Background: an optimization exercise with open tools, aiming at small area. Do not read the settings as production practice.
In this exercise RTL edits were held to simulation tests only and were not proved equivalent to the original.
Not every run is shown, and edits may drop behaviour that the tests do not exercise.

## flow/design.v

```verilog
module lp_ch(input [15:0] y, input [12:0] t1, input c1, output [15:0] yn);
wire pos = ~y[15];
wire [7:0] uh = y[15:8];
wire [7:0] ul = y[7:0];
wire [13:0] m;
wire a1 = uh[0] | 1'b0;
wire a2 = uh[0] ^ 1'b0;
wire a3, a4;
assign a3 = uh[1] ^ a1; assign a4 = uh[1] | a1;
wire a5, a6;
fa a5_c(uh[2], a4, ~pos, a5, a6);
wire a7, a8;
fa a7_c(uh[0], pos, ~uh[3], a7, a8);
wire a9 = ~a6 & a7;
wire a10 = a6 ^ a7;
wire a11, a12;
fa a11_c(uh[1], ul[0], a8, a11, a12);
wire a13, a14;
fa a13_c(a9, a11, ~uh[4], a13, a14);
wire a15, a16;
fa a15_c(uh[2], ul[1], a12, a15, a16);
wire a17, a18;
fa a17_c(a14, a15, ~uh[5], a17, a18);
wire a19, a20;
fa a19_c(uh[3], ul[2], a16, a19, a20);
wire a21, a22;
fa a21_c(a18, a19, ~uh[6], a21, a22);
wire a23, a24;
fa a23_c(uh[4], uh[7], ul[3], a23, a24);
wire a25, a26;
fa a25_c(pos, a20, a22, a25, a26);
wire a27, a28;
fa a27_c(a23, a25, ~1'b0, a27, a28);
wire a29, a30;
fa a29_c(uh[5], ul[4], a24, a29, a30);
wire a31, a32;
fa a31_c(a26, a28, a29, a31, a32);
wire a33 = ~1'b0 & a31;
wire a34 = 1'b0 ^ a31;
wire a35, a36;
fa a35_c(uh[6], ul[5], a30, a35, a36);
wire a37, a38;
fa a37_c(a32, a33, a35, a37, a38);
wire a39 = ~1'b0 & a37;
wire a40 = 1'b0 ^ a37;
wire a41, a42;
fa a41_c(ul[6], a36, a38, a41, a42);
wire a43, a44;
fa a43_c(a39, a41, ~uh[7], a43, a44);
wire a45, a46;
fa a45_c(ul[7], a42, a44, a45, a46);
wire a47 = ~1'b0 & a45;
wire a48 = 1'b0 ^ a45;
wire a49, a50;
fa a49_c(a46, a47, ~1'b0, a49, a50);
wire a51 = 1'b0 ^ a50;
assign m[0] = a2;
assign m[1] = a3;
assign m[2] = ~a5;
assign m[3] = ~a10;
assign m[4] = a13;
assign m[5] = a17;
assign m[6] = a21;
assign m[7] = a27;
assign m[8] = ~a34;
assign m[9] = ~a40;
assign m[10] = a43;
assign m[11] = ~a48;
assign m[12] = a49;
assign m[13] = ~a51;
wire [6:0] mh = m[13:7];
wire [6:0] ml = m[6:0];
wire [9:0] p;
wire b1, b2;
ha b1_c(mh[0], ~ml[0], b1, b2);
wire b3, b4;
fa b3_c(mh[1], b2, ~ml[1], b3, b4);
wire b5, b6;
ha b5_c(mh[0], mh[2], b5, b6);
wire b7, b8;
fa b7_c(b4, b5, ~ml[2], b7, b8);
wire b9, b10;
fa b9_c(mh[0], mh[1], mh[3], b9, b10);
wire b11, b12;
ha b11_c(b6, b8, b11, b12);
wire b13, b14;
fa b13_c(b9, b11, ~ml[3], b13, b14);
wire b15, b16;
fa b15_c(mh[1], mh[2], mh[4], b15, b16);
wire b17, b18;
fa b17_c(b10, b12, b14, b17, b18);
wire b19, b20;
fa b19_c(b15, b17, ~ml[4], b19, b20);
wire b21, b22;
fa b21_c(mh[2], mh[3], mh[5], b21, b22);
wire b23, b24;
fa b23_c(b16, b18, b20, b23, b24);
wire b25, b26;
fa b25_c(b21, b23, ~ml[5], b25, b26);
wire b27, b28;
ha b27_c(mh[3], mh[4], b27, b28);
wire b29, b30;
fa b29_c(b22, b24, b26, b29, b30);
wire b31, b32;
fa b31_c(ml[6], mh[6], ~b27, b31, b32);
wire b33 = ~b29 & b31;
wire b34 = b29 ^ b31;
wire b35, b36;
ha b35_c(mh[4], mh[5], b35, b36);
wire b37, b38;
fa b37_c(b28, b30, b35, b37, b38);
wire b39, b40;
fa b39_c(b32, b33, ~b37, b39, b40);
wire b41, b42;
fa b41_c(mh[5], b36, b38, b41, b42);
wire b43, b44;
fa b43_c(mh[6], b40, ~b41, b43, b44);
wire b45 = mh[6] ^ b44 ^ ~b42;
assign p[0] = ~b1;
assign p[1] = ~b3;
assign p[2] = ~b7;
assign p[3] = ~b13;
assign p[4] = ~b19;
assign p[5] = ~b25;
assign p[6] = ~b34;
assign p[7] = b39;
assign p[8] = b43;
assign p[9] = b45;
wire g1 = $signed(p) >= 10'sd141;
wire l0 = p[9];
wire l1 = $signed(p) < -10'sd141;
wire l2 = $signed(p) < -10'sd282;
wire l3 = $signed(p) < -10'sd423;
wire f1, f2;
fa f1_c(t1[0], c1, y[0], f1, f2);
wire f3, f4;
fa f3_c(l0, l1, l2, f3, f4);
wire f5, f6;
fa f5_c(l3, f1, f3, f5, f6);
wire f7, f8;
fa f7_c(uh[0], mh[0], g1, f7, f8);
wire f9, f10;
ha f9_c(f7, ~f5, f9, f10);
wire f11, f12;
fa f11_c(t1[1], y[1], f2, f11, f12);
wire f13, f14;
fa f13_c(f4, f6, f11, f13, f14);
wire f15, f16;
fa f15_c(uh[1], mh[1], f8, f15, f16);
wire f17, f18;
fa f17_c(f10, f15, ~f13, f17, f18);
wire f19, f20;
fa f19_c(t1[2], y[2], uh[0], f19, f20);
wire f21, f22;
fa f21_c(f12, f14, f19, f21, f22);
wire f23, f24;
fa f23_c(uh[2], mh[2], f16, f23, f24);
wire f25, f26;
fa f25_c(f18, f23, ~f21, f25, f26);
wire f27, f28;
fa f27_c(t1[3], y[3], uh[1], f27, f28);
wire f29, f30;
fa f29_c(f20, f22, f27, f29, f30);
wire f31, f32;
fa f31_c(uh[3], mh[3], f24, f31, f32);
wire f33, f34;
fa f33_c(f26, f31, ~f29, f33, f34);
wire f35, f36;
fa f35_c(t1[4], y[4], uh[2], f35, f36);
wire f37, f38;
fa f37_c(f28, f30, f35, f37, f38);
wire f39, f40;
fa f39_c(uh[4], mh[4], f32, f39, f40);
wire f41, f42;
fa f41_c(f34, f39, ~f37, f41, f42);
wire f43, f44;
fa f43_c(t1[5], y[5], uh[3], f43, f44);
wire f45, f46;
fa f45_c(f36, f38, f43, f45, f46);
wire f47, f48;
fa f47_c(uh[0], uh[5], mh[5], f47, f48);
wire f49, f50;
ha f49_c(f40, f42, f49, f50);
wire f51, f52;
fa f51_c(f47, f49, ~f45, f51, f52);
wire f53, f54;
fa f53_c(t1[6], y[6], uh[4], f53, f54);
wire f55, f56;
fa f55_c(mh[6], f44, f46, f55, f56);
wire f57, f58;
ha f57_c(uh[1], uh[6], f57, f58);
wire f59, f60;
fa f59_c(f48, f50, f52, f59, f60);
wire f61, f62;
fa f61_c(f53, f55, ~f57, f61, f62);
wire f63 = ~f59 & f61;
wire f64 = f59 ^ f61;
wire f65, f66;
fa f65_c(t1[7], y[7], uh[5], f65, f66);
wire f67, f68;
fa f67_c(uh[7], f54, f56, f67, f68);
wire f69, f70;
fa f69_c(f62, f63, f65, f69, f70);
wire f71, f72;
fa f71_c(uh[2], f58, f60, f71, f72);
wire f73, f74;
fa f73_c(f67, f69, ~f71, f73, f74);
wire f75, f76;
fa f75_c(t1[8], y[8], uh[6], f75, f76);
wire f77, f78;
fa f77_c(f66, f68, f70, f77, f78);
wire f79, f80;
fa f79_c(f74, f75, f77, f79, f80);
wire f81, f82;
ha f81_c(uh[3], f72, f81, f82);
wire f83 = f79 & ~f81;
wire f84 = f79 ^ f81;
wire f85, f86;
fa f85_c(t1[9], y[9], f76, f85, f86);
wire f87, f88;
fa f87_c(f78, f80, f83, f87, f88);
wire f89, f90;
fa f89_c(uh[4], uh[7], f82, f89, f90);
wire f91, f92;
fa f91_c(f85, f87, ~f89, f91, f92);
wire f93, f94;
fa f93_c(t1[10], y[10], f86, f93, f94);
wire f95, f96;
fa f95_c(f88, f92, f93, f95, f96);
wire f97, f98;
ha f97_c(uh[5], f90, f97, f98);
wire f99 = f95 & ~f97;
wire f100 = f95 ^ f97;
wire f101, f102;
fa f101_c(t1[11], y[11], f94, f101, f102);
wire f103, f104;
fa f103_c(f96, f99, f101, f103, f104);
wire f105, f106;
ha f105_c(uh[6], f98, f105, f106);
wire f107 = f103 & ~f105;
wire f108 = f103 ^ f105;
wire f109, f110;
fa f109_c(y[12], uh[7], f102, f109, f110);
wire f111, f112;
fa f111_c(f104, f107, f109, f111, f112);
wire f113, f114;
ha f113_c(t1[12], f106, f113, f114);
wire f115 = f111 & ~f113;
wire f116 = f111 ^ f113;
wire f117, f118;
fa f117_c(y[13], f110, f112, f117, f118);
wire f119, f120;
fa f119_c(f115, f117, ~f114, f119, f120);
wire f121, f122;
fa f121_c(y[14], f118, f120, f121, f122);
wire f123 = ~1'b0 & f121;
wire f124 = 1'b0 ^ f121;
wire f125 = f122 ^ f123 ^ ~y[15];
assign yn[0] = ~f9;
assign yn[1] = ~f17;
assign yn[2] = ~f25;
assign yn[3] = ~f33;
assign yn[4] = ~f41;
assign yn[5] = ~f51;
assign yn[6] = ~f64;
assign yn[7] = f73;
assign yn[8] = ~f84;
assign yn[9] = f91;
assign yn[10] = ~f100;
assign yn[11] = ~f108;
assign yn[12] = ~f116;
assign yn[13] = f119;
assign yn[14] = ~f124;
assign yn[15] = f125;
endmodule
module hp_ch(input [14:0] h, input [15:0] x, input [15:0] xp, output [14:0] q);
wire [17:0] u;
wire s1, s2;
fa s1_c(h[0], x[0], ~xp[0], s1, s2);
wire s3 = ~1'b0 & s1;
wire s4 = 1'b0 ^ s1;
wire s5, s6;
fa s5_c(h[1], x[1], s2, s5, s6);
wire s7, s8;
fa s7_c(s3, s5, ~xp[1], s7, s8);
wire s9, s10;
fa s9_c(h[2], x[2], s6, s9, s10);
wire s11, s12;
fa s11_c(s8, s9, ~xp[2], s11, s12);
wire s13, s14;
fa s13_c(h[3], x[3], s10, s13, s14);
wire s15, s16;
fa s15_c(s12, s13, ~xp[3], s15, s16);
wire s17, s18;
fa s17_c(h[4], x[4], s14, s17, s18);
wire s19, s20;
fa s19_c(s16, s17, ~xp[4], s19, s20);
wire s21, s22;
fa s21_c(h[5], x[5], s18, s21, s22);
wire s23, s24;
fa s23_c(s20, s21, ~xp[5], s23, s24);
wire s25, s26;
fa s25_c(h[6], x[6], s22, s25, s26);
wire s27, s28;
fa s27_c(s24, s25, ~xp[6], s27, s28);
wire s29, s30;
fa s29_c(h[7], x[7], s26, s29, s30);
wire s31, s32;
fa s31_c(s28, s29, ~xp[7], s31, s32);
wire s33, s34;
fa s33_c(h[8], x[8], s30, s33, s34);
wire s35, s36;
fa s35_c(s32, s33, ~xp[8], s35, s36);
wire s37, s38;
fa s37_c(h[9], x[9], s34, s37, s38);
wire s39, s40;
fa s39_c(s36, s37, ~xp[9], s39, s40);
wire s41, s42;
fa s41_c(h[10], x[10], s38, s41, s42);
wire s43, s44;
fa s43_c(s40, s41, ~xp[10], s43, s44);
wire s45, s46;
fa s45_c(h[11], x[11], s42, s45, s46);
wire s47, s48;
fa s47_c(s44, s45, ~xp[11], s47, s48);
wire s49, s50;
fa s49_c(h[12], x[12], s46, s49, s50);
wire s51, s52;
fa s51_c(s48, s49, ~xp[12], s51, s52);
wire s53, s54;
fa s53_c(h[13], x[13], s50, s53, s54);
wire s55, s56;
fa s55_c(s52, s53, ~xp[13], s55, s56);
wire s57, s58;
fa s57_c(x[14], s54, s56, s57, s58);
wire s59, s60;
ha s59_c(h[14], xp[14], s59, s60);
wire s61 = s57 & ~s59;
wire s62 = s57 ^ s59;
wire s63, s64;
fa s63_c(xp[15], s58, s61, s63, s64);
wire s65, s66;
ha s65_c(x[15], s60, s65, s66);
wire s67 = s63 & ~s65;
wire s68 = s63 ^ s65;
wire s69, s70;
fa s69_c(s64, s67, ~s66, s69, s70);
wire s71 = 1'b0 ^ s70;
assign u[0] = ~s4;
assign u[1] = s7;
assign u[2] = s11;
assign u[3] = s15;
assign u[4] = s19;
assign u[5] = s23;
assign u[6] = s27;
assign u[7] = s31;
assign u[8] = s35;
assign u[9] = s39;
assign u[10] = s43;
assign u[11] = s47;
assign u[12] = s51;
assign u[13] = s55;
assign u[14] = ~s62;
assign u[15] = ~s68;
assign u[16] = s69;
assign u[17] = ~s71;
wire neg = u[17];
wire [9:0] uh = u[17:8];
wire [7:0] ul = u[7:0];
wire [13:0] m;
wire a1 = uh[0] | 1'b0;
wire a2 = uh[0] ^ 1'b0;
wire a3, a4;
assign a3 = uh[1] ^ a1; assign a4 = uh[1] | a1;
wire a5, a6;
fa a5_c(uh[2], a4, ~neg, a5, a6);
wire a7, a8;
fa a7_c(uh[0], neg, ~uh[3], a7, a8);
wire a9 = ~a6 & a7;
wire a10 = a6 ^ a7;
wire a11, a12;
fa a11_c(uh[1], ul[0], a8, a11, a12);
wire a13, a14;
fa a13_c(a9, a11, ~uh[4], a13, a14);
wire a15, a16;
fa a15_c(uh[2], ul[1], a12, a15, a16);
wire a17, a18;
fa a17_c(a14, a15, ~uh[5], a17, a18);
wire a19, a20;
fa a19_c(uh[3], ul[2], a16, a19, a20);
wire a21, a22;
fa a21_c(a18, a19, ~uh[6], a21, a22);
wire a23, a24;
fa a23_c(uh[4], ul[3], neg, a23, a24);
wire a25, a26;
fa a25_c(a20, a22, a23, a25, a26);
wire a27 = ~uh[7] & a25;
wire a28 = uh[7] ^ a25;
wire a29, a30;
fa a29_c(uh[5], ul[4], a24, a29, a30);
wire a31, a32;
fa a31_c(a26, a27, a29, a31, a32);
wire a33 = ~uh[8] & a31;
wire a34 = uh[8] ^ a31;
wire a35, a36;
fa a35_c(uh[6], uh[9], ul[5], a35, a36);
wire a37, a38;
fa a37_c(a30, a32, a33, a37, a38);
wire a39, a40;
fa a39_c(a35, a37, ~1'b0, a39, a40);
wire a41, a42;
fa a41_c(uh[7], ul[6], a36, a41, a42);
wire a43, a44;
fa a43_c(a38, a40, a41, a43, a44);
wire a45 = ~1'b0 & a43;
wire a46 = 1'b0 ^ a43;
wire a47, a48;
fa a47_c(uh[8], ul[7], a42, a47, a48);
wire a49, a50;
fa a49_c(a44, a45, a47, a49, a50);
wire a51 = ~1'b0 & a49;
wire a52 = 1'b0 ^ a49;
wire a53, a54;
fa a53_c(a48, a50, a51, a53, a54);
wire a55 = ~uh[9] & a53;
wire a56 = uh[9] ^ a53;
wire a57 = a54 ^ a55 ^ ~1'b0;
assign m[0] = a2;
assign m[1] = a3;
assign m[2] = ~a5;
assign m[3] = ~a10;
assign m[4] = a13;
assign m[5] = a17;
assign m[6] = a21;
assign m[7] = ~a28;
assign m[8] = ~a34;
assign m[9] = a39;
assign m[10] = ~a46;
assign m[11] = ~a52;
assign m[12] = ~a56;
assign m[13] = a57;
wire [6:0] mh = m[13:7];
wire [6:0] ml = m[6:0];
wire [10:0] p;
wire b1, b2;
ha b1_c(mh[0], ~ml[0], b1, b2);
wire b3, b4;
fa b3_c(mh[1], b2, ~ml[1], b3, b4);
wire b5, b6;
ha b5_c(mh[0], mh[2], b5, b6);
wire b7, b8;
fa b7_c(b4, b5, ~ml[2], b7, b8);
wire b9, b10;
fa b9_c(mh[0], mh[1], mh[3], b9, b10);
wire b11, b12;
ha b11_c(b6, b8, b11, b12);
wire b13, b14;
fa b13_c(b9, b11, ~ml[3], b13, b14);
wire b15, b16;
fa b15_c(mh[1], mh[2], mh[4], b15, b16);
wire b17, b18;
fa b17_c(b10, b12, b14, b17, b18);
wire b19, b20;
fa b19_c(b15, b17, ~ml[4], b19, b20);
wire b21, b22;
fa b21_c(mh[2], mh[3], mh[5], b21, b22);
wire b23, b24;
fa b23_c(b16, b18, b20, b23, b24);
wire b25, b26;
fa b25_c(b21, b23, ~ml[5], b25, b26);
wire b27, b28;
ha b27_c(mh[3], mh[4], b27, b28);
wire b29, b30;
fa b29_c(b22, b24, b26, b29, b30);
wire b31, b32;
fa b31_c(ml[6], mh[6], ~b27, b31, b32);
wire b33 = ~b29 & b31;
wire b34 = b29 ^ b31;
wire b35, b36;
ha b35_c(mh[4], mh[5], b35, b36);
wire b37, b38;
fa b37_c(b28, b30, b35, b37, b38);
wire b39, b40;
fa b39_c(b32, b33, ~b37, b39, b40);
wire b41, b42;
fa b41_c(mh[5], b36, b38, b41, b42);
wire b43, b44;
fa b43_c(mh[6], b40, ~b41, b43, b44);
wire b45, b46;
fa b45_c(mh[6], b44, ~b42, b45, b46);
wire b47 = 1'b0 ^ b46;
assign p[0] = ~b1;
assign p[1] = ~b3;
assign p[2] = ~b7;
assign p[3] = ~b13;
assign p[4] = ~b19;
assign p[5] = ~b25;
assign p[6] = ~b34;
assign p[7] = b39;
assign p[8] = b43;
assign p[9] = b45;
assign p[10] = ~b47;
wire g1 = $signed(p) >= 11'sd141;
wire g2 = $signed(p) >= 11'sd282;
wire l0 = p[10];
wire l1 = $signed(p) < -11'sd141;
wire l2 = $signed(p) < -11'sd282;
wire l3 = $signed(p) < -11'sd423;
wire l4 = $signed(p) < -11'sd564;
wire f1, f2;
fa f1_c(uh[0], mh[0], g1, f1, f2);
wire f3, f4;
fa f3_c(l0, l1, l2, f3, f4);
wire f5, f6;
ha f5_c(l3, l4, f5, f6);
wire f7, f8;
fa f7_c(g2, f1, ~f3, f7, f8);
wire f9 = ~f5 & f7;
wire f10 = f5 ^ f7;
wire f11, f12;
fa f11_c(uh[1], mh[1], f2, f11, f12);
wire f13, f14;
fa f13_c(f8, f9, f11, f13, f14);
wire f15, f16;
ha f15_c(f4, f6, f15, f16);
wire f17 = f13 & ~f15;
wire f18 = f13 ^ f15;
wire f19, f20;
fa f19_c(uh[2], mh[2], f12, f19, f20);
wire f21, f22;
fa f21_c(f14, f17, f19, f21, f22);
wire f23, f24;
ha f23_c(uh[0], f16, f23, f24);
wire f25 = f21 & ~f23;
wire f26 = f21 ^ f23;
wire f27, f28;
fa f27_c(uh[3], mh[3], f20, f27, f28);
wire f29, f30;
fa f29_c(f22, f25, f27, f29, f30);
wire f31, f32;
ha f31_c(uh[1], f24, f31, f32);
wire f33 = f29 & ~f31;
wire f34 = f29 ^ f31;
wire f35, f36;
fa f35_c(uh[4], mh[4], f28, f35, f36);
wire f37, f38;
fa f37_c(f30, f33, f35, f37, f38);
wire f39, f40;
ha f39_c(uh[2], f32, f39, f40);
wire f41 = f37 & ~f39;
wire f42 = f37 ^ f39;
wire f43, f44;
fa f43_c(uh[0], uh[5], mh[5], f43, f44);
wire f45, f46;
fa f45_c(f36, f38, f41, f45, f46);
wire f47, f48;
ha f47_c(uh[3], f40, f47, f48);
wire f49, f50;
fa f49_c(f43, f45, ~f47, f49, f50);
wire f51, f52;
fa f51_c(uh[1], uh[6], f44, f51, f52);
wire f53, f54;
fa f53_c(f46, f50, f51, f53, f54);
wire f55, f56;
fa f55_c(uh[4], mh[6], f48, f55, f56);
wire f57 = f53 & ~f55;
wire f58 = f53 ^ f55;
wire f59, f60;
fa f59_c(uh[2], uh[7], f52, f59, f60);
wire f61, f62;
fa f61_c(f54, f57, f59, f61, f62);
wire f63, f64;
ha f63_c(uh[5], f56, f63, f64);
wire f65 = f61 & ~f63;
wire f66 = f61 ^ f63;
wire f67, f68;
fa f67_c(uh[3], uh[8], f60, f67, f68);
wire f69, f70;
fa f69_c(f62, f65, f67, f69, f70);
wire f71, f72;
ha f71_c(uh[6], f64, f71, f72);
wire f73 = f69 & ~f71;
wire f74 = f69 ^ f71;
wire f75, f76;
fa f75_c(uh[4], f68, f70, f75, f76);
wire f77, f78;
fa f77_c(uh[7], uh[9], f72, f77, f78);
wire f79, f80;
fa f79_c(f73, f75, ~f77, f79, f80);
wire f81, f82;
fa f81_c(uh[5], f76, f80, f81, f82);
wire f83, f84;
ha f83_c(uh[8], f78, f83, f84);
wire f85 = f81 & ~f83;
wire f86 = f81 ^ f83;
wire f87, f88;
fa f87_c(uh[6], uh[9], f82, f87, f88);
wire f89, f90;
fa f89_c(f85, f87, ~f84, f89, f90);
wire f91, f92;
fa f91_c(uh[7], f88, f90, f91, f92);
wire f93 = ~1'b0 & f91;
wire f94 = 1'b0 ^ f91;
wire f95, f96;
fa f95_c(uh[8], f92, f93, f95, f96);
wire f97 = ~1'b0 & f95;
wire f98 = 1'b0 ^ f95;
wire f99 = f96 ^ f97 ^ ~uh[9];
assign q[0] = ~f10;
assign q[1] = ~f18;
assign q[2] = ~f26;
assign q[3] = ~f34;
assign q[4] = ~f42;
assign q[5] = f49;
assign q[6] = ~f58;
assign q[7] = ~f66;
assign q[8] = ~f74;
assign q[9] = f79;
assign q[10] = ~f86;
assign q[11] = f89;
assign q[12] = ~f94;
assign q[13] = ~f98;
assign q[14] = f99;
endmodule
module ec_ch(input [15:0] x, input [15:0] xp, output [15:0] y);
wire s1 = xp[0] & xp[15];
wire s2, s3;
fa s2_c(xp[0], xp[1], xp[15], s2, s3);
wire s4 = s1 & s2;
wire s5, s6;
fa s5_c(xp[1], xp[2], x[0], s5, s6);
wire s7, s8;
fa s7_c(s3, s4, s5, s7, s8);
wire s9, s10;
fa s9_c(xp[2], xp[3], x[1], s9, s10);
wire s11, s12;
fa s11_c(s6, s8, s9, s11, s12);
wire s13, s14;
fa s13_c(xp[3], xp[4], x[2], s13, s14);
wire s15, s16;
fa s15_c(s10, s12, s13, s15, s16);
wire s17, s18;
fa s17_c(xp[4], xp[5], x[3], s17, s18);
wire s19, s20;
fa s19_c(s14, s16, s17, s19, s20);
wire s21, s22;
fa s21_c(xp[5], xp[6], x[4], s21, s22);
wire s23, s24;
fa s23_c(s18, s20, s21, s23, s24);
wire s25, s26;
fa s25_c(xp[6], xp[7], x[5], s25, s26);
wire s27, s28;
fa s27_c(s22, s24, s25, s27, s28);
wire s29, s30;
fa s29_c(xp[7], xp[8], x[6], s29, s30);
wire s31, s32;
fa s31_c(s26, s28, s29, s31, s32);
wire s33, s34;
fa s33_c(xp[8], xp[9], x[7], s33, s34);
wire s35, s36;
fa s35_c(s30, s32, s33, s35, s36);
wire s37, s38;
fa s37_c(xp[9], xp[10], x[8], s37, s38);
wire s39, s40;
fa s39_c(s34, s36, s37, s39, s40);
wire s41, s42;
fa s41_c(xp[10], xp[11], x[9], s41, s42);
wire s43, s44;
fa s43_c(s38, s40, s41, s43, s44);
wire s45, s46;
fa s45_c(xp[11], xp[12], x[10], s45, s46);
wire s47, s48;
fa s47_c(s42, s44, s45, s47, s48);
wire s49, s50;
fa s49_c(xp[12], xp[13], x[11], s49, s50);
wire s51, s52;
fa s51_c(s46, s48, s49, s51, s52);
wire s53, s54;
fa s53_c(xp[13], xp[14], x[12], s53, s54);
wire s55, s56;
fa s55_c(s50, s52, s53, s55, s56);
wire s57, s58;
fa s57_c(xp[14], x[13], s54, s57, s58);
wire s59, s60;
fa s59_c(s56, s57, ~xp[15], s59, s60);
wire s61 = ~1'b0 & s59;
wire s62 = 1'b0 ^ s59;
wire s63, s64;
fa s63_c(x[14], s58, s60, s63, s64);
wire s65, s66;
fa s65_c(s61, s63, ~xp[15], s65, s66);
wire s67 = s64 ^ s66 ^ ~x[15];
assign y[0] = s7;
assign y[1] = s11;
assign y[2] = s15;
assign y[3] = s19;
assign y[4] = s23;
assign y[5] = s27;
assign y[6] = s31;
assign y[7] = s35;
assign y[8] = s39;
assign y[9] = s43;
assign y[10] = s47;
assign y[11] = s51;
assign y[12] = s55;
assign y[13] = ~s62;
assign y[14] = s65;
assign y[15] = s67;
endmodule
module fa(input a, input b, input c, output s, output co);
assign s = a ^ b ^ c;
assign co = (a & b) | (a & c) | (b & c);
endmodule
module ha(input a, input b, output s, output co);
assign s = a ^ b;
assign co = a & b;
endmodule
module audio_core
(
	input AUD_BCLK,
	input rst,
	input [2:0]SW,
	input AUD_ADCLRCK,
	input AUD_ADCDAT,
	input AUD_DACLRCK,
	output AUD_DACDAT
);
reg [5:0] adc_cnt;
reg [31:0] adc_shift;
reg [31:0] x;
always @(posedge AUD_BCLK)
	adc_shift <= {adc_shift[30:0], AUD_ADCDAT};
always @(posedge AUD_BCLK or negedge rst)
begin
	if (rst == 1'b0)
		adc_cnt <= 6'd0;
	else if (adc_cnt == 6'd33)
		adc_cnt <= 6'd0;
	else if (adc_cnt != 6'd0 || AUD_ADCLRCK)
		adc_cnt <= adc_cnt + 6'd1;
end
reg [7:0] r;
reg [8:0] q;
wire sign_bit = (adc_cnt == 6'd1) || (adc_cnt == 6'd17);
wire [8:0] t = {r, AUD_ADCDAT};
wire ge = (t >= 9'd141);
wire [8:0] tm = t - 9'd141;
always @(posedge AUD_BCLK)
begin
	if (sign_bit) begin
		r <= AUD_ADCDAT ? 8'd140 : 8'd0;
		q <= {9{AUD_ADCDAT}};
	end else begin
		r <= ge ? tm[7:0] : t[7:0];
		q <= {q[7:0], ge};
	end
end
reg [3:0] g;
always @(*)
begin
	case (r)
		8'd0: g = 4'd0;
		8'd1: g = 4'd0;
		8'd2: g = 4'd0;
		8'd3: g = 4'd0;
		8'd4: g = 4'd0;
		8'd5: g = 4'd0;
		8'd6: g = 4'd0;
		8'd7: g = 4'd0;
		8'd8: g = 4'd0;
		8'd9: g = 4'd1;
		8'd10: g = 4'd1;
		8'd11: g = 4'd1;
		8'd12: g = 4'd1;
		8'd13: g = 4'd1;
		8'd14: g = 4'd1;
		8'd15: g = 4'd1;
		8'd16: g = 4'd1;
		8'd17: g = 4'd1;
		8'd18: g = 4'd2;
		8'd19: g = 4'd2;
		8'd20: g = 4'd2;
		8'd21: g = 4'd2;
		8'd22: g = 4'd2;
		8'd23: g = 4'd2;
		8'd24: g = 4'd2;
		8'd25: g = 4'd2;
		8'd26: g = 4'd2;
		8'd27: g = 4'd3;
		8'd28: g = 4'd3;
		8'd29: g = 4'd3;
		8'd30: g = 4'd3;
		8'd31: g = 4'd3;
		8'd32: g = 4'd3;
		8'd33: g = 4'd3;
		8'd34: g = 4'd3;
		8'd35: g = 4'd3;
		8'd36: g = 4'd4;
		8'd37: g = 4'd4;
		8'd38: g = 4'd4;
		8'd39: g = 4'd4;
		8'd40: g = 4'd4;
		8'd41: g = 4'd4;
		8'd42: g = 4'd4;
		8'd43: g = 4'd4;
		8'd44: g = 4'd4;
		8'd45: g = 4'd5;
		8'd46: g = 4'd5;
		8'd47: g = 4'd5;
		8'd48: g = 4'd5;
		8'd49: g = 4'd5;
		8'd50: g = 4'd5;
		8'd51: g = 4'd5;
		8'd52: g = 4'd5;
		8'd53: g = 4'd6;
		8'd54: g = 4'd6;
		8'd55: g = 4'd6;
		8'd56: g = 4'd6;
		8'd57: g = 4'd6;
		8'd58: g = 4'd6;
		8'd59: g = 4'd6;
		8'd60: g = 4'd6;
		8'd61: g = 4'd6;
		8'd62: g = 4'd7;
		8'd63: g = 4'd7;
		8'd64: g = 4'd7;
		8'd65: g = 4'd7;
		8'd66: g = 4'd7;
		8'd67: g = 4'd7;
		8'd68: g = 4'd7;
		8'd69: g = 4'd7;
		8'd70: g = 4'd7;
		8'd71: g = 4'd8;
		8'd72: g = 4'd8;
		8'd73: g = 4'd8;
		8'd74: g = 4'd8;
		8'd75: g = 4'd8;
		8'd76: g = 4'd8;
		8'd77: g = 4'd8;
		8'd78: g = 4'd8;
		8'd79: g = 4'd8;
		8'd80: g = 4'd9;
		8'd81: g = 4'd9;
		8'd82: g = 4'd9;
		8'd83: g = 4'd9;
		8'd84: g = 4'd9;
		8'd85: g = 4'd9;
		8'd86: g = 4'd9;
		8'd87: g = 4'd9;
		8'd88: g = 4'd9;
		8'd89: g = 4'd10;
		8'd90: g = 4'd10;
		8'd91: g = 4'd10;
		8'd92: g = 4'd10;
		8'd93: g = 4'd10;
		8'd94: g = 4'd10;
		8'd95: g = 4'd10;
		8'd96: g = 4'd10;
		8'd97: g = 4'd11;
		8'd98: g = 4'd11;
		8'd99: g = 4'd11;
		8'd100: g = 4'd11;
		8'd101: g = 4'd11;
		8'd102: g = 4'd11;
		8'd103: g = 4'd11;
		8'd104: g = 4'd11;
		8'd105: g = 4'd11;
		8'd106: g = 4'd12;
		8'd107: g = 4'd12;
		8'd108: g = 4'd12;
		8'd109: g = 4'd12;
		8'd110: g = 4'd12;
		8'd111: g = 4'd12;
		8'd112: g = 4'd12;
		8'd113: g = 4'd12;
		8'd114: g = 4'd12;
		8'd115: g = 4'd13;
		8'd116: g = 4'd13;
		8'd117: g = 4'd13;
		8'd118: g = 4'd13;
		8'd119: g = 4'd13;
		8'd120: g = 4'd13;
		8'd121: g = 4'd13;
		8'd122: g = 4'd13;
		8'd123: g = 4'd13;
		8'd124: g = 4'd14;
		8'd125: g = 4'd14;
		8'd126: g = 4'd14;
		8'd127: g = 4'd14;
		8'd128: g = 4'd14;
		8'd129: g = 4'd14;
		8'd130: g = 4'd14;
		8'd131: g = 4'd14;
		8'd132: g = 4'd14;
		8'd133: g = 4'd15;
		8'd134: g = 4'd15;
		8'd135: g = 4'd15;
		8'd136: g = 4'd15;
		8'd137: g = 4'd15;
		8'd138: g = 4'd15;
		8'd139: g = 4'd15;
		8'd140: g = 4'd15;
		default: g = 4'd15;
	endcase
end
wire [13:0] t1_now = {q, g, q[8] & (r != 8'd0)};
reg [13:0] t1_saved;
always @(posedge AUD_BCLK)
	if (adc_cnt == 6'd17)
		t1_saved <= t1_now;
reg [13:0] t1L, t1R;
always @(posedge AUD_BCLK or negedge rst)
begin
	if (rst == 1'b0) begin
		x <= 32'd0;
		t1L <= 14'd0;
		t1R <= 14'd0;
	end else if (adc_cnt == 6'd33) begin
		x <= adc_shift;
		t1L <= t1_saved;
		t1R <= t1_now;
	end
end
reg [31:0] xp;
reg [15:0] lpL, lpR;
reg [14:0] hpL, hpR;
wire [15:0] lpL_n, lpR_n, ecL, ecR;
wire [14:0] hpL_n, hpR_n;
lp_ch lp_left(lpL, t1L[13:1], t1L[0], lpL_n);
lp_ch lp_right(lpR, t1R[13:1], t1R[0], lpR_n);
hp_ch hp_left(hpL, x[31:16], xp[31:16], hpL_n);
hp_ch hp_right(hpR, x[15:0], xp[15:0], hpR_n);
ec_ch ec_left(x[31:16], xp[31:16], ecL);
ec_ch ec_right(x[15:0], xp[15:0], ecR);
always @(posedge AUD_BCLK or negedge rst)
begin
	if (rst == 1'b0) begin
		xp <= 32'd0;
		lpL <= 16'd0;
		lpR <= 16'd0;
		hpL <= 15'd0;
		hpR <= 15'd0;
	end else if (AUD_DACLRCK) begin
		xp <= x;
		lpL <= lpL_n;
		lpR <= lpR_n;
		hpL <= hpL_n;
		hpR <= hpR_n;
	end
end
reg [31:0] currentDACData;
always @(*)
begin
	case (SW)
		3'b001: currentDACData = {lpL_n, lpR_n};
		3'b010: currentDACData = {hpL_n[14], hpL_n, hpR_n[14], hpR_n};
		3'b100: currentDACData = {ecL, ecR};
		default: currentDACData = x;
	endcase
end
reg [5:0] dac_cnt;
reg dac_top;
reg [31:0] dac_ring;
wire dac_idle = (dac_cnt == 6'd0);
always @(posedge AUD_BCLK or negedge rst)
begin
	if (rst == 1'b0)
		dac_cnt <= 6'd0;
	else if (dac_cnt == 6'd33)
		dac_cnt <= 6'd0;
	else if (!dac_idle || AUD_DACLRCK)
		dac_cnt <= dac_cnt + 6'd1;
end
always @(posedge AUD_BCLK or negedge rst)
begin
	if (rst == 1'b0)
		dac_top <= 1'b0;
	else
		dac_top <= dac_idle ? currentDACData[31] : dac_ring[31];
end
always @(posedge AUD_BCLK)
	dac_ring <= dac_idle ? {currentDACData[30:0], currentDACData[31]} : {dac_ring[30:0], dac_top};
assign AUD_DACDAT = dac_top;
endmodule
```

## flow/run.sh

```bash
#!/bin/bash
# synth_recipe.tcl (not shown) runs the flow's synth.tcl, then flattens the netlist and writes it again
# the make line also repeats each setting of config.mk as NAME=value (left out here)
make -C /OpenROAD-flow-scripts/flow DESIGN_CONFIG=/design/flow/config.mk WORK_HOME=/design/flow/orfs CLKGATE_MAP_FILE= SYNTH_SCRIPT=/design/flow/synth_recipe.tcl finish
```

## flow/config.mk

```make
export PLATFORM = sky130hd
export DESIGN_NAME = audio_core
export DESIGN_NICKNAME = audio_core
export VERILOG_FILES = /design/flow/design.v
export SDC_FILE = /design/flow/constraint.sdc
export NUM_CORES = 4
export LEC_CHECK = 0
export CAP_MARGIN = 20
export CORE_MARGIN = 2
export CORE_UTILIZATION = 65
export CTS_BUF_LIST = sky130_fd_sc_hd__clkbuf_16
export CTS_CLUSTER_DIAMETER = 100
export CTS_CLUSTER_SIZE = 30
export PLACE_DENSITY = 0.75
export SLEW_MARGIN = 20
export SYNTH_HIERARCHICAL = 1
export SYNTH_MINIMUM_KEEP_SIZE = 0
```

## flow/constraint.sdc

```tcl
create_clock -name core_clock -period 40.0 [get_ports {AUD_BCLK}]
set_input_delay 8.0000 -clock core_clock [delete_from_list [all_inputs] [get_ports {AUD_BCLK}]]
set_output_delay 8.0000 -clock core_clock [all_outputs]
set_load 0.01 [all_outputs]
```

==> parameters.txt, run 1 <==
Parameter                              Value

Status
  Outcome ... finished clean

Critical path
  Critical path's most frequent cell ... sky130_fd_sc_hd__fa_1
  Crit Path Category ... reg -> reg
  Largest stage delay on the critical path ... around 0.69 ns
  CP bufs+invs ... 2
  Master of the slowest instance on the critical path ... sky130_fd_sc_hd__fa_1
  Cell count along the critical path ... between 70 and 80
  Reg2Reg Depth ... slightly below 80
  WP data required ... between 40 and 50 ns
  Beginning of the worst register-to-register path ... x[16]$_DFFE_PN0N_
  Nature of the critical path startpoint ... register
  Arrival time reported for the critical path endpoint ... approximately 32 ns
  Reg-to-reg endpoint ... dac_ring[0]$_DFF_P_
  Critical Path Sink Type ... register

STA
  Setup repair after global routing missed its margin ... false
  Slew HR ... 0.320
  Maximum clock skew at final layout ... about 0.050 ns
  Number of endpoints with negative hold slack in the final report ... 0
  Post-route fraction of the period consumed by the critical path ... 0.779
  Least setup slack across all paths after layout ... about 9 ns
  Accumulated negative setup slack ... 0 ns
  Final count of negative-setup-slack endpoints ... 0
  Min Clock Period, post-route ... between 30 and 40 ns

Synth
  Top cells by area in the synthesized netlist ... sky130_fd_sc_hd__fa_1, sky130_fd_sc_hd__dfrtp_1, sky130_fd_sc_hd__mux2_2, sky130_fd_sc_hd__dfxtp_1, sky130_fd_sc_hd__ha_1
  Yosys top cell by area ... sky130_fd_sc_hd__fa_1
  Most common library cells after synthesis ... sky130_fd_sc_hd__fa_1, sky130_fd_sc_hd__inv_1, sky130_fd_sc_hd__dfrtp_1, sky130_fd_sc_hd__mux2_2, sky130_fd_sc_hd__ha_1
  Most common cell in the netlist ... sky130_fd_sc_hd__fa_1
  Cell variety after synth ... 80
  Share of the synthesized area in the top cell type ... 0.381
  Count of state elements after synthesis ... ~270
  Post-synth design cell area ... about 22000 µm²
  Post-synth ARST share ... 0.628
  Count of yosys warnings during synthesis ... 7
  Number of synthesized flops with an enable pin ... 14

Finish
  Count of fill cells added during filler insertion ... about 2400
  Most frequent cells in the layout ... sky130_fd_sc_hd__fa_1, sky130_fd_sc_hd__inv_1, sky130_fd_sc_hd__dfrtp_1, sky130_fd_sc_hd__mux2_2, sky130_fd_sc_hd__ha_1
  Multi-input logic area ... about 14000 µm²
  Synthesis-to-finish area growth ... 3.00%
  Final net count ... around 2200
  Clk_buf instances ... 16
  Ant. Diodes ... 0
  Seq cells ... between 200 and 300
  Non-Clock Buffer Area Fraction ... 0.00640
  Layout inverter count without the clock tree ... 227
  Non-Clock Buffer Count ... 17
  Share of the final layout cell area in multi-input gates ... 0.634
  FF+latch area ... between 6000 and 7000 µm²

Placed design
  Number of buffers inserted by port buffering ... 8
  DP HPWL ... roughly 34000 µm
  Area after DPL ... approximately 22000 µm²

Worst hold path
  End point of the most critical hold path ... adc_shift[30]$_DFF_P_
  Hold_sp ... adc_shift[29]$_DFF_P_
  Hold-critical path depth ... 0

Clock tree
  CTS hold repair buffers ... 0
  CTS tree ... built
  Clock Root Buffer ... sky130_fd_sc_hd__clkbuf_16
  Inserted Clock Buffers ... 15
  Largest buffer count on any clock path ... 3
  Post-CTS Repair Setup Buffers ... 0
  CTS clk-pin slew, worst paths ... 0.11 ns
  Number of sinks handled by clock tree synthesis ... between 200 and 300

GRT
  Number of global-route vias before repair ... ~14000
  First-pass GRT wire length ... 74200 µm

Route
  Pre-Repair DR Iteration Count ... 6
  Starting DRT DRC Count ... 570
  Number of vias per cell ... approximately 6.0
  Count of nets left with antenna violations after detail routing ... 0

Die
  Die height ... about 190 µm
  Core Box Area ... between 30000 and 40000 µm²
  Number of ports placed on the die boundary ... 9
  Effective utilization at floorplan ... 0.660

Run
  Max Cap Violations ... 0
-- run 1: kinds of logic after synthesis --
logic type	count (synthesis)	share of synthesized area
AO/OA/AOI/OAI	200	0.0679
XOR/XNOR	22	0.00992
adder cells (fa/ha/maj)	536	0.445
buffers and inverters	331	0.0651
flip-flops	266	0.284
multiplexers	160	0.0814
other	4	0.000676
AND/OR/NAND/NOR	208	0.0463
-- run 1: layer usage --
layer / wire length, µm / vias up / GRT usage
met3: 1820 / 70 / 0.0346
met5: 13 / - / 0
met4: 1220 / 2 / 0.0712
li1: - / 5515 / -
met2: 22100 / 291 / 0.446
met1: 17900 / 6742 / 0.370
-- run 1: flip-flops by register name, indices dropped and copies added, names as in the netlist, 9 cells and up --
name / count
adc_shift: 32
t1L: 14
hpL: 15
t1_saved: 14
lpL: 16
dac_ring: 32
q: 9
t1R: 14
lpR: 16
x: 32
hpR: 15
xp: 32
Run 1, metal layers overlaid:
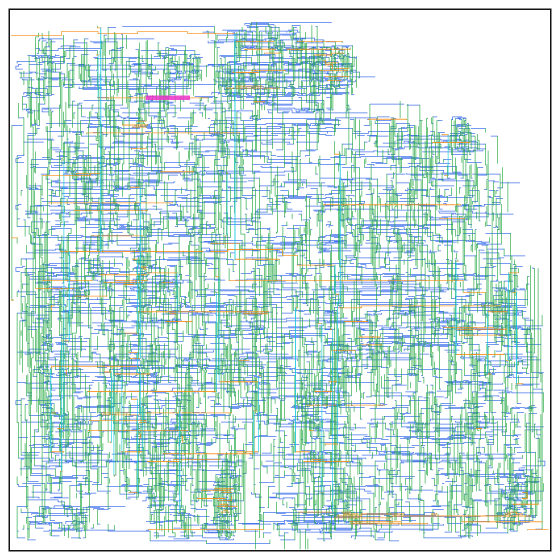
[green] metal 2 | wire length: 22.1 mm
[cyan] metal 4 | wire length: 1220 µm
[magenta] metal 5 | wire length: 13.8 µm
[orange] metal 3 | wire length: 1820 µm
[blue] metal 1 | wire length: 17900 µm

Run 1, congestion heat map:
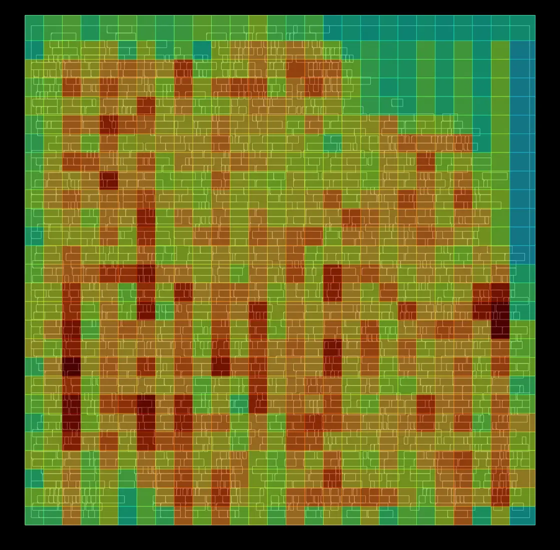
met3 layer usage reported by global route: 0.0346
average detailed-routed wire length per instance: 20.3 µm

Run 1, signal metal coverage by tile:
38 x 38 tiles, from white (low) to dark blue (high), scaled to the fullest tile. Values are wire area over tile area, all layers added.
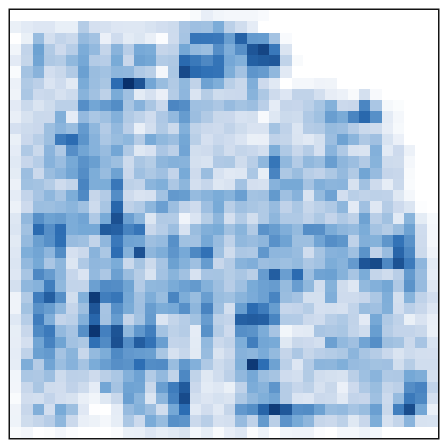
emptiest ninth of the die: upper right
fullest tile: 0.59
nearly empty tiles: 11%
mean over tiles: 0.19
tiles over half the peak: 20%
via count: 12620
Total Wirelength: 43100 µm
combined global-route utilization of all metal layers: 0.265

Run 1, the whole layout, all layers:
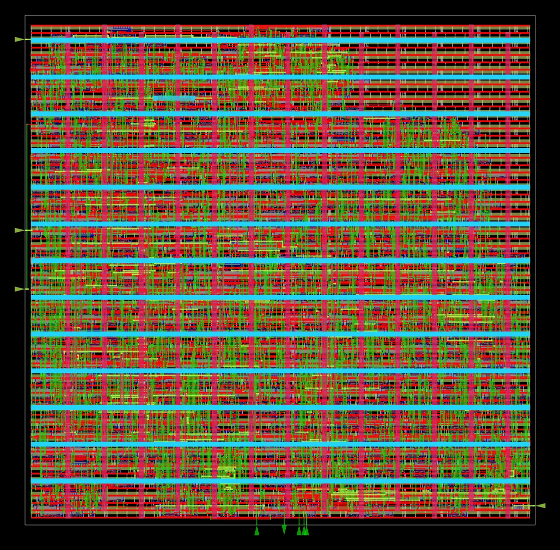
Finished Cell Area: 22900 µm²
Final Util: 0.680
placement row count: 67
non-filler cells, final: 2116
Total Die Area: 35600 µm²

## Run 2: what changed since run 1
--- a/flow/config.mk
+++ b/flow/config.mk
@@ -10,3 +10,3 @@
 export CORE_UTILIZATION = 65
-export CTS_BUF_LIST = sky130_fd_sc_hd__clkbuf_16
+export CTS_BUF_LIST = sky130_fd_sc_hd__clkbuf_8 sky130_fd_sc_hd__clkbuf_16
 export CTS_CLUSTER_DIAMETER = 100
Run 2, sizing map:
Scale bar: 50 µm.
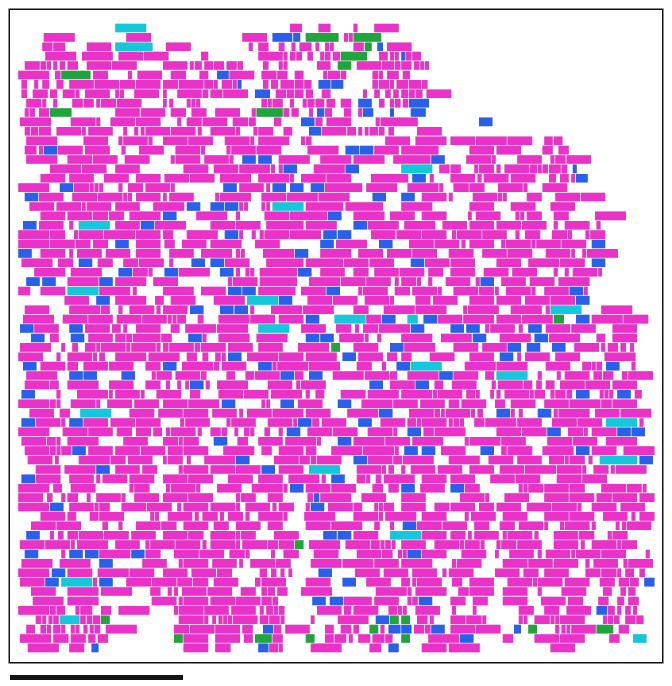
[green] _3 and _4 cells | cells: 21 | share: 1.3% | most used: buf_4
[magenta] _0 and _1 cells | cells: 1443 | share: 87% | most used: fa_1
[cyan] _6 and larger | cells: 21 | share: 1.3% | most used: clkbuf_16
[blue] _2 cells | cells: 183 | share: 11% | most used: mux2_2
synthesis-to-finish area growth: 3.00%
least setup slack across all paths after layout: 8.85 ns
Non-Clock Buffer Count: 17

==> parameters.txt, run 2 <==
Parameter                              Value

Run
  Max Cap Violations ... 0

Die
  Effective utilization at floorplan ... 0.660
  Total Die Area ... ~36000 µm²
  Placement row count ... 67
  Core Box Area ... approximately 34000 µm²
  Number of ports placed on the die boundary ... 9
  Die height ... approximately 190 µm

Clock tree
  Number of sinks handled by clock tree synthesis ... 266
  Post-CTS Repair Setup Buffers ... 0
  Largest buffer count on any clock path ... 3
  Clock Root Buffer ... sky130_fd_sc_hd__clkbuf_16
  Inserted Clock Buffers ... 15

Placed design
  Final Wtd Congestion ... around 0.89
  Area after DPL ... ~22000 µm²
  Number of buffers inserted by port buffering ... 8

Finish
  Layout inverter count without the clock tree ... about 230
  Ant. Diodes ... 0
  Non-filler cells, final ... about 2100
  Most frequent cells in the layout ... sky130_fd_sc_hd__fa_1, sky130_fd_sc_hd__inv_1, sky130_fd_sc_hd__dfrtp_1, sky130_fd_sc_hd__mux2_2, sky130_fd_sc_hd__ha_1
  Seq cells ... 266
  Final net count ... ~2200
  Final Util ... 0.680
  Share of the final layout cell area in multi-input gates ... 0.634
  Count of fill cells added during filler insertion ... approximately 2400
  Non-Clock Buffer Area Fraction ... 0.00640
  Finished Cell Area ... 22900 µm²
  FF+latch area ... roughly 6300 µm²
  Multi-input logic area ... between 10000 and 15000 µm²
  Clk_buf instances ... 16

STA
  Final count of negative-setup-slack endpoints ... 0
  Min Clock Period, post-route ... between 30 and 40 ns
  Accumulated negative setup slack ... 0 ns
  Post-route fraction of the period consumed by the critical path ... 0.779
  Slew HR ... 0.320
  Maximum clock skew at final layout ... slightly below 0.05 ns
  Number of endpoints with negative hold slack in the final report ... 0
  Setup repair after global routing missed its margin ... false

Synth
  Most common cell in the netlist ... sky130_fd_sc_hd__fa_1
  Most common library cells after synthesis ... sky130_fd_sc_hd__fa_1, sky130_fd_sc_hd__inv_1, sky130_fd_sc_hd__dfrtp_1, sky130_fd_sc_hd__mux2_2, sky130_fd_sc_hd__ha_1
  Cell variety after synth ... 80
  Share of the synthesized area in the top cell type ... 0.381
  Count of yosys warnings during synthesis ... 7
  Top cells by area in the synthesized netlist ... sky130_fd_sc_hd__fa_1, sky130_fd_sc_hd__dfrtp_1, sky130_fd_sc_hd__mux2_2, sky130_fd_sc_hd__dfxtp_1, sky130_fd_sc_hd__ha_1
  Yosys top cell by area ... sky130_fd_sc_hd__fa_1
  Post-synth design cell area ... between 20000 and 25000 µm²

Route
  Total Wirelength ... about 43000 µm
  Average detailed-routed wire length per instance ... around 20 µm
  Pre-Repair DR Iteration Count ... 6
  Number of vias per cell ... 5.96
  Count of nets left with antenna violations after detail routing ... 0
  Via count ... 12620
  Starting DRT DRC Count ... 570

Critical path
  Arrival time reported for the critical path endpoint ... roughly 32 ns
  Crit Path Category ... reg -> reg
  Critical path's most frequent cell ... sky130_fd_sc_hd__fa_1
  WP data required ... 40.48 ns
  CP bufs+invs ... 2
  Critical Path Sink Type ... register
  Beginning of the worst register-to-register path ... x[16]$_DFFE_PN0N_
  Master of the slowest instance on the critical path ... sky130_fd_sc_hd__fa_1
  Nature of the critical path startpoint ... register
  Reg2Reg Depth ... 77
  Largest stage delay on the critical path ... around 0.69 ns
  Reg-to-reg endpoint ... dac_ring[0]$_DFF_P_

Status
  Outcome ... finished clean

Worst hold path
  Hold-critical path depth ... 0
  Hold_sp ... adc_shift[29]$_DFF_P_

GRT
  First-pass GRT wire length ... 74200 µm
  Combined global-route utilization of all metal layers ... 0.265
  Number of global-route vias before repair ... approximately 14000
Run 2, signal wires on met1:
Scale bar: 50 µm. Cells faint in the background.
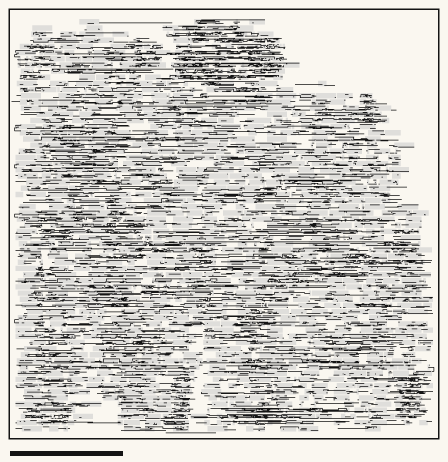
share of all routed wire: 42%
wire length on this layer: 17900 µm
met1 Use GR: 0.370

[run 2: metal layers]
metal / global-route usage / vias to the layer above / share of wire
met5: 0 / - / 0.00030
met4: 0.0712 / 2 / 0.028
met3: 0.0346 / 70 / 0.042
met2: 0.446 / 291 / 0.51
met1: 0.370 / 6742 / 0.42
li1: - / 5515 / -
[run 2: logic make-up after synthesis]
kind of cell             share of synthesized area
adder cells (fa/ha/maj)                      0.445
buffers and inverters                       0.0651
flip-flops                                   0.284
AND/OR/NAND/NOR                             0.0463
AO/OA/AOI/OAI                               0.0679
multiplexers                                0.0814
XOR/XNOR                                   0.00992
other                                     0.000676
[run 2: worst register-to-register path, delay by kind of cell, from the launching register on]
kind / cells / cell delay, ns
fa+ha+maj: 69 / 28.70
compound gates: 3 / 1.03
xor+xnor: 2 / 0.48
flops: 1 / 0.47
buf+inv: 2 / 0.35
simple gates: 1 / 0.09
## Run 3: what changed since run 2
==> flow/flow/run.sh (new file) <==
#!/bin/bash
# The standard layout, with the resizer's power recovery after global
# routing (it downsizes cells on paths with timing slack to spare).
set -o pipefail
export RECOVER_POWER=100
bash standard.sh finish > standard_flow.log 2>&1
==> flow/standard.sh (new file) <==
#!/bin/bash
# synth_recipe.tcl (not shown) runs the flow's synth.tcl, then flattens the netlist and writes it again
# the make line also repeats each setting of config.mk as NAME=value (left out here)
make -C /OpenROAD-flow-scripts/flow DESIGN_CONFIG=/design/flow/config.mk WORK_HOME=/design/flow/orfs CLKGATE_MAP_FILE= SYNTH_SCRIPT=/design/flow/synth_recipe.tcl "${@:-finish}"
--- a/flow/config.mk
+++ b/flow/config.mk
@@ -10,3 +10,3 @@
 export CORE_UTILIZATION = 65
-export CTS_BUF_LIST = sky130_fd_sc_hd__clkbuf_8 sky130_fd_sc_hd__clkbuf_16
+export CTS_BUF_LIST = sky130_fd_sc_hd__clkbuf_16
 export CTS_CLUSTER_DIAMETER = 100
removed: flow/run.sh
Run 3, metal layers overlaid:
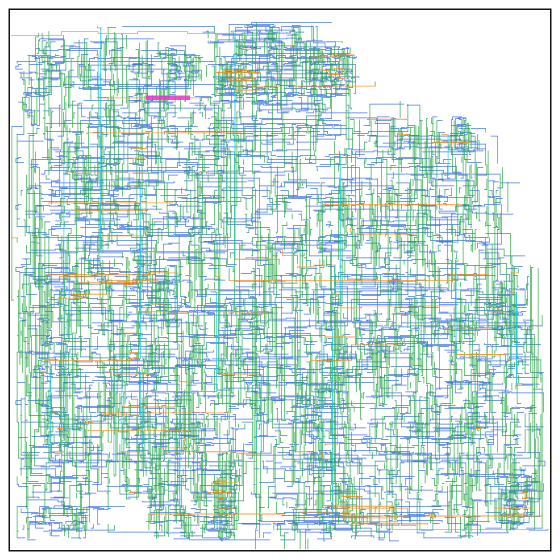
[orange] metal 3 | wire length: 1900 µm
[cyan] metal 4 | wire length: 1220 µm
[blue] metal 1 | wire length: 17800 µm
[green] metal 2 | wire length: 22.1 mm
[magenta] metal 5 | wire length: 13.8 µm
average detailed-routed wire length per instance: 20.3 µm
via count: 12616
Total Wirelength: 43000 µm

Run 3, signal wires on met1:
Scale bar: 50 µm. Cells faint in the background.
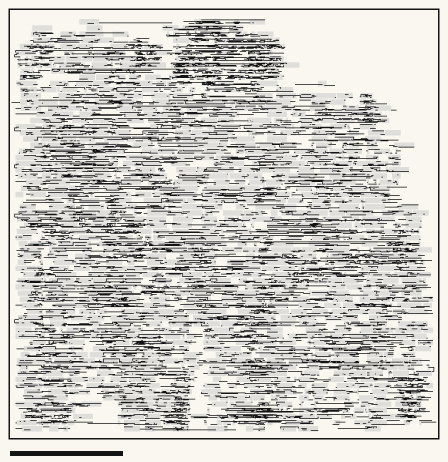
main direction: horizontal
wire length on this layer: 17800 µm
nets with wire on the layer: 2054

==> parameters.txt, run 3 <==
Parameter                              Value

Critical path
  Reg2Reg Depth ... 77
  Arrival time reported for the critical path endpoint ... 31.62 ns
  WP data required ... just over 40 ns
  Critical path's most frequent cell ... sky130_fd_sc_hd__fa_1
  Beginning of the worst register-to-register path ... x[16]$_DFFE_PN0N_
  Critical Path Sink Type ... register
  Nature of the critical path startpoint ... register
  Cell count along the critical path ... 77
  CP bufs+invs ... 2
  Crit Path Category ... reg -> reg
  Master of the slowest instance on the critical path ... sky130_fd_sc_hd__fa_1
  Reg-to-reg endpoint ... dac_ring[0]$_DFF_P_
  Largest stage delay on the critical path ... between 0.6 and 0.7 ns

Finish
  FF+latch area ... ~6300 µm²
  Share of the final layout cell area in multi-input gates ... 0.633
  Clk_buf instances ... 16
  Non-Clock Buffer Count ... 17
  Non-Clock Buffer Area Fraction ... 0.00544
  Final net count ... between 2000 and 2500
  Layout inverter count without the clock tree ... 227
  Final Util ... 0.677
  Ant. Diodes ... 0
  Commonest non-fill, non-tap cell in the layout ... sky130_fd_sc_hd__fa_1
  Synthesis-to-finish area growth ... 2.50%
  Most frequent cells in the layout ... sky130_fd_sc_hd__fa_1, sky130_fd_sc_hd__inv_1, sky130_fd_sc_hd__dfrtp_1, sky130_fd_sc_hd__mux2_2, sky130_fd_sc_hd__ha_1
  Non-filler cells, final ... between 2000 and 2500
  Multi-input logic area ... between 10000 and 15000 µm²
  Count of fill cells added during filler insertion ... about 2400
  Seq cells ... around 270

Synth
  Number of synthesized flops with an enable pin ... 14
  Most common library cells after synthesis ... sky130_fd_sc_hd__fa_1, sky130_fd_sc_hd__inv_1, sky130_fd_sc_hd__dfrtp_1, sky130_fd_sc_hd__mux2_2, sky130_fd_sc_hd__ha_1
  Post-synth design cell area ... approximately 22000 µm²
  Count of yosys warnings during synthesis ... 7
  Count of state elements after synthesis ... 266
  Cell variety after synth ... 80
  Top cells by area in the synthesized netlist ... sky130_fd_sc_hd__fa_1, sky130_fd_sc_hd__dfrtp_1, sky130_fd_sc_hd__mux2_2, sky130_fd_sc_hd__dfxtp_1, sky130_fd_sc_hd__ha_1
  Yosys top cell by area ... sky130_fd_sc_hd__fa_1
  Most common cell in the netlist ... sky130_fd_sc_hd__fa_1
  Post-Syn Area per Cell ... between 10 and 15 µm²
  Post-synth ARST share ... 0.628
  Share of the synthesized area in the top cell type ... 0.381

Route
  Number of vias per cell ... just under 6
  Met2 wire length ... 22100 µm
  Routed length on met3 ... 1900 µm
  Starting DRT DRC Count ... 583
  Uppermost layer routed ... met5
  M1 WL ... 17800 µm
  Pre-Repair DR Iteration Count ... 7
  Count of nets left with antenna violations after detail routing ... 0

Clock tree
  CTS tree ... built
  Clock Root Buffer ... sky130_fd_sc_hd__clkbuf_16
  CTS clk-pin slew, worst paths ... around 0.11 ns
  Largest buffer count on any clock path ... 3
  Post-CTS Repair Setup Buffers ... 0
  Post-cts resize count ... 0
  Number of sinks handled by clock tree synthesis ... between 200 and 300
  Inserted Clock Buffers ... 15
  CTS hold repair buffers ... 0

Worst hold path
  Hold-critical path depth ... 0
  End point of the most critical hold path ... adc_shift[30]$_DFF_P_
  Hold_sp ... adc_shift[29]$_DFF_P_

Status
  Outcome ... finished with violations
  Layout violations ..... max-capacitance violations, max-slew violations

GRT
  Most Crowded Layer GR ... met2
  Combined global-route utilization of all metal layers ... 0.265
  Remaining global-route overflow ... 0
  Met1 Use GR ... 0.370
  Number of global-route vias before repair ... ~14000
  First-pass GRT wire length ... roughly 74000 µm
  Met3 layer usage reported by global route ... 0.0346
  Met2 usage ... 0.446

STA
  Least setup slack across all paths after layout ... ~8.9 ns
  Accumulated negative setup slack ... 0 ns
  Post-route fraction of the period consumed by the critical path ... 0.779
  Setup repair after global routing missed its margin ... false
  Maximum clock skew at final layout ... slightly below 0.05 ns
  Min Clock Period, post-route ... roughly 31 ns
  Number of endpoints with negative hold slack in the final report ... 0
  Final count of negative-setup-slack endpoints ... 0
  Slew Limit Fails ... approximately 360
  Slew HR ... -1.24

Placed design
  Area after DPL ... approximately 22000 µm²
  Number of buffers inserted by port buffering ... 8
  DP HPWL ... roughly 34000 µm

Die
  Placement row count ... 67
  Effective utilization at floorplan ... 0.660
  Core Box Area ... between 30000 and 40000 µm²
  Total Die Area ... approximately 36000 µm²

Run
  Max Cap Violations ... 8
Run 3, signal metal coverage by tile:
38 x 38 tiles, from white (low) to dark blue (high), scaled to the fullest tile. Values are wire area over tile area, all layers added.
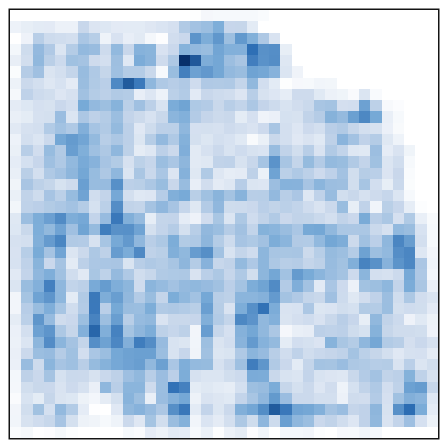
fullest tile: 0.71
nearly empty tiles: 11%
tiles over half the peak: 9.4%
mean over tiles: 0.19

Run 3, the whole layout, all layers:
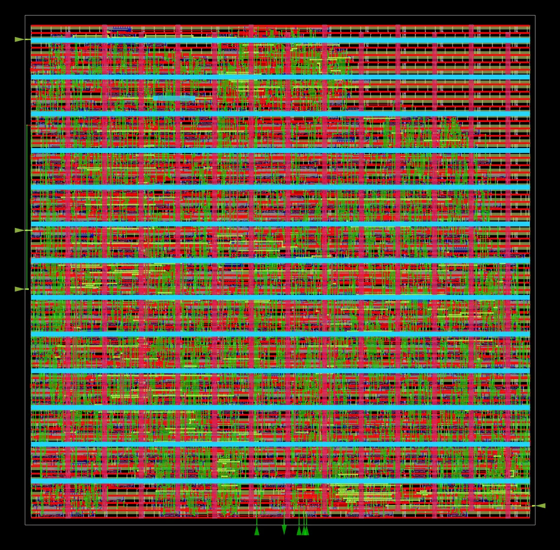
die width: 189 µm
Finished Cell Area: 22800 µm²
number of ports placed on the die boundary: 9
die height: 189 µm

run 3: changes by cell type in the layout (fill, tap and decap cells not counted), moves of 2 or more:
| cell | change |
|---|---|
| sky130_fd_sc_hd__nor3_2 | -2 |
| sky130_fd_sc_hd__buf_4 | -4 |
| sky130_fd_sc_hd__clkdlybuf4s50_1 | -3 |
| sky130_fd_sc_hd__and2_0 | +2 |
| sky130_fd_sc_hd__nor3_1 | +2 |
| sky130_fd_sc_hd__clkbuf_1 | +5 |
| sky130_fd_sc_hd__and2_1 | -2 |
| sky130_fd_sc_hd__dlygate4sd3_1 | +3 |
run 3: kinds of logic (layout without fill, tap and decap cells):
family | after synthesis | count (layout) | synth area share
fa+ha+maj | 536 | 536 | 0.445
buf+inv | 331 | 270 | 0.0651
flops | 266 | 266 | 0.284
simple gates | 208 | 208 | 0.0463
compound gates | 200 | 200 | 0.0679
mux | 160 | 160 | 0.0814
xor+xnor | 22 | 22 | 0.00992
other cells | 4 | 6 | 0.000676
## Run 4: what changed since run 3
--- a/flow/design.v
+++ b/flow/design.v
@@ -70,13 +70,13 @@
 assign m[13] = ~a51;
-wire [6:0] mh = m[13:7];
-wire [6:0] ml = m[6:0];
+wire [5:0] mh = m[13:8];
+wire [7:0] ml = m[7:0];
 wire [9:0] p;
-wire b1, b2;
-ha b1_c(mh[0], ~ml[0], b1, b2);
+wire b1 = ~ml[1] & mh[0];
+wire b2 = ml[1] ^ mh[0];
 wire b3, b4;
-fa b3_c(mh[1], b2, ~ml[1], b3, b4);
+fa b3_c(mh[1], b1, ~ml[2], b3, b4);
 wire b5, b6;
-ha b5_c(mh[0], mh[2], b5, b6);
-wire b7, b8;
-fa b7_c(b4, b5, ~ml[2], b7, b8);
+fa b5_c(mh[0], mh[2], b4, b5, b6);
+wire b7 = ~ml[3] & b5;
+wire b8 = ml[3] ^ b5;
 wire b9, b10;
@@ -84,5 +84,5 @@
 wire b11, b12;
-ha b11_c(b6, b8, b11, b12);
-wire b13, b14;
-fa b13_c(b9, b11, ~ml[3], b13, b14);
+fa b11_c(b6, b7, b9, b11, b12);
+wire b13 = ~ml[4] & b11;
+wire b14 = ml[4] ^ b11;
 wire b15, b16;
@@ -90,41 +90,41 @@
 wire b17, b18;
-fa b17_c(b10, b12, b14, b17, b18);
+fa b17_c(b10, b12, b13, b17, b18);
 wire b19, b20;
-fa b19_c(b15, b17, ~ml[4], b19, b20);
+fa b19_c(b15, b17, ~ml[5], b19, b20);
 wire b21, b22;
-fa b21_c(mh[2], mh[3], mh[5], b21, b22);
+fa b21_c(mh[2], mh[3], b16, b21, b22);
 wire b23, b24;
-fa b23_c(b16, b18, b20, b23, b24);
+fa b23_c(b18, b20, b21, b23, b24);
 wire b25, b26;
-fa b25_c(b21, b23, ~ml[5], b25, b26);
-wire b27, b28;
-ha b27_c(mh[3], mh[4], b27, b28);
+ha b25_c(ml[6], mh[5], b25, b26);
+wire b27 = b23 & ~b25;
+wire b28 = b23 ^ b25;
 wire b29, b30;
-fa b29_c(b22, b24, b26, b29, b30);
+fa b29_c(mh[3], mh[4], b22, b29, b30);
 wire b31, b32;
-fa b31_c(ml[6], mh[6], ~b27, b31, b32);
-wire b33 = ~b29 & b31;
-wire b34 = b29 ^ b31;
-wire b35, b36;
-ha b35_c(mh[4], mh[5], b35, b36);
+fa b31_c(b24, b27, b29, b31, b32);
+wire b33, b34;
+ha b33_c(ml[7], b26, b33, b34);
+wire b35 = b31 & ~b33;
+wire b36 = b31 ^ b33;
 wire b37, b38;
-fa b37_c(b28, b30, b35, b37, b38);
+fa b37_c(mh[4], b30, b32, b37, b38);
 wire b39, b40;
-fa b39_c(b32, b33, ~b37, b39, b40);
+ha b39_c(mh[5], b34, b39, b40);
 wire b41, b42;
-fa b41_c(mh[5], b36, b38, b41, b42);
-wire b43, b44;
-fa b43_c(mh[6], b40, ~b41, b43, b44);
-wire b45 = mh[6] ^ b44 ^ ~b42;
-assign p[0] = ~b1;
-assign p[1] = ~b3;
-assign p[2] = ~b7;
-assign p[3] = ~b13;
-assign p[4] = ~b19;
-assign p[5] = ~b25;
-assign p[6] = ~b34;
-assign p[7] = b39;
-assign p[8] = b43;
-assign p[9] = b45;
+fa b41_c(b35, b37, ~b39, b41, b42);
+wire b43 = mh[5] ^ 1'b0 ^ b40;
+wire b44 = b38 ^ b42 ^ ~b43;
+assign p[0] = ml[0];
+assign p[1] = b2;
+assign p[2] = ~b3;
+assign p[3] = b8;
+assign p[4] = b14;
+assign p[5] = ~b19;
+assign p[6] = b28;
+assign p[7] = b36;
+assign p[8] = ~b41;
+assign p[9] = ~b44;
 wire g1 = $signed(p) >= 10'sd141;
+wire g2 = $signed(p) >= 10'sd282;
 wire l0 = p[9];
@@ -140,3 +140,3 @@
 wire f7, f8;
-fa f7_c(uh[0], mh[0], g1, f7, f8);
+fa f7_c(uh[0], g1, g2, f7, f8);
 wire f9, f10;
@@ -148,3 +148,3 @@
 wire f15, f16;
-fa f15_c(uh[1], mh[1], f8, f15, f16);
+fa f15_c(uh[1], mh[0], f8, f15, f16);
 wire f17, f18;
@@ -156,3 +156,3 @@
 wire f23, f24;
-fa f23_c(uh[2], mh[2], f16, f23, f24);
+fa f23_c(uh[2], mh[1], f16, f23, f24);
 wire f25, f26;
@@ -164,3 +164,3 @@
 wire f31, f32;
-fa f31_c(uh[3], mh[3], f24, f31, f32);
+fa f31_c(uh[3], mh[2], f24, f31, f32);
 wire f33, f34;
@@ -172,3 +172,3 @@
 wire f39, f40;
-fa f39_c(uh[4], mh[4], f32, f39, f40);
+fa f39_c(uh[4], mh[3], f32, f39, f40);
 wire f41, f42;
@@ -180,3 +180,3 @@
 wire f47, f48;
-fa f47_c(uh[0], uh[5], mh[5], f47, f48);
+fa f47_c(uh[0], uh[5], mh[4], f47, f48);
 wire f49, f50;
@@ -188,3 +188,3 @@
 wire f55, f56;
-fa f55_c(mh[6], f44, f46, f55, f56);
+fa f55_c(mh[5], f44, f46, f55, f56);
 wire f57, f58;
@@ -444,10 +444,10 @@
 wire [10:0] p;
-wire b1, b2;
-ha b1_c(mh[0], ~ml[0], b1, b2);
+wire b1 = ~ml[0] & mh[0];
+wire b2 = ml[0] ^ mh[0];
 wire b3, b4;
-fa b3_c(mh[1], b2, ~ml[1], b3, b4);
+fa b3_c(mh[1], b1, ~ml[1], b3, b4);
 wire b5, b6;
-ha b5_c(mh[0], mh[2], b5, b6);
-wire b7, b8;
-fa b7_c(b4, b5, ~ml[2], b7, b8);
+fa b5_c(mh[0], mh[2], b4, b5, b6);
+wire b7 = ~ml[2] & b5;
+wire b8 = ml[2] ^ b5;
 wire b9, b10;
@@ -455,5 +455,5 @@
 wire b11, b12;
-ha b11_c(b6, b8, b11, b12);
-wire b13, b14;
-fa b13_c(b9, b11, ~ml[3], b13, b14);
+fa b11_c(b6, b7, b9, b11, b12);
+wire b13 = ~ml[3] & b11;
+wire b14 = ml[3] ^ b11;
 wire b15, b16;
@@ -461,3 +461,3 @@
 wire b17, b18;
-fa b17_c(b10, b12, b14, b17, b18);
+fa b17_c(b10, b12, b13, b17, b18);
 wire b19, b20;
@@ -471,15 +471,15 @@
 wire b27, b28;
-ha b27_c(mh[3], mh[4], b27, b28);
+fa b27_c(mh[3], mh[4], b22, b27, b28);
 wire b29, b30;
-fa b29_c(b22, b24, b26, b29, b30);
+fa b29_c(b24, b26, b27, b29, b30);
 wire b31, b32;
-fa b31_c(ml[6], mh[6], ~b27, b31, b32);
-wire b33 = ~b29 & b31;
+ha b31_c(ml[6], mh[6], b31, b32);
+wire b33 = b29 & ~b31;
 wire b34 = b29 ^ b31;
 wire b35, b36;
-ha b35_c(mh[4], mh[5], b35, b36);
+fa b35_c(mh[4], mh[5], b28, b35, b36);
 wire b37, b38;
-fa b37_c(b28, b30, b35, b37, b38);
-wire b39, b40;
-fa b39_c(b32, b33, ~b37, b39, b40);
+fa b37_c(b30, b33, b35, b37, b38);
+wire b39 = ~b32 & b37;
+wire b40 = b32 ^ b37;
 wire b41, b42;
@@ -487,17 +487,17 @@
 wire b43, b44;
-fa b43_c(mh[6], b40, ~b41, b43, b44);
+fa b43_c(b39, b41, ~mh[6], b43, b44);
 wire b45, b46;
-fa b45_c(mh[6], b44, ~b42, b45, b46);
+fa b45_c(b42, b44, ~mh[6], b45, b46);
 wire b47 = 1'b0 ^ b46;
-assign p[0] = ~b1;
+assign p[0] = b2;
 assign p[1] = ~b3;
-assign p[2] = ~b7;
-assign p[3] = ~b13;
+assign p[2] = b8;
+assign p[3] = b14;
 assign p[4] = ~b19;
 assign p[5] = ~b25;
-assign p[6] = ~b34;
-assign p[7] = b39;
-assign p[8] = b43;
-assign p[9] = b45;
-assign p[10] = ~b47;
+assign p[6] = b34;
+assign p[7] = b40;
+assign p[8] = ~b43;
+assign p[9] = ~b45;
+assign p[10] = b47;
 wire g1 = $signed(p) >= 11'sd141;
==> flow/run.sh (new file) <==
#!/bin/bash
# synth_recipe.tcl (not shown) runs the flow's synth.tcl, then flattens the netlist and writes it again
# the make line also repeats each setting of config.mk as NAME=value (left out here)
make -C /OpenROAD-flow-scripts/flow DESIGN_CONFIG=/design/flow/config.mk WORK_HOME=/design/flow/orfs CLKGATE_MAP_FILE= SYNTH_SCRIPT=/design/flow/synth_recipe.tcl finish
removed: flow/flow/run.sh
removed: flow/standard.sh
Run 4, signal wires on met1:
Scale bar: 50 µm. Cells faint in the background.
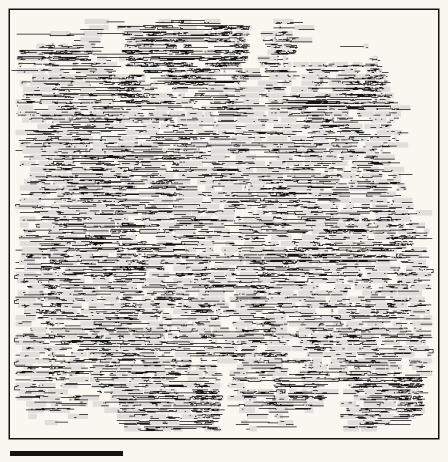
longest straight run: 48.3 µm
main direction: horizontal

Run 4, the whole layout, all layers:
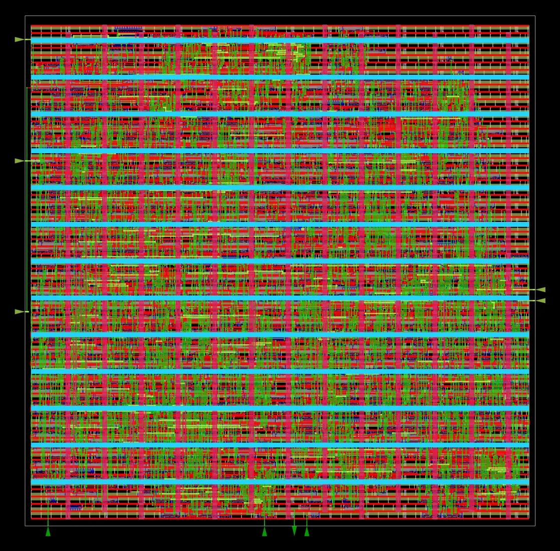
Final Util: 0.682
die height: 189 µm
non-filler cells, final: 2122
Total Wirelength: 43800 µm

==> parameters.txt, run 4 <==
Parameter                              Value

Status
  Outcome ... finished clean

Clock tree
  CTS tree ... built
  Largest buffer count on any clock path ... 3
  Post-cts resize count ... 0
  Clock Root Buffer ... sky130_fd_sc_hd__clkbuf_16
  CTS clk-pin slew, worst paths ... 0.11 ns
  Insertion delay to the later sink of the worst-skew pair ... approximately 0.53 ns
  Number of sinks handled by clock tree synthesis ... roughly 270
  CTS hold repair buffers ... 0
  Post-CTS Repair Setup Buffers ... 0
  Inserted Clock Buffers ... 15

Finish
  Finished Cell Area ... ~23000 µm²
  Commonest non-fill, non-tap cell in the layout ... sky130_fd_sc_hd__fa_1
  Count of fill cells added during filler insertion ... ~2400
  FF+latch area ... 6300 µm²
  Synthesis-to-finish area growth ... 3.26%
  Most frequent cells in the layout ... sky130_fd_sc_hd__fa_1, sky130_fd_sc_hd__inv_1, sky130_fd_sc_hd__dfrtp_1, sky130_fd_sc_hd__mux2_2, sky130_fd_sc_hd__ha_1
  Layout cell share with drive strength beyond 1 ... 0.135
  Multi-input logic area ... roughly 15000 µm²
  Final net count ... ~2200
  Ant. Diodes ... 0

Die
  Total Die Area ... roughly 36000 µm²
  Effective utilization at floorplan ... 0.661
  Core Box Area ... ~34000 µm²
  Die width ... about 190 µm
  Number of ports placed on the die boundary ... 9
  Placement row count ... 67

Critical path
  Critical path's most frequent cell ... sky130_fd_sc_hd__fa_1
  Reg2Reg Depth ... 80
  Cell count along the critical path ... 80
  Nature of the critical path startpoint ... register
  Source of the critical timing path ... x[16]$_DFFE_PN0N_
  Crit Path Category ... reg -> reg
  Master of the slowest instance on the critical path ... sky130_fd_sc_hd__fa_1
  Critical Path Sink Type ... register
  WP data required ... ~40 ns
  Beginning of the worst register-to-register path ... x[16]$_DFFE_PN0N_
  Largest stage delay on the critical path ... about 0.58 ns
  Reg-to-reg endpoint ... dac_ring[0]$_DFF_P_
  Arrival time reported for the critical path endpoint ... between 30 and 40 ns
  CP bufs+invs ... 3

STA
  Least setup slack across all paths after layout ... 7.94 ns
  Slew Limit Fails ... 0
  Slew HR ... 0.326
  Number of endpoints with negative hold slack in the final report ... 0
  Achievable clock frequency ... a little over 30 MHz
  Min Clock Period, post-route ... 32.06 ns
  Accumulated negative setup slack ... 0 ns
  Post-route fraction of the period consumed by the critical path ... 0.801
  Setup repair after global routing missed its margin ... false
  Maximum clock skew at final layout ... 0.0361 ns
  Final count of negative-setup-slack endpoints ... 0
  Worst hold-check slack ... 0.342 ns

Route
  Via count ... about 13000
  Pre-Repair DR Iteration Count ... 5
  Count of nets left with antenna violations after detail routing ... 0
  Number of vias per cell ... around 6
  Starting DRT DRC Count ... a little over 600

Synth
  Post-synthesis adder-cell area fraction ... 0.442
  Cell variety after synth ... 80
  Post-Syn Area per Cell ... roughly 13 µm²
  Number of standard cells after synthesis ... ~1700
  Share of the synthesized area in the top cell type ... 0.376
  Post-synthesis simple-gate area fraction ... 0.0482
  Xor and xnor area share after synthesis ... 0.0114
  Number of synthesized flops with an enable pin ... 14
  Post-synth design cell area ... ~22000 µm²
  Dominant combinational cell family by area after synthesis ... adder cells
  Most common cell in the netlist ... sky130_fd_sc_hd__fa_1
  Count of state elements after synthesis ... 266
  Top cells by area in the synthesized netlist ... sky130_fd_sc_hd__fa_1, sky130_fd_sc_hd__dfrtp_1, sky130_fd_sc_hd__mux2_2, sky130_fd_sc_hd__dfxtp_1, sky130_fd_sc_hd__ha_1
  Area fraction in compound gates after synthesis ... 0.0687
  Most common library cells after synthesis ... sky130_fd_sc_hd__fa_1, sky130_fd_sc_hd__inv_1, sky130_fd_sc_hd__dfrtp_1, sky130_fd_sc_hd__mux2_2, sky130_fd_sc_hd__ha_1
  Count of yosys warnings during synthesis ... 7
  Multiplexer area fraction after synthesis ... 0.0816
  Yosys top cell by area ... sky130_fd_sc_hd__fa_1
  Post-synth ARST share ... 0.628

GRT
  Antenna violations before repair ... 0
  Met3 layer usage reported by global route ... 0.0238
  First-pass GRT wire length ... between 70000 and 80000 µm
  Remaining global-route overflow ... 0
  Most Crowded Layer GR ... met2
  Number of global-route vias before repair ... 14140
  Met1 Use GR ... 0.377
  Combined global-route utilization of all metal layers ... 0.268

Worst hold path
  Hold-critical path depth ... 0
  Hold_sp ... adc_shift[11]$_DFF_P_
  End point of the most critical hold path ... adc_shift[12]$_DFF_P_

Placed design
  Final Wtd Congestion ... slightly below 0.9
  Number of buffers inserted by port buffering ... 8
  Area after DPL ... about 22000 µm²
  DP HPWL ... 34200 µm

Run
  Max Cap Violations ... 0
Run 4, congestion heat map:
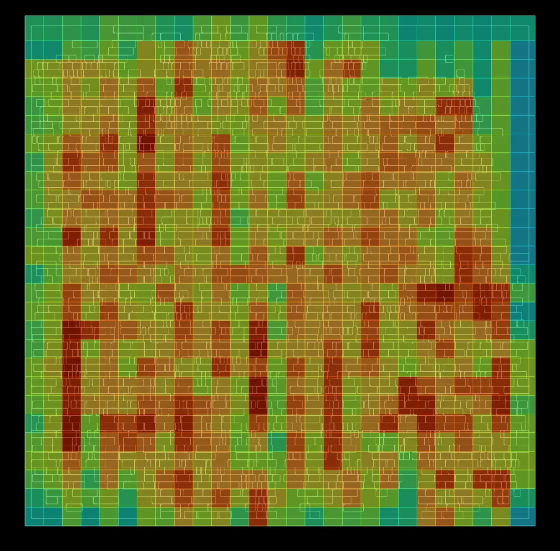
met2 usage: 0.463
average detailed-routed wire length per instance: 20.6 µm

Run 4, signal metal coverage by tile:
38 x 38 tiles, from white (low) to dark blue (high), scaled to the fullest tile. Values are wire area over tile area, all layers added.
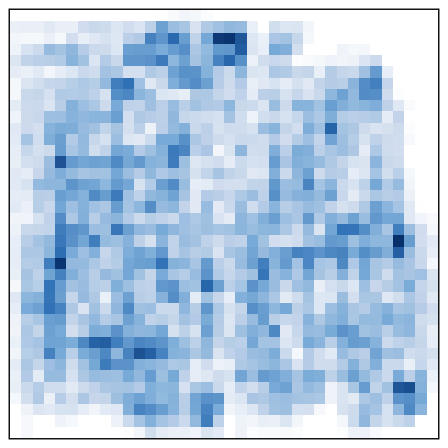
nearly empty tiles: 10%
tiles over half the peak: 16%
emptiest ninth of the die: upper right
mean over tiles: 0.19
fullest tile: 0.62

==> run 4: modules after synthesis (local to each module, per instance) <==
module	flip-flops and latches	cells	area, µm²	times used
ec_ch	0	19	149	2
hp_ch	0	108	691	2
lp_ch	0	86	518	2
audio_core	266	845	10600	1
fa	0	1	20.0	416
ha	0	1	12.5	44
==> run 4: cell type report <==
class,count,area share
multi-input combinational,1152,0.634
sequential,266,0.275
inverter,213,0.0351
tap,448,0.0245
clock buffer,15,0.0164
clock inverter,11,0.00733
timing repair buffer,17,0.00727
==> run 4: through the flow <==
step                 util
floorplan               -
CTS                 0.682
detailed placement  0.665
global route        0.682
global placement    0.665
finish              0.682
==> run 4: per-layer routing <==
metal,vias up,routed length [µm]
li1,5557,-
met1,6773,18500
met2,276,22600
met3,65,1660
met4,0,1010
met5,-,0
## Run 5: what changed since run 4
--- a/flow/design.v
+++ b/flow/design.v
@@ -728,2 +728,3 @@
 reg [5:0] adc_cnt;
+wire [5:0] adc_step = {adc_cnt[4:0], ~(adc_cnt[5] ^ adc_cnt[4])};
 reg [31:0] adc_shift;
@@ -736,6 +737,6 @@
 		adc_cnt <= 6'd0;
-	else if (adc_cnt == 6'd33)
+	else if (adc_cnt == 6'd49)
 		adc_cnt <= 6'd0;
 	else if (adc_cnt != 6'd0 || AUD_ADCLRCK)
-		adc_cnt <= adc_cnt + 6'd1;
+		adc_cnt <= adc_step;
 end
@@ -743,3 +744,3 @@
 reg [8:0] q;
-wire sign_bit = (adc_cnt == 6'd1) || (adc_cnt == 6'd17);
+wire sign_bit = (adc_cnt == 6'd1) || (adc_cnt == 6'd29);
 wire [8:0] t = {r, AUD_ADCDAT};
@@ -908,3 +909,3 @@
 always @(posedge AUD_BCLK)
-	if (adc_cnt == 6'd17)
+	if (adc_cnt == 6'd29)
 		t1_saved <= t1_now;
@@ -917,3 +918,3 @@
 		t1R <= 14'd0;
-	end else if (adc_cnt == 6'd33) begin
+	end else if (adc_cnt == 6'd49) begin
 		x <= adc_shift;
@@ -968,6 +969,6 @@
 		dac_cnt <= 6'd0;
-	else if (dac_cnt == 6'd33)
+	else if (dac_cnt == 6'd49)
 		dac_cnt <= 6'd0;
 	else if (!dac_idle || AUD_DACLRCK)
-		dac_cnt <= dac_cnt + 6'd1;
+		dac_cnt <= {dac_cnt[4:0], ~(dac_cnt[5] ^ dac_cnt[4])};
 end
Run 5, congestion heat map:
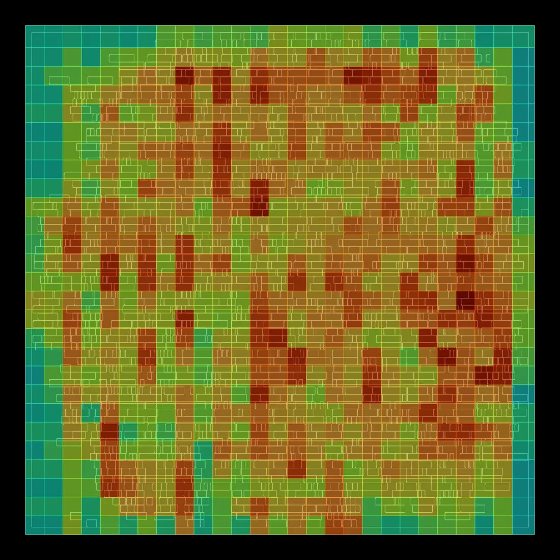
met2 usage: 0.457
Final Util: 0.676

Run 5, sizing map:
Scale bar: 50 µm.
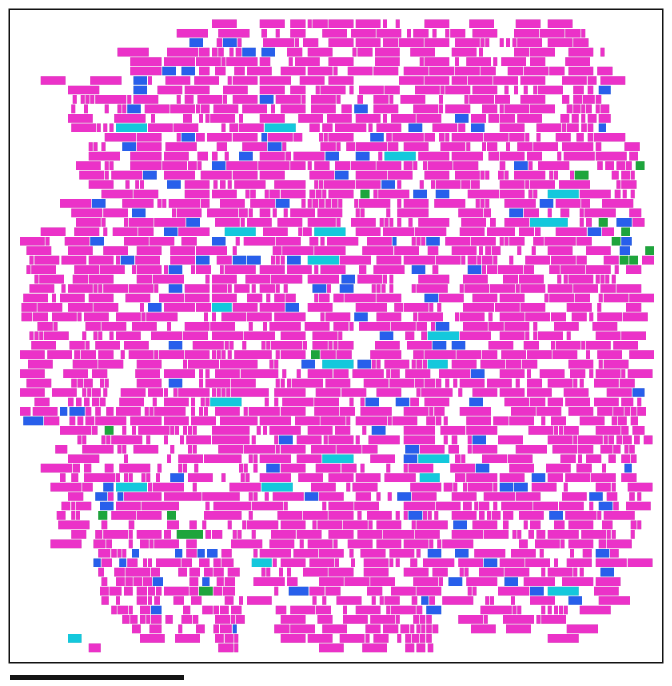
[blue] _2 cells | cells: 124 | share: 7.1% | most used: mux2_2
[green] _3 and _4 cells | cells: 15 | share: 0.86% | most used: buf_4
[magenta] _0 and _1 cells | cells: 1592 | share: 91% | most used: fa_1
[cyan] _6 and larger | cells: 21 | share: 1.2% | most used: clkbuf_16

==> parameters.txt, run 5 <==
Parameter                              Value

Critical path
  Nature of the critical path startpoint ... register
  Crit Path Category ... reg -> reg
  Master of the slowest instance on the critical path ... sky130_fd_sc_hd__a2111oi_0
  Critical Path Sink Type ... register
  WP data required ... about 40 ns

Clock tree
  Number of sinks handled by clock tree synthesis ... around 270
  Post-cts resize count ... 0
  Clock Root Buffer ... sky130_fd_sc_hd__clkbuf_16
  Insertion delay to the later sink of the worst-skew pair ... between 0.5 and 0.6 ns
  Post-CTS Repair Setup Buffers ... 0
  Largest buffer count on any clock path ... 3

Die
  Placement row count ... between 60 and 70
  Core Box Area ... ~33000 µm²
  Total Die Area ... approximately 35000 µm²

Finish
  Ant. Diodes ... 0
  Commonest non-fill, non-tap cell in the layout ... sky130_fd_sc_hd__fa_1
  Layout inverter count without the clock tree ... around 210
  Non-filler cells, final ... 2200
  Number of multi-input combinational cells ... 1237
  Non-Clock Buffer Count ... 19
  Sequential cell area share ... 0.279
  Final net count ... roughly 2300
  Seq cells ... between 200 and 300
  Clk_buf instances ... 15
  Synthesis-to-finish area growth ... 2.99%

Synth
  Most common library cells after synthesis ... sky130_fd_sc_hd__fa_1, sky130_fd_sc_hd__nand2_1, sky130_fd_sc_hd__inv_1, sky130_fd_sc_hd__dfrtp_1, sky130_fd_sc_hd__ha_1
  Count of state elements after synthesis ... between 200 and 300
  Post-Syn Area per Cell ... between 10 and 15 µm²
  Post-synthesis simple-gate area fraction ... 0.0744
  Number of synthesized flops with an enable pin ... 14
  Post-synth ARST share ... 0.628
  Post-synth design cell area ... roughly 22000 µm²
  Count of yosys warnings during synthesis ... 7
  Top cells by area in the synthesized netlist ... sky130_fd_sc_hd__fa_1, sky130_fd_sc_hd__dfrtp_1, sky130_fd_sc_hd__dfxtp_1, sky130_fd_sc_hd__ha_1, sky130_fd_sc_hd__mux2_2
  Yosys top cell by area ... sky130_fd_sc_hd__fa_1
  Multiplexer area fraction after synthesis ... 0.0503
  Post-synthesis adder-cell area fraction ... 0.447
  Most common cell in the netlist ... sky130_fd_sc_hd__fa_1

STA
  Least setup slack across all paths after layout ... 7.89 ns
  Setup repair after global routing missed its margin ... false
  Accumulated negative setup slack ... 0 ns
  Min Clock Period, post-route ... around 32 ns
  Slew HR ... 0.288
  Maximum clock skew at final layout ... about 0.023 ns
  Post-route fraction of the period consumed by the critical path ... 0.803

Route
  Count of nets left with antenna violations after detail routing ... 0
  Number of vias per cell ... a little under 6
  Pre-Repair DR Iteration Count ... 6
  Average detailed-routed wire length per instance ... 20.0 µm

GRT
  First-pass GRT wire length ... 76500 µm
  Number of global-route vias before repair ... approximately 15000
  Remaining global-route overflow ... 0

Status
  Outcome ... finished clean

Placed design
  Number of buffers inserted by port buffering ... 8
Run 5, signal wires on met1:
Scale bar: 50 µm. Cells faint in the background.
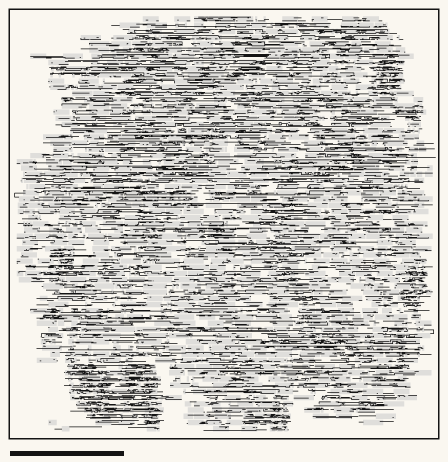
share of all routed wire: 44%
main direction: horizontal
via count: 12949
Total Wirelength: 44000 µm
met1 Use GR: 0.393

Run 5, signal metal coverage by tile:
38 x 38 tiles, from white (low) to dark blue (high), scaled to the fullest tile. Values are wire area over tile area, all layers added.
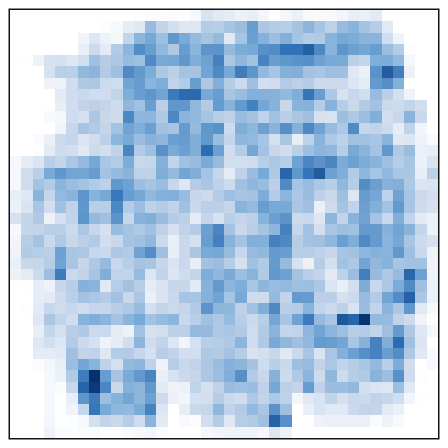
fullest tile: 0.65
tiles over half the peak: 15%
mean over tiles: 0.20
emptiest ninth of the die: upper left
nearly empty tiles: 12%
densest ninth of the die: top centre

-- run 5: path summary, 6_finish.rpt --
check	from	to	slack (ns)	depth (start not counted)
max	x[16]$_DFFE_PN0P_	dac_ring[0]$_DFF_P_	7.89	80
min in group asynchronous	rst	adc_cnt[4]$_DFFE_PN0P_	7.45	1
max reg2reg	x[16]$_DFFE_PN0P_	dac_ring[0]$_DFF_P_	7.89	80
max in group asynchronous	rst	xp[31]$_DFFE_PN0P_	30.70	3
min reg2reg	adc_shift[14]$_DFF_P_	adc_shift[15]$_DFF_P_	0.34	0
min	adc_shift[14]$_DFF_P_	adc_shift[15]$_DFF_P_	0.34	0
-- run 5: metal layers --
layer,routed length [µm],track usage
met1,19200,0.393
met4,992,0.0663
met2,22000,0.457
met3,1710,0.0264
met5,13,0
-- run 5: critical path: cells and delay by family, from the launching register on --
| family | cells | cell delay, ns |
|---|---|---|
| adders and majority gates | 70 | 29.08 |
| AOI/OAI and AO/OA | 3 | 1.12 |
| buffers and inverters | 4 | 0.57 |
| DFF | 1 | 0.46 |
| xor gates and xnor gates | 2 | 0.42 |
| and+or+nand+nor | 1 | 0.38 |
## Run 6: what changed since run 5
--- a/flow/config.mk
+++ b/flow/config.mk
@@ -15,3 +15 @@
 export SLEW_MARGIN = 20
-export SYNTH_HIERARCHICAL = 1
-export SYNTH_MINIMUM_KEEP_SIZE = 0
Run 6, signal wires on met1:
Scale bar: 50 µm. Cells faint in the background.
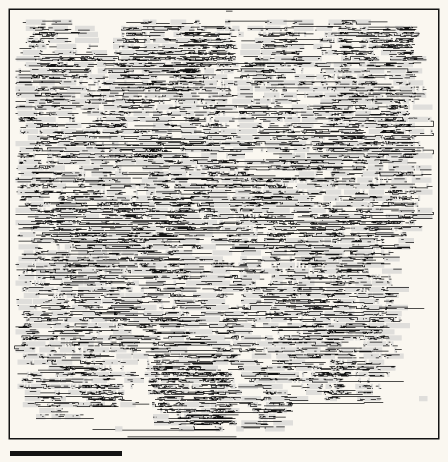
wire length on this layer: 20.9 mm
main direction: horizontal
share of all routed wire: 43%
nets with wire on the layer: 2697
longest straight run: 48.8 µm
met1 Use GR: 0.402
Total Wirelength: 48200 µm
via count: 15043

Run 6, congestion heat map:
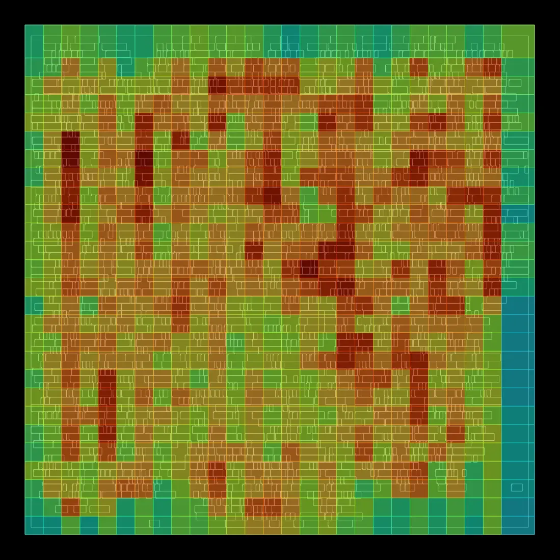
average detailed-routed wire length per instance: 17.6 µm
met3 layer usage reported by global route: 0.0362

==> parameters.txt, run 6 <==
Parameter                              Value

Clock tree
  Number of sinks handled by clock tree synthesis ... 266
  Largest buffer count on any clock path ... 3
  Post-CTS Repair Setup Buffers ... 0
  CTS clk-pin slew, worst paths ... 0.12 ns
  Clock Root Buffer ... sky130_fd_sc_hd__clkbuf_16
  Post-cts resize count ... 0
  Inserted Clock Buffers ... 15
  Insertion delay to the later sink of the worst-skew pair ... between 0.5 and 0.6 ns

STA
  Maximum clock skew at final layout ... 0.0392 ns
  Slew HR ... 0.334
  Number of endpoints with negative hold slack in the final report ... 0
  Setup repair after global routing missed its margin ... false
  Achievable clock frequency ... 31.1 MHz
  Post-route fraction of the period consumed by the critical path ... 0.805
  Least setup slack across all paths after layout ... about 8 ns
  Slew Limit Fails ... 0
  Min Clock Period, post-route ... roughly 32 ns
  Worst hold-check slack ... between 0.3 and 0.4 ns

Worst hold path
  Hold-critical path depth ... 0
  Hold_sp ... adc_shift[30]$_DFF_P_
  End point of the most critical hold path ... adc_shift[31]$_DFF_P_

GRT
  First-pass GRT wire length ... 82400 µm
  Number of global-route vias before repair ... ~16000
  Most Crowded Layer GR ... met2
  Met2 usage ... 0.475
  Remaining global-route overflow ... 0
  Combined global-route utilization of all metal layers ... 0.285

Critical path
  Cell count along the critical path ... around 110
  Source of the critical timing path ... x[0]$_DFFE_PN0P_
  Crit Path Category ... reg -> reg
  Arrival time reported for the critical path endpoint ... 32.59 ns
  Register-to-register setup slack ... a little under 8 ns
  Largest stage delay on the critical path ... approximately 0.8 ns
  Crit path to ... dac_ring[16]$_DFF_P_
  Nature of the critical path startpoint ... register
  Critical path's most frequent cell ... sky130_fd_sc_hd__fa_1

Route
  Routed length on met3 ... 2440 µm
  Pre-Repair DR Iteration Count ... 6
  Number of vias per cell ... around 5.5
  Uppermost layer routed ... met4

Synth
  Count of state elements after synthesis ... approximately 270
  Cell variety after synth ... between 70 and 80
  Post-synth design cell area ... approximately 23000 µm²
  Most common cell in the netlist ... sky130_fd_sc_hd__inv_1
  Xor and xnor area share after synthesis ... 0.0287
  Multiplexer area fraction after synthesis ... 0.00759
  Post-synthesis adder-cell area fraction ... 0.402
  Post-Syn Area per Cell ... roughly 9.9 µm²
  Post-synthesis simple-gate area fraction ... 0.0772
  Top cells by area in the synthesized netlist ... sky130_fd_sc_hd__fa_1, sky130_fd_sc_hd__dfrtp_1, sky130_fd_sc_hd__inv_1, sky130_fd_sc_hd__ha_1, sky130_fd_sc_hd__dfxtp_1
  Area fraction in compound gates after synthesis ... 0.101
  Dominant combinational cell family by area after synthesis ... adder cells
  Share of the synthesized area in the top cell type ... 0.323

Finish
  Count of fill cells added during filler insertion ... 2597
  Most frequent cells in the layout ... sky130_fd_sc_hd__inv_1, sky130_fd_sc_hd__fa_1, sky130_fd_sc_hd__nand2_1, sky130_fd_sc_hd__o21ai_0, sky130_fd_sc_hd__dfrtp_1
  Layout cell share with drive strength beyond 1 ... 0.0279
  Commonest non-fill, non-tap cell in the layout ... sky130_fd_sc_hd__inv_1
  Final net count ... about 2800
  Synthesis-to-finish area growth ... 4.16%

Die
  Number of ports placed on the die boundary ... 9

Placed design
  Area after DPL ... 23300 µm²

Run
  Max Cap Violations ... 0

Status
  Outcome ... finished clean
Run 6, the whole layout, all layers:
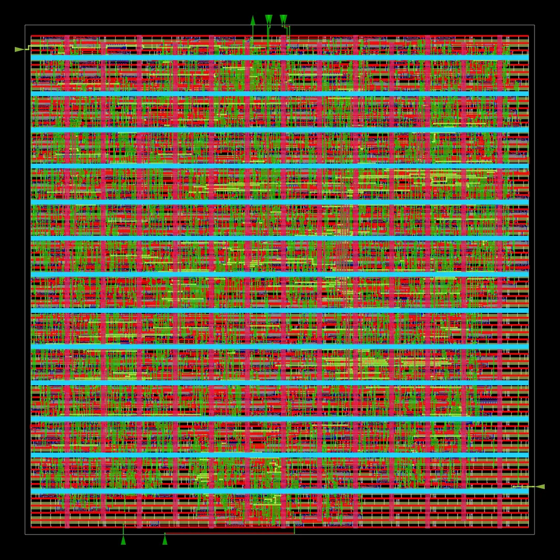
non-filler cells, final: 2746
Finished Cell Area: 23900 µm²

Run 6, metal layers overlaid:
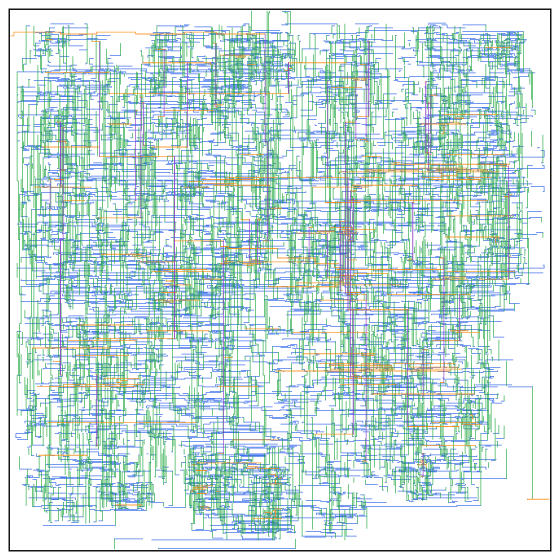
[green] metal 2 | wire length: 23.6 mm
[blue] metal 1 | wire length: 20.9 mm
[orange] metal 3 | wire length: 2440 µm
[purple] metal 4 | wire length: 1330 µm

-- run 6: cell count changes in the layout (fill, tap and decap cells not counted), moves of 7 or more --
cell,delta
sky130_fd_sc_hd__xnor2_1,+47
sky130_fd_sc_hd__a22oi_1,-12
sky130_fd_sc_hd__xor2_1,+10
sky130_fd_sc_hd__nand2b_1,+7
sky130_fd_sc_hd__nor2_1,+49
sky130_fd_sc_hd__inv_1,+378
sky130_fd_sc_hd__o21ai_0,+132
sky130_fd_sc_hd__mux2_2,-93
sky130_fd_sc_hd__a21oi_1,+39
sky130_fd_sc_hd__mux2i_1,+12
sky130_fd_sc_hd__fa_1,-46
sky130_fd_sc_hd__ha_1,+24
-- run 6: final cells by class --
cell class / instances / area [µm²] / area share
multi-input cells: 1399 / 14100 / 0.593
clock inverters: 10 / 125 / 0.00524
flip-flops and latches: 266 / 6300 / 0.264
clock buffers: 15 / 375 / 0.0157
well taps: 455 / 569 / 0.0238
repair buffers: 17 / 166 / 0.00697
inverters: 584 / 2190 / 0.0918
## Run 7: what changed since run 6
--- a/flow/config.mk
+++ b/flow/config.mk
@@ -9,3 +9,3 @@
 export CORE_MARGIN = 2
-export CORE_UTILIZATION = 65
+export CORE_UTILIZATION = 75
 export CTS_BUF_LIST = sky130_fd_sc_hd__clkbuf_16
@@ -13,3 +13,5 @@
 export CTS_CLUSTER_SIZE = 30
-export PLACE_DENSITY = 0.75
+export PLACE_DENSITY = 0.85
 export SLEW_MARGIN = 20
+export SYNTH_HIERARCHICAL = 1
+export SYNTH_MINIMUM_KEEP_SIZE = 0
Run 7, signal metal coverage by tile:
35 x 35 tiles, from white (low) to dark blue (high), scaled to the fullest tile. Values are wire area over tile area, all layers added.
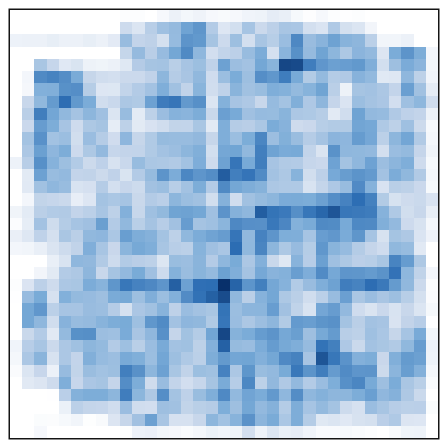
mean over tiles: 0.24
tiles over half the peak: 19%
nearly empty tiles: 8.2%
Total Wirelength: 46100 µm
via count: 13356
average detailed-routed wire length per instance: 21.6 µm
combined global-route utilization of all metal layers: 0.327

Run 7, sizing map:
Scale bar: 50 µm.
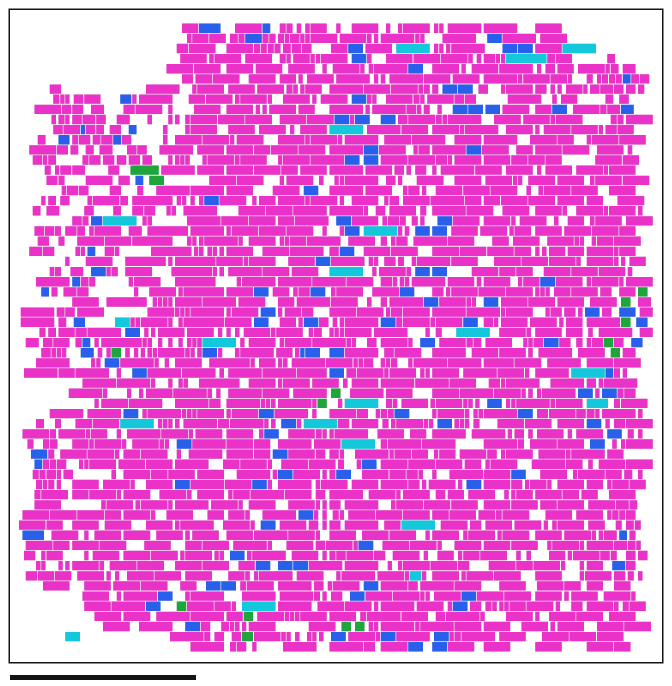
[green] _3 and _4 cells | cells: 15 | share: 0.86% | most used: buf_4
[magenta] _0 and _1 cells | cells: 1593 | share: 91% | most used: fa_1
[cyan] _6 and larger | cells: 20 | share: 1.1% | most used: clkbuf_16
[blue] _2 cells | cells: 124 | share: 7.1% | most used: mux2_2
least setup slack across all paths after layout: 7.90 ns
synthesis-to-finish area growth: 2.51%
Finished Cell Area: 22500 µm²
Non-Clock Buffer Count: 19

==> parameters.txt, run 7 <==
Parameter                              Value

Status
  Outcome ... finished clean

Critical path
  CP bufs+invs ... 4
  Crit Path Category ... reg -> reg
  Reg-to-reg endpoint ... dac_ring[0]$_DFF_P_
  Critical Path Sink Type ... register
  Register-to-register setup slack ... a little under 8 ns
  Master of the slowest instance on the critical path ... sky130_fd_sc_hd__fa_1
  Cell count along the critical path ... 80
  Beginning of the worst register-to-register path ... x[16]$_DFFE_PN0P_
  Reg2Reg Depth ... 80
  Critical path's most frequent cell ... sky130_fd_sc_hd__fa_1

Finish
  Count of fill cells added during filler insertion ... between 1500 and 2000
  Commonest non-fill, non-tap cell in the layout ... sky130_fd_sc_hd__fa_1
  Final net count ... 2285
  Most frequent cells in the layout ... sky130_fd_sc_hd__fa_1, sky130_fd_sc_hd__nand2_1, sky130_fd_sc_hd__inv_1, sky130_fd_sc_hd__dfrtp_1, sky130_fd_sc_hd__ha_1

Route
  Number of vias per cell ... 6.25
  Count of nets left with antenna violations after detail routing ... 0
  Routed length on met3 ... roughly 2400 µm
  Met2 wire length ... about 24000 µm
  Uppermost layer routed ... met4
  M1 WL ... about 18000 µm

STA
  Post-route fraction of the period consumed by the critical path ... 0.802
  Slew Limit Fails ... 0
  Number of endpoints with negative hold slack in the final report ... 0
  Worst hold-check slack ... 0.342 ns
  Accumulated negative setup slack ... 0 ns
  Achievable clock frequency ... roughly 31 MHz
  Min Clock Period, post-route ... approximately 32 ns
  Setup repair after global routing missed its margin ... false

Synth
  Number of synthesized flops with an enable pin ... 14
  Count of yosys warnings during synthesis ... 7
  Share of the synthesized area in the top cell type ... 0.380
  Dominant combinational cell family by area after synthesis ... adder cells
  Most common cell in the netlist ... sky130_fd_sc_hd__fa_1
  Number of standard cells after synthesis ... about 1800
  Count of state elements after synthesis ... 266
  Post-synth ARST share ... 0.628
  Yosys top cell by area ... sky130_fd_sc_hd__fa_1
  Post-synthesis adder-cell area fraction ... 0.447
  Post-synthesis simple-gate area fraction ... 0.0744
  Post-Syn Area per Cell ... between 10 and 15 µm²
  Multiplexer area fraction after synthesis ... 0.0503

Clock tree
  Number of sinks handled by clock tree synthesis ... ~270
  Largest buffer count on any clock path ... 3
  CTS tree ... built
  Post-cts resize count ... 0

Die
  Effective utilization at floorplan ... 0.763
  Core Box Area ... ~29000 µm²

GRT
  Met2 usage ... 0.556
  Number of global-route vias before repair ... 15101
  First-pass GRT wire length ... between 70000 and 80000 µm

Placed design
  Number of buffers inserted by port buffering ... 8
  Area after DPL ... 22000 µm²
  DP HPWL ... 35100 µm
Run 7, the whole layout, all layers:
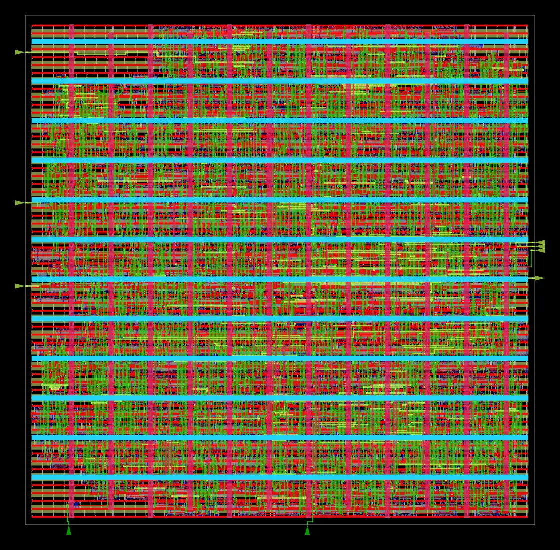
Total Die Area: 30600 µm²
Final Util: 0.782
die width: 175 µm
die height: 175 µm
placement row count: 62

Run 7, signal wires on met1:
Scale bar: 50 µm. Cells faint in the background.
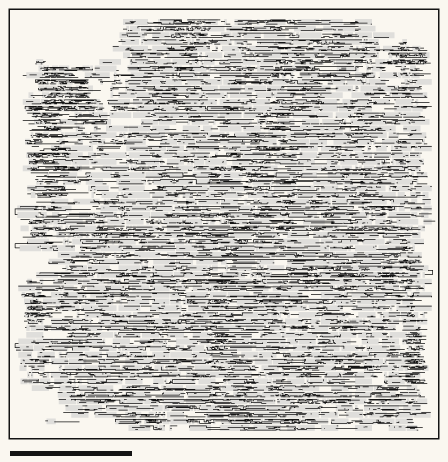
nets with wire on the layer: 2153
longest straight run: 94.8 µm
main direction: horizontal
share of all routed wire: 40%
wire length on this layer: 18400 µm
met1 Use GR: 0.444

[run 7: worst min-delay path by stage]
stage | start | to | slack [ns] | cells after the start
2_1_floorplan | adc_shift[9]$_DFF_P_ | adc_shift[10]$_DFF_P_ | 0.33 | 0
3_3_place_gp | adc_shift[30]$_DFF_P_ | adc_shift[31]$_DFF_P_ | 0.33 | 0
3_5_place_dp | adc_shift[13]$_DFF_P_ | adc_shift[14]$_DFF_P_ | 0.34 | 0
4_1_cts | adc_shift[27]$_DFF_P_ | adc_shift[28]$_DFF_P_ | 0.36 | 0
5_1_grt | adc_shift[26]$_DFF_P_ | adc_shift[27]$_DFF_P_ | 0.36 | 0
6_report | adc_shift[14]$_DFF_P_ | adc_shift[15]$_DFF_P_ | 0.34 | 0
[run 7: final cells by class]
type | instances | area (µm²) | area share
multi-input combinational | 1237 | 14300 | 0.636
tap | 384 | 480 | 0.0214
clock inverter | 9 | 90.1 | 0.00401
inverter | 206 | 773 | 0.0344
clock buffer | 15 | 375 | 0.0167
timing repair buffer | 19 | 161 | 0.00719
sequential | 266 | 6300 | 0.281
## Run 8: large edit since run 7, in outline
flow/design.v: 985 -> 1037 lines; modules unchanged: 0
  AudioADC: new, 205 lines
  AudioDAC: new, 32 lines
  LowPassFilter: new, 18 lines
  lp_ch: edited, 275 -> 275 lines
  HighPassFilter: new, 21 lines
  hp_ch: edited, 349 -> 351 lines
  EchoFilter: new, 8 lines
  ec_ch: edited, 85 -> 87 lines
  audio_core: edited, 268 -> 40 lines
  removed: fa, ha
==> module audio_core as of run 8 <==
module audio_core
(
	input AUD_BCLK,
	input rst,
	input [2:0]SW,
	input AUD_ADCLRCK,
	input AUD_ADCDAT,
	input AUD_DACLRCK,
	output AUD_DACDAT
);
wire [31:0] x;
reg [31:0] currentDACData;
wire [13:0] t1L, t1R;
AudioADC myADC(rst, AUD_BCLK, AUD_ADCLRCK, AUD_ADCDAT, x, t1L, t1R);
reg [31:0] xp;
always @(posedge AUD_BCLK or negedge rst)
begin
	if (rst == 1'b0)
		xp <= 32'd0;
	else if (AUD_DACLRCK)
		xp <= x;
end
wire [31:0] lp, hp, ec;
LowPassFilter lpL(rst, AUD_BCLK, AUD_DACLRCK, t1L, lp[31:16]);
LowPassFilter lpR(rst, AUD_BCLK, AUD_DACLRCK, t1R, lp[15:0]);
HighPassFilter hpL(rst, AUD_BCLK, AUD_DACLRCK, x[31:16], xp[31:16], hp[31:16]);
HighPassFilter hpR(rst, AUD_BCLK, AUD_DACLRCK, x[15:0], xp[15:0], hp[15:0]);
EchoFilter ecL(x[31:16], xp[31:16], ec[31:16]);
EchoFilter ecR(x[15:0], xp[15:0], ec[15:0]);
always @(*)
begin
	case (SW)
		3'b001: currentDACData = lp;
		3'b010: currentDACData = hp;
		3'b100: currentDACData = ec;
		default: currentDACData = x;
	endcase
end
AudioDAC myDAC(rst, AUD_BCLK, AUD_DACLRCK, currentDACData, AUD_DACDAT);
endmodule
==> module HighPassFilter as of run 8 <==
module HighPassFilter
(
input rst,
input AUDIO_CLK,
input AUD_DACLRCK,
input [15:0] x,
input [15:0] xp,
output [15:0] y
);
reg [14:0] lastOutput;
wire [14:0] q;
hp_ch d(lastOutput, x, xp, q);
assign y = {q[14], q};
always @(posedge AUDIO_CLK or negedge rst)
begin
	if (rst == 1'b0)
		lastOutput <= 15'd0;
	else if (AUD_DACLRCK)
		lastOutput <= q;
end
endmodule
==> module LowPassFilter as of run 8 <==
module LowPassFilter
(
input rst,
input AUDIO_CLK,
input AUD_DACLRCK,
input [13:0] t1,
output [15:0] y
);
reg [15:0] lastOutput;
lp_ch d(lastOutput, t1[13:1], t1[0], y);
always @(posedge AUDIO_CLK or negedge rst)
begin
	if (rst == 1'b0)
		lastOutput <= 16'd0;
	else if (AUD_DACLRCK)
		lastOutput <= y;
end
endmodule
==> module AudioDAC as of run 8 <==
module AudioDAC
(
input rst,
input AUD_BCLK,
input AUD_DACLRCK,
input [31:0] digital_signal_in,
output AUD_DACDAT
);
reg [5:0] cnt;
reg top;
reg [31:0] ring;
wire idle = (cnt == 6'd0);
always @(posedge AUD_BCLK or negedge rst)
begin
	if (rst == 1'b0)
		cnt <= 6'd0;
	else if (cnt == 6'd33)
		cnt <= 6'd0;
	else if (!idle || AUD_DACLRCK)
		cnt <= cnt + 6'd1;
end
always @(posedge AUD_BCLK or negedge rst)
begin
	if (rst == 1'b0)
		top <= 1'b0;
	else
		top <= idle ? digital_signal_in[31] : ring[31];
end
always @(posedge AUD_BCLK)
	ring <= idle ? {digital_signal_in[30:0], digital_signal_in[31]} : {ring[30:0], top};
assign AUD_DACDAT = top;
endmodule
==> module EchoFilter as of run 8 <==
module EchoFilter
(
input [15:0] x,
input [15:0] xp,
output [15:0] y
);
ec_ch d(x, xp, y);
endmodule
==> flow/config.mk (replaced) <==
export PLATFORM = sky130hd
export DESIGN_NAME = audio_core
export DESIGN_NICKNAME = audio_core
export VERILOG_FILES = /design/flow/design.v
export SDC_FILE = /design/flow/constraint.sdc
export NUM_CORES = 4
export LEC_CHECK = 0
export CAP_MARGIN = 20
export CORE_MARGIN = 2
export CORE_UTILIZATION = 40
export SLEW_MARGIN = 20
Run 8, sizing map:
Scale bar: 50 µm.
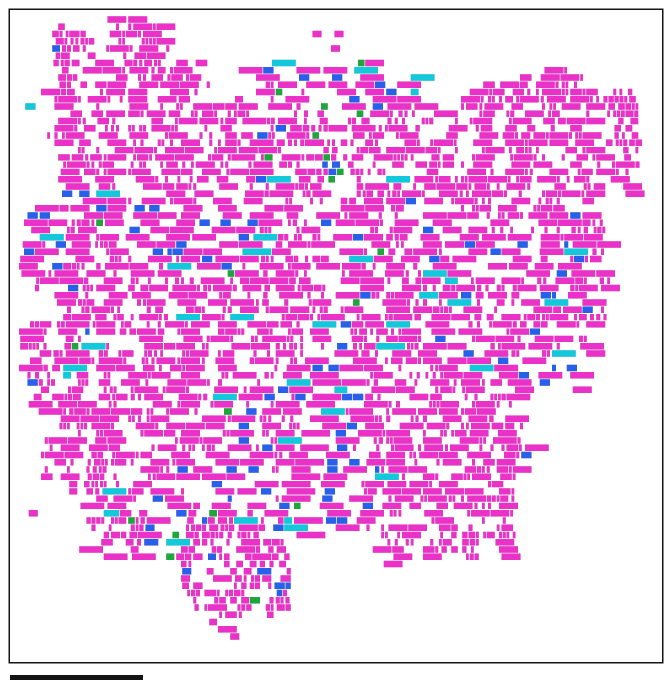
[green] _3 and _4 cells | cells: 21 | share: 0.97% | most used: buf_4
[cyan] _6 and larger | cells: 41 | share: 1.9% | most used: clkbuf_16
[blue] _2 cells | cells: 108 | share: 5.0% | most used: mux2_2
[magenta] _0 and _1 cells | cells: 1997 | share: 92% | most used: inv_1
Non-Clock Buffer Count: 20
synthesis-to-finish area growth: 8.24%
Finished Cell Area: 25000 µm²

Run 8, metal layers overlaid:
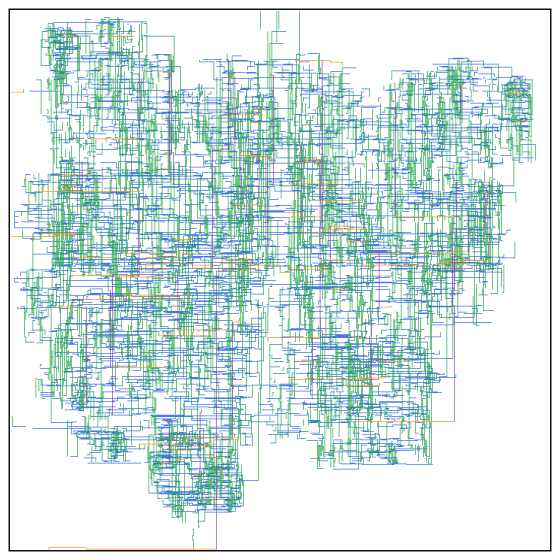
[green] metal 2 | wire length: 24.6 mm
[orange] metal 3 | wire length: 1450 µm
[blue] metal 1 | wire length: 21.7 mm
[purple] metal 4 | wire length: 1430 µm

==> parameters.txt, run 8 <==
Parameter                              Value

Status
  Outcome ... finished clean

Critical path
  Reg-to-reg endpoint ... myDAC.ring[0]$_DFF_P_
  Beginning of the worst register-to-register path ... myADC.digital_signal_out[16]$_DFFE_PN0N_
  Crit Path Category ... reg -> reg
  Critical Path Sink Type ... register
  WP data required ... 40.47 ns
  Critical path's most frequent cell ... sky130_fd_sc_hd__fa_1
  Master of the slowest instance on the critical path ... sky130_fd_sc_hd__fa_1
  Crit path to ... myDAC.ring[0]$_DFF_P_
  Largest stage delay on the critical path ... a little under 0.6 ns
  Arrival time reported for the critical path endpoint ... ~28 ns

Clock tree
  Largest buffer count on any clock path ... 3
  Clock Root Buffer ... sky130_fd_sc_hd__clkbuf_16
  CTS clk-pin slew, worst paths ... around 0.06 ns
  Insertion delay to the later sink of the worst-skew pair ... roughly 0.6 ns
  CTS tree ... built
  Inserted Clock Buffers ... 31
  Post-CTS Repair Setup Buffers ... 0
  Number of sinks handled by clock tree synthesis ... approximately 270

Synth
  Xor and xnor area share after synthesis ... 0.0144
  Post-Syn Area per Cell ... 10.7 µm²
  Most common cell in the netlist ... sky130_fd_sc_hd__inv_1
  Count of state elements after synthesis ... roughly 270
  Post-synth ARST share ... 0.628
  Dominant combinational cell family by area after synthesis ... adder cells
  Number of synthesized flops with an enable pin ... 14
  Post-synthesis adder-cell area fraction ... 0.428
  Top cells by area in the synthesized netlist ... sky130_fd_sc_hd__fa_1, sky130_fd_sc_hd__dfrtp_1, sky130_fd_sc_hd__inv_1, sky130_fd_sc_hd__ha_1, sky130_fd_sc_hd__dfxtp_1
  Count of yosys warnings during synthesis ... 5
  Number of standard cells after synthesis ... ~2200
  Area fraction in compound gates after synthesis ... 0.0787
  Share of the synthesized area in the top cell type ... 0.338
  Post-synth design cell area ... 23100 µm²
  Post-synthesis simple-gate area fraction ... 0.0576
  Multiplexer area fraction after synthesis ... 0.0464
  Cell variety after synth ... a little over 70
  Most common library cells after synthesis ... sky130_fd_sc_hd__inv_1, sky130_fd_sc_hd__fa_1, sky130_fd_sc_hd__dfrtp_1, sky130_fd_sc_hd__ha_1, sky130_fd_sc_hd__nand2_1

STA
  Achievable clock frequency ... between 30 and 40 MHz
  Slew HR ... 0.357
  Setup repair after global routing missed its margin ... false
  Worst hold-check slack ... 0.347 ns
  Final count of negative-setup-slack endpoints ... 0
  Maximum clock skew at final layout ... approximately 0.035 ns
  Accumulated negative setup slack ... 0 ns
  Slew Limit Fails ... 0
  Number of endpoints with negative hold slack in the final report ... 0
  Least setup slack across all paths after layout ... between 10 and 15 ns
  Post-route fraction of the period consumed by the critical path ... 0.678

Finish
  Sequential cell area share ... 0.252
  Clk_buf instances ... 38
  Multi-input logic area ... between 10000 and 15000 µm²
  Clock network area share ... 0.0412
  Final Util ... 0.436
  Final net count ... about 2700
  Number of multi-input combinational cells ... ~1300
  Commonest non-fill, non-tap cell in the layout ... sky130_fd_sc_hd__inv_1
  Share of the final layout cell area in multi-input gates ... 0.578
  Seq cells ... 266
  Cell class with the largest area share ... multi-input combinational cells
  Ant. Diodes ... 0
  FF+latch area ... between 6000 and 7000 µm²
  Non-Clock Buffer Area Fraction ... 0.00676
  Layout inverter count without the clock tree ... 557

Die
  TAP cells ... ~770
  Effective utilization at floorplan ... 0.402
  Die height ... about 240 µm
  Total Die Area ... just under 60000 µm²
  Core Box Area ... 57400 µm²
  Number of ports placed on the die boundary ... 9

Route
  Count of nets left with antenna violations after detail routing ... 0
  Pre-Repair DR Iteration Count ... 5
  Via count ... around 14000
  Starting DRT DRC Count ... 821

GRT
  Combined global-route utilization of all metal layers ... 0.175
  First-pass GRT wire length ... 84300 µm
  Remaining global-route overflow ... 0

Placed design
  Area after DPL ... roughly 24000 µm²
  DP HPWL ... 39700 µm

Worst hold path
  End point of the most critical hold path ... myADC.shift[7]$_DFF_P_
  Hold_sp ... myADC.shift[6]$_DFF_P_
Run 8, the whole layout, all layers:
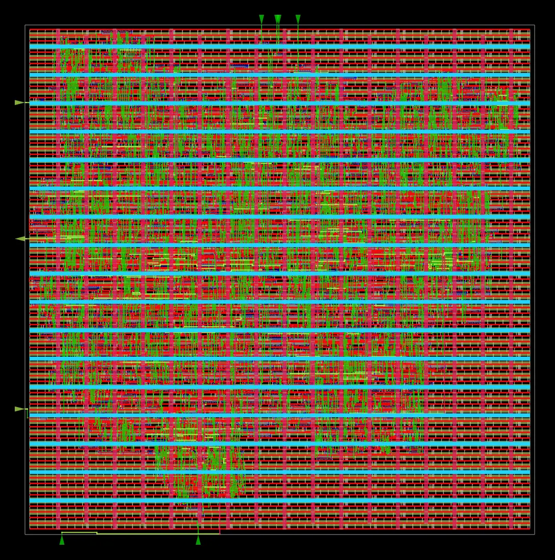
Total Wirelength: 49200 µm
non-filler cells, final: 2932
placement row count: 88

Run 8, congestion heat map:
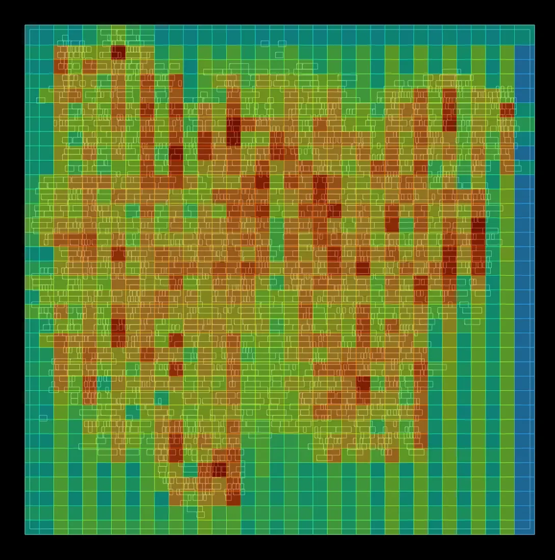
Most Crowded Layer GR: met2
average detailed-routed wire length per instance: 16.8 µm
met3 layer usage reported by global route: 0.0198

run 8: changes by cell type in the layout (fill, tap and decap cells not counted), moves of 8 or more:
cell	change
sky130_fd_sc_hd__o21ai_0	+68
sky130_fd_sc_hd__nor3_1	-9
sky130_fd_sc_hd__fa_1	-26
sky130_fd_sc_hd__nor2_1	+25
sky130_fd_sc_hd__ha_1	+48
sky130_fd_sc_hd__mux2_2	-8
sky130_fd_sc_hd__inv_1	+348
sky130_fd_sc_hd__clkbuf_16	+16
sky130_fd_sc_hd__xor2_1	+9
sky130_fd_sc_hd__a21oi_1	+18
sky130_fd_sc_hd__xnor2_1	+11
sky130_fd_sc_hd__o21a_1	+8
sky130_fd_sc_hd__nand2_1	-104
run 8: routing by layer:
metal / vias up / track usage / share of wire
met5: - / 0 / 0
met4: 0 / 0.0495 / 0.029
met3: 84 / 0.0198 / 0.030
met2: 234 / 0.303 / 0.50
met1: 7402 / 0.233 / 0.44
li1: 6680 / - / -
run 8: critical path, delay by kind of cell, from the launching register on:
family          cells  cell delay [ns]
simple gates        1             0.09
xor+xnor            2             0.38
compound gates      4             0.81
fa+ha+maj          66            23.89
flops               1             0.37
buf+inv            23             1.44

separate check: timing with driven ports:
How much do the figures lean on ideal ports? The routed layouts below were timed once more, with nothing changed but the port constraints. Step 1 assumes that a clkbuf_16 drives the clock port and a buf_2 every other input. Step 2 also shifts input and output timing later by t, the mid clock arrival at the registers, as if the neighbouring blocks saw the same clock. Three values: ideal ports, drivers, drivers and shift; two values: the first two.
| run | shift t [ns] | slack for setup (ns) | latest minus earliest clock arrival (ns) | worst register clock-pin slew, ns | worst slew at a driven data input, ns |
|---|---|---|---|---|---|
| run 1 | 0.556 | 8.845 / 8.845 / 8.845 | 0.059 / 0.060 | 0.12 / 0.12 | 0.05 |
| run 2 | 0.556 | 8.845 / 8.845 / 8.845 | 0.059 / 0.060 | 0.12 / 0.12 | 0.05 |
| run 3 | 0.555 | 8.859 / 8.859 / 8.859 | 0.058 / 0.058 | 0.12 / 0.12 | 0.05 |
| run 4 | 0.567 | 7.944 / 7.944 / 7.944 | 0.045 / 0.045 | 0.12 / 0.12 | 0.06 |
| run 5 | 0.551 | 7.890 / 7.890 / 7.890 | 0.025 / 0.025 | 0.12 / 0.12 | 0.05 |
| run 6 | 0.561 | 7.807 / 7.807 / 7.807 | 0.039 / 0.039 | 0.12 / 0.12 | 0.09 |
| run 7 | 0.552 | 7.901 / 7.901 / 7.901 | 0.055 / 0.054 | 0.12 / 0.12 | 0.04 |
| run 8 | 0.637 | 12.863 / 12.863 / 12.863 | 0.037 / 0.037 | 0.07 / 0.07 | 0.04 |
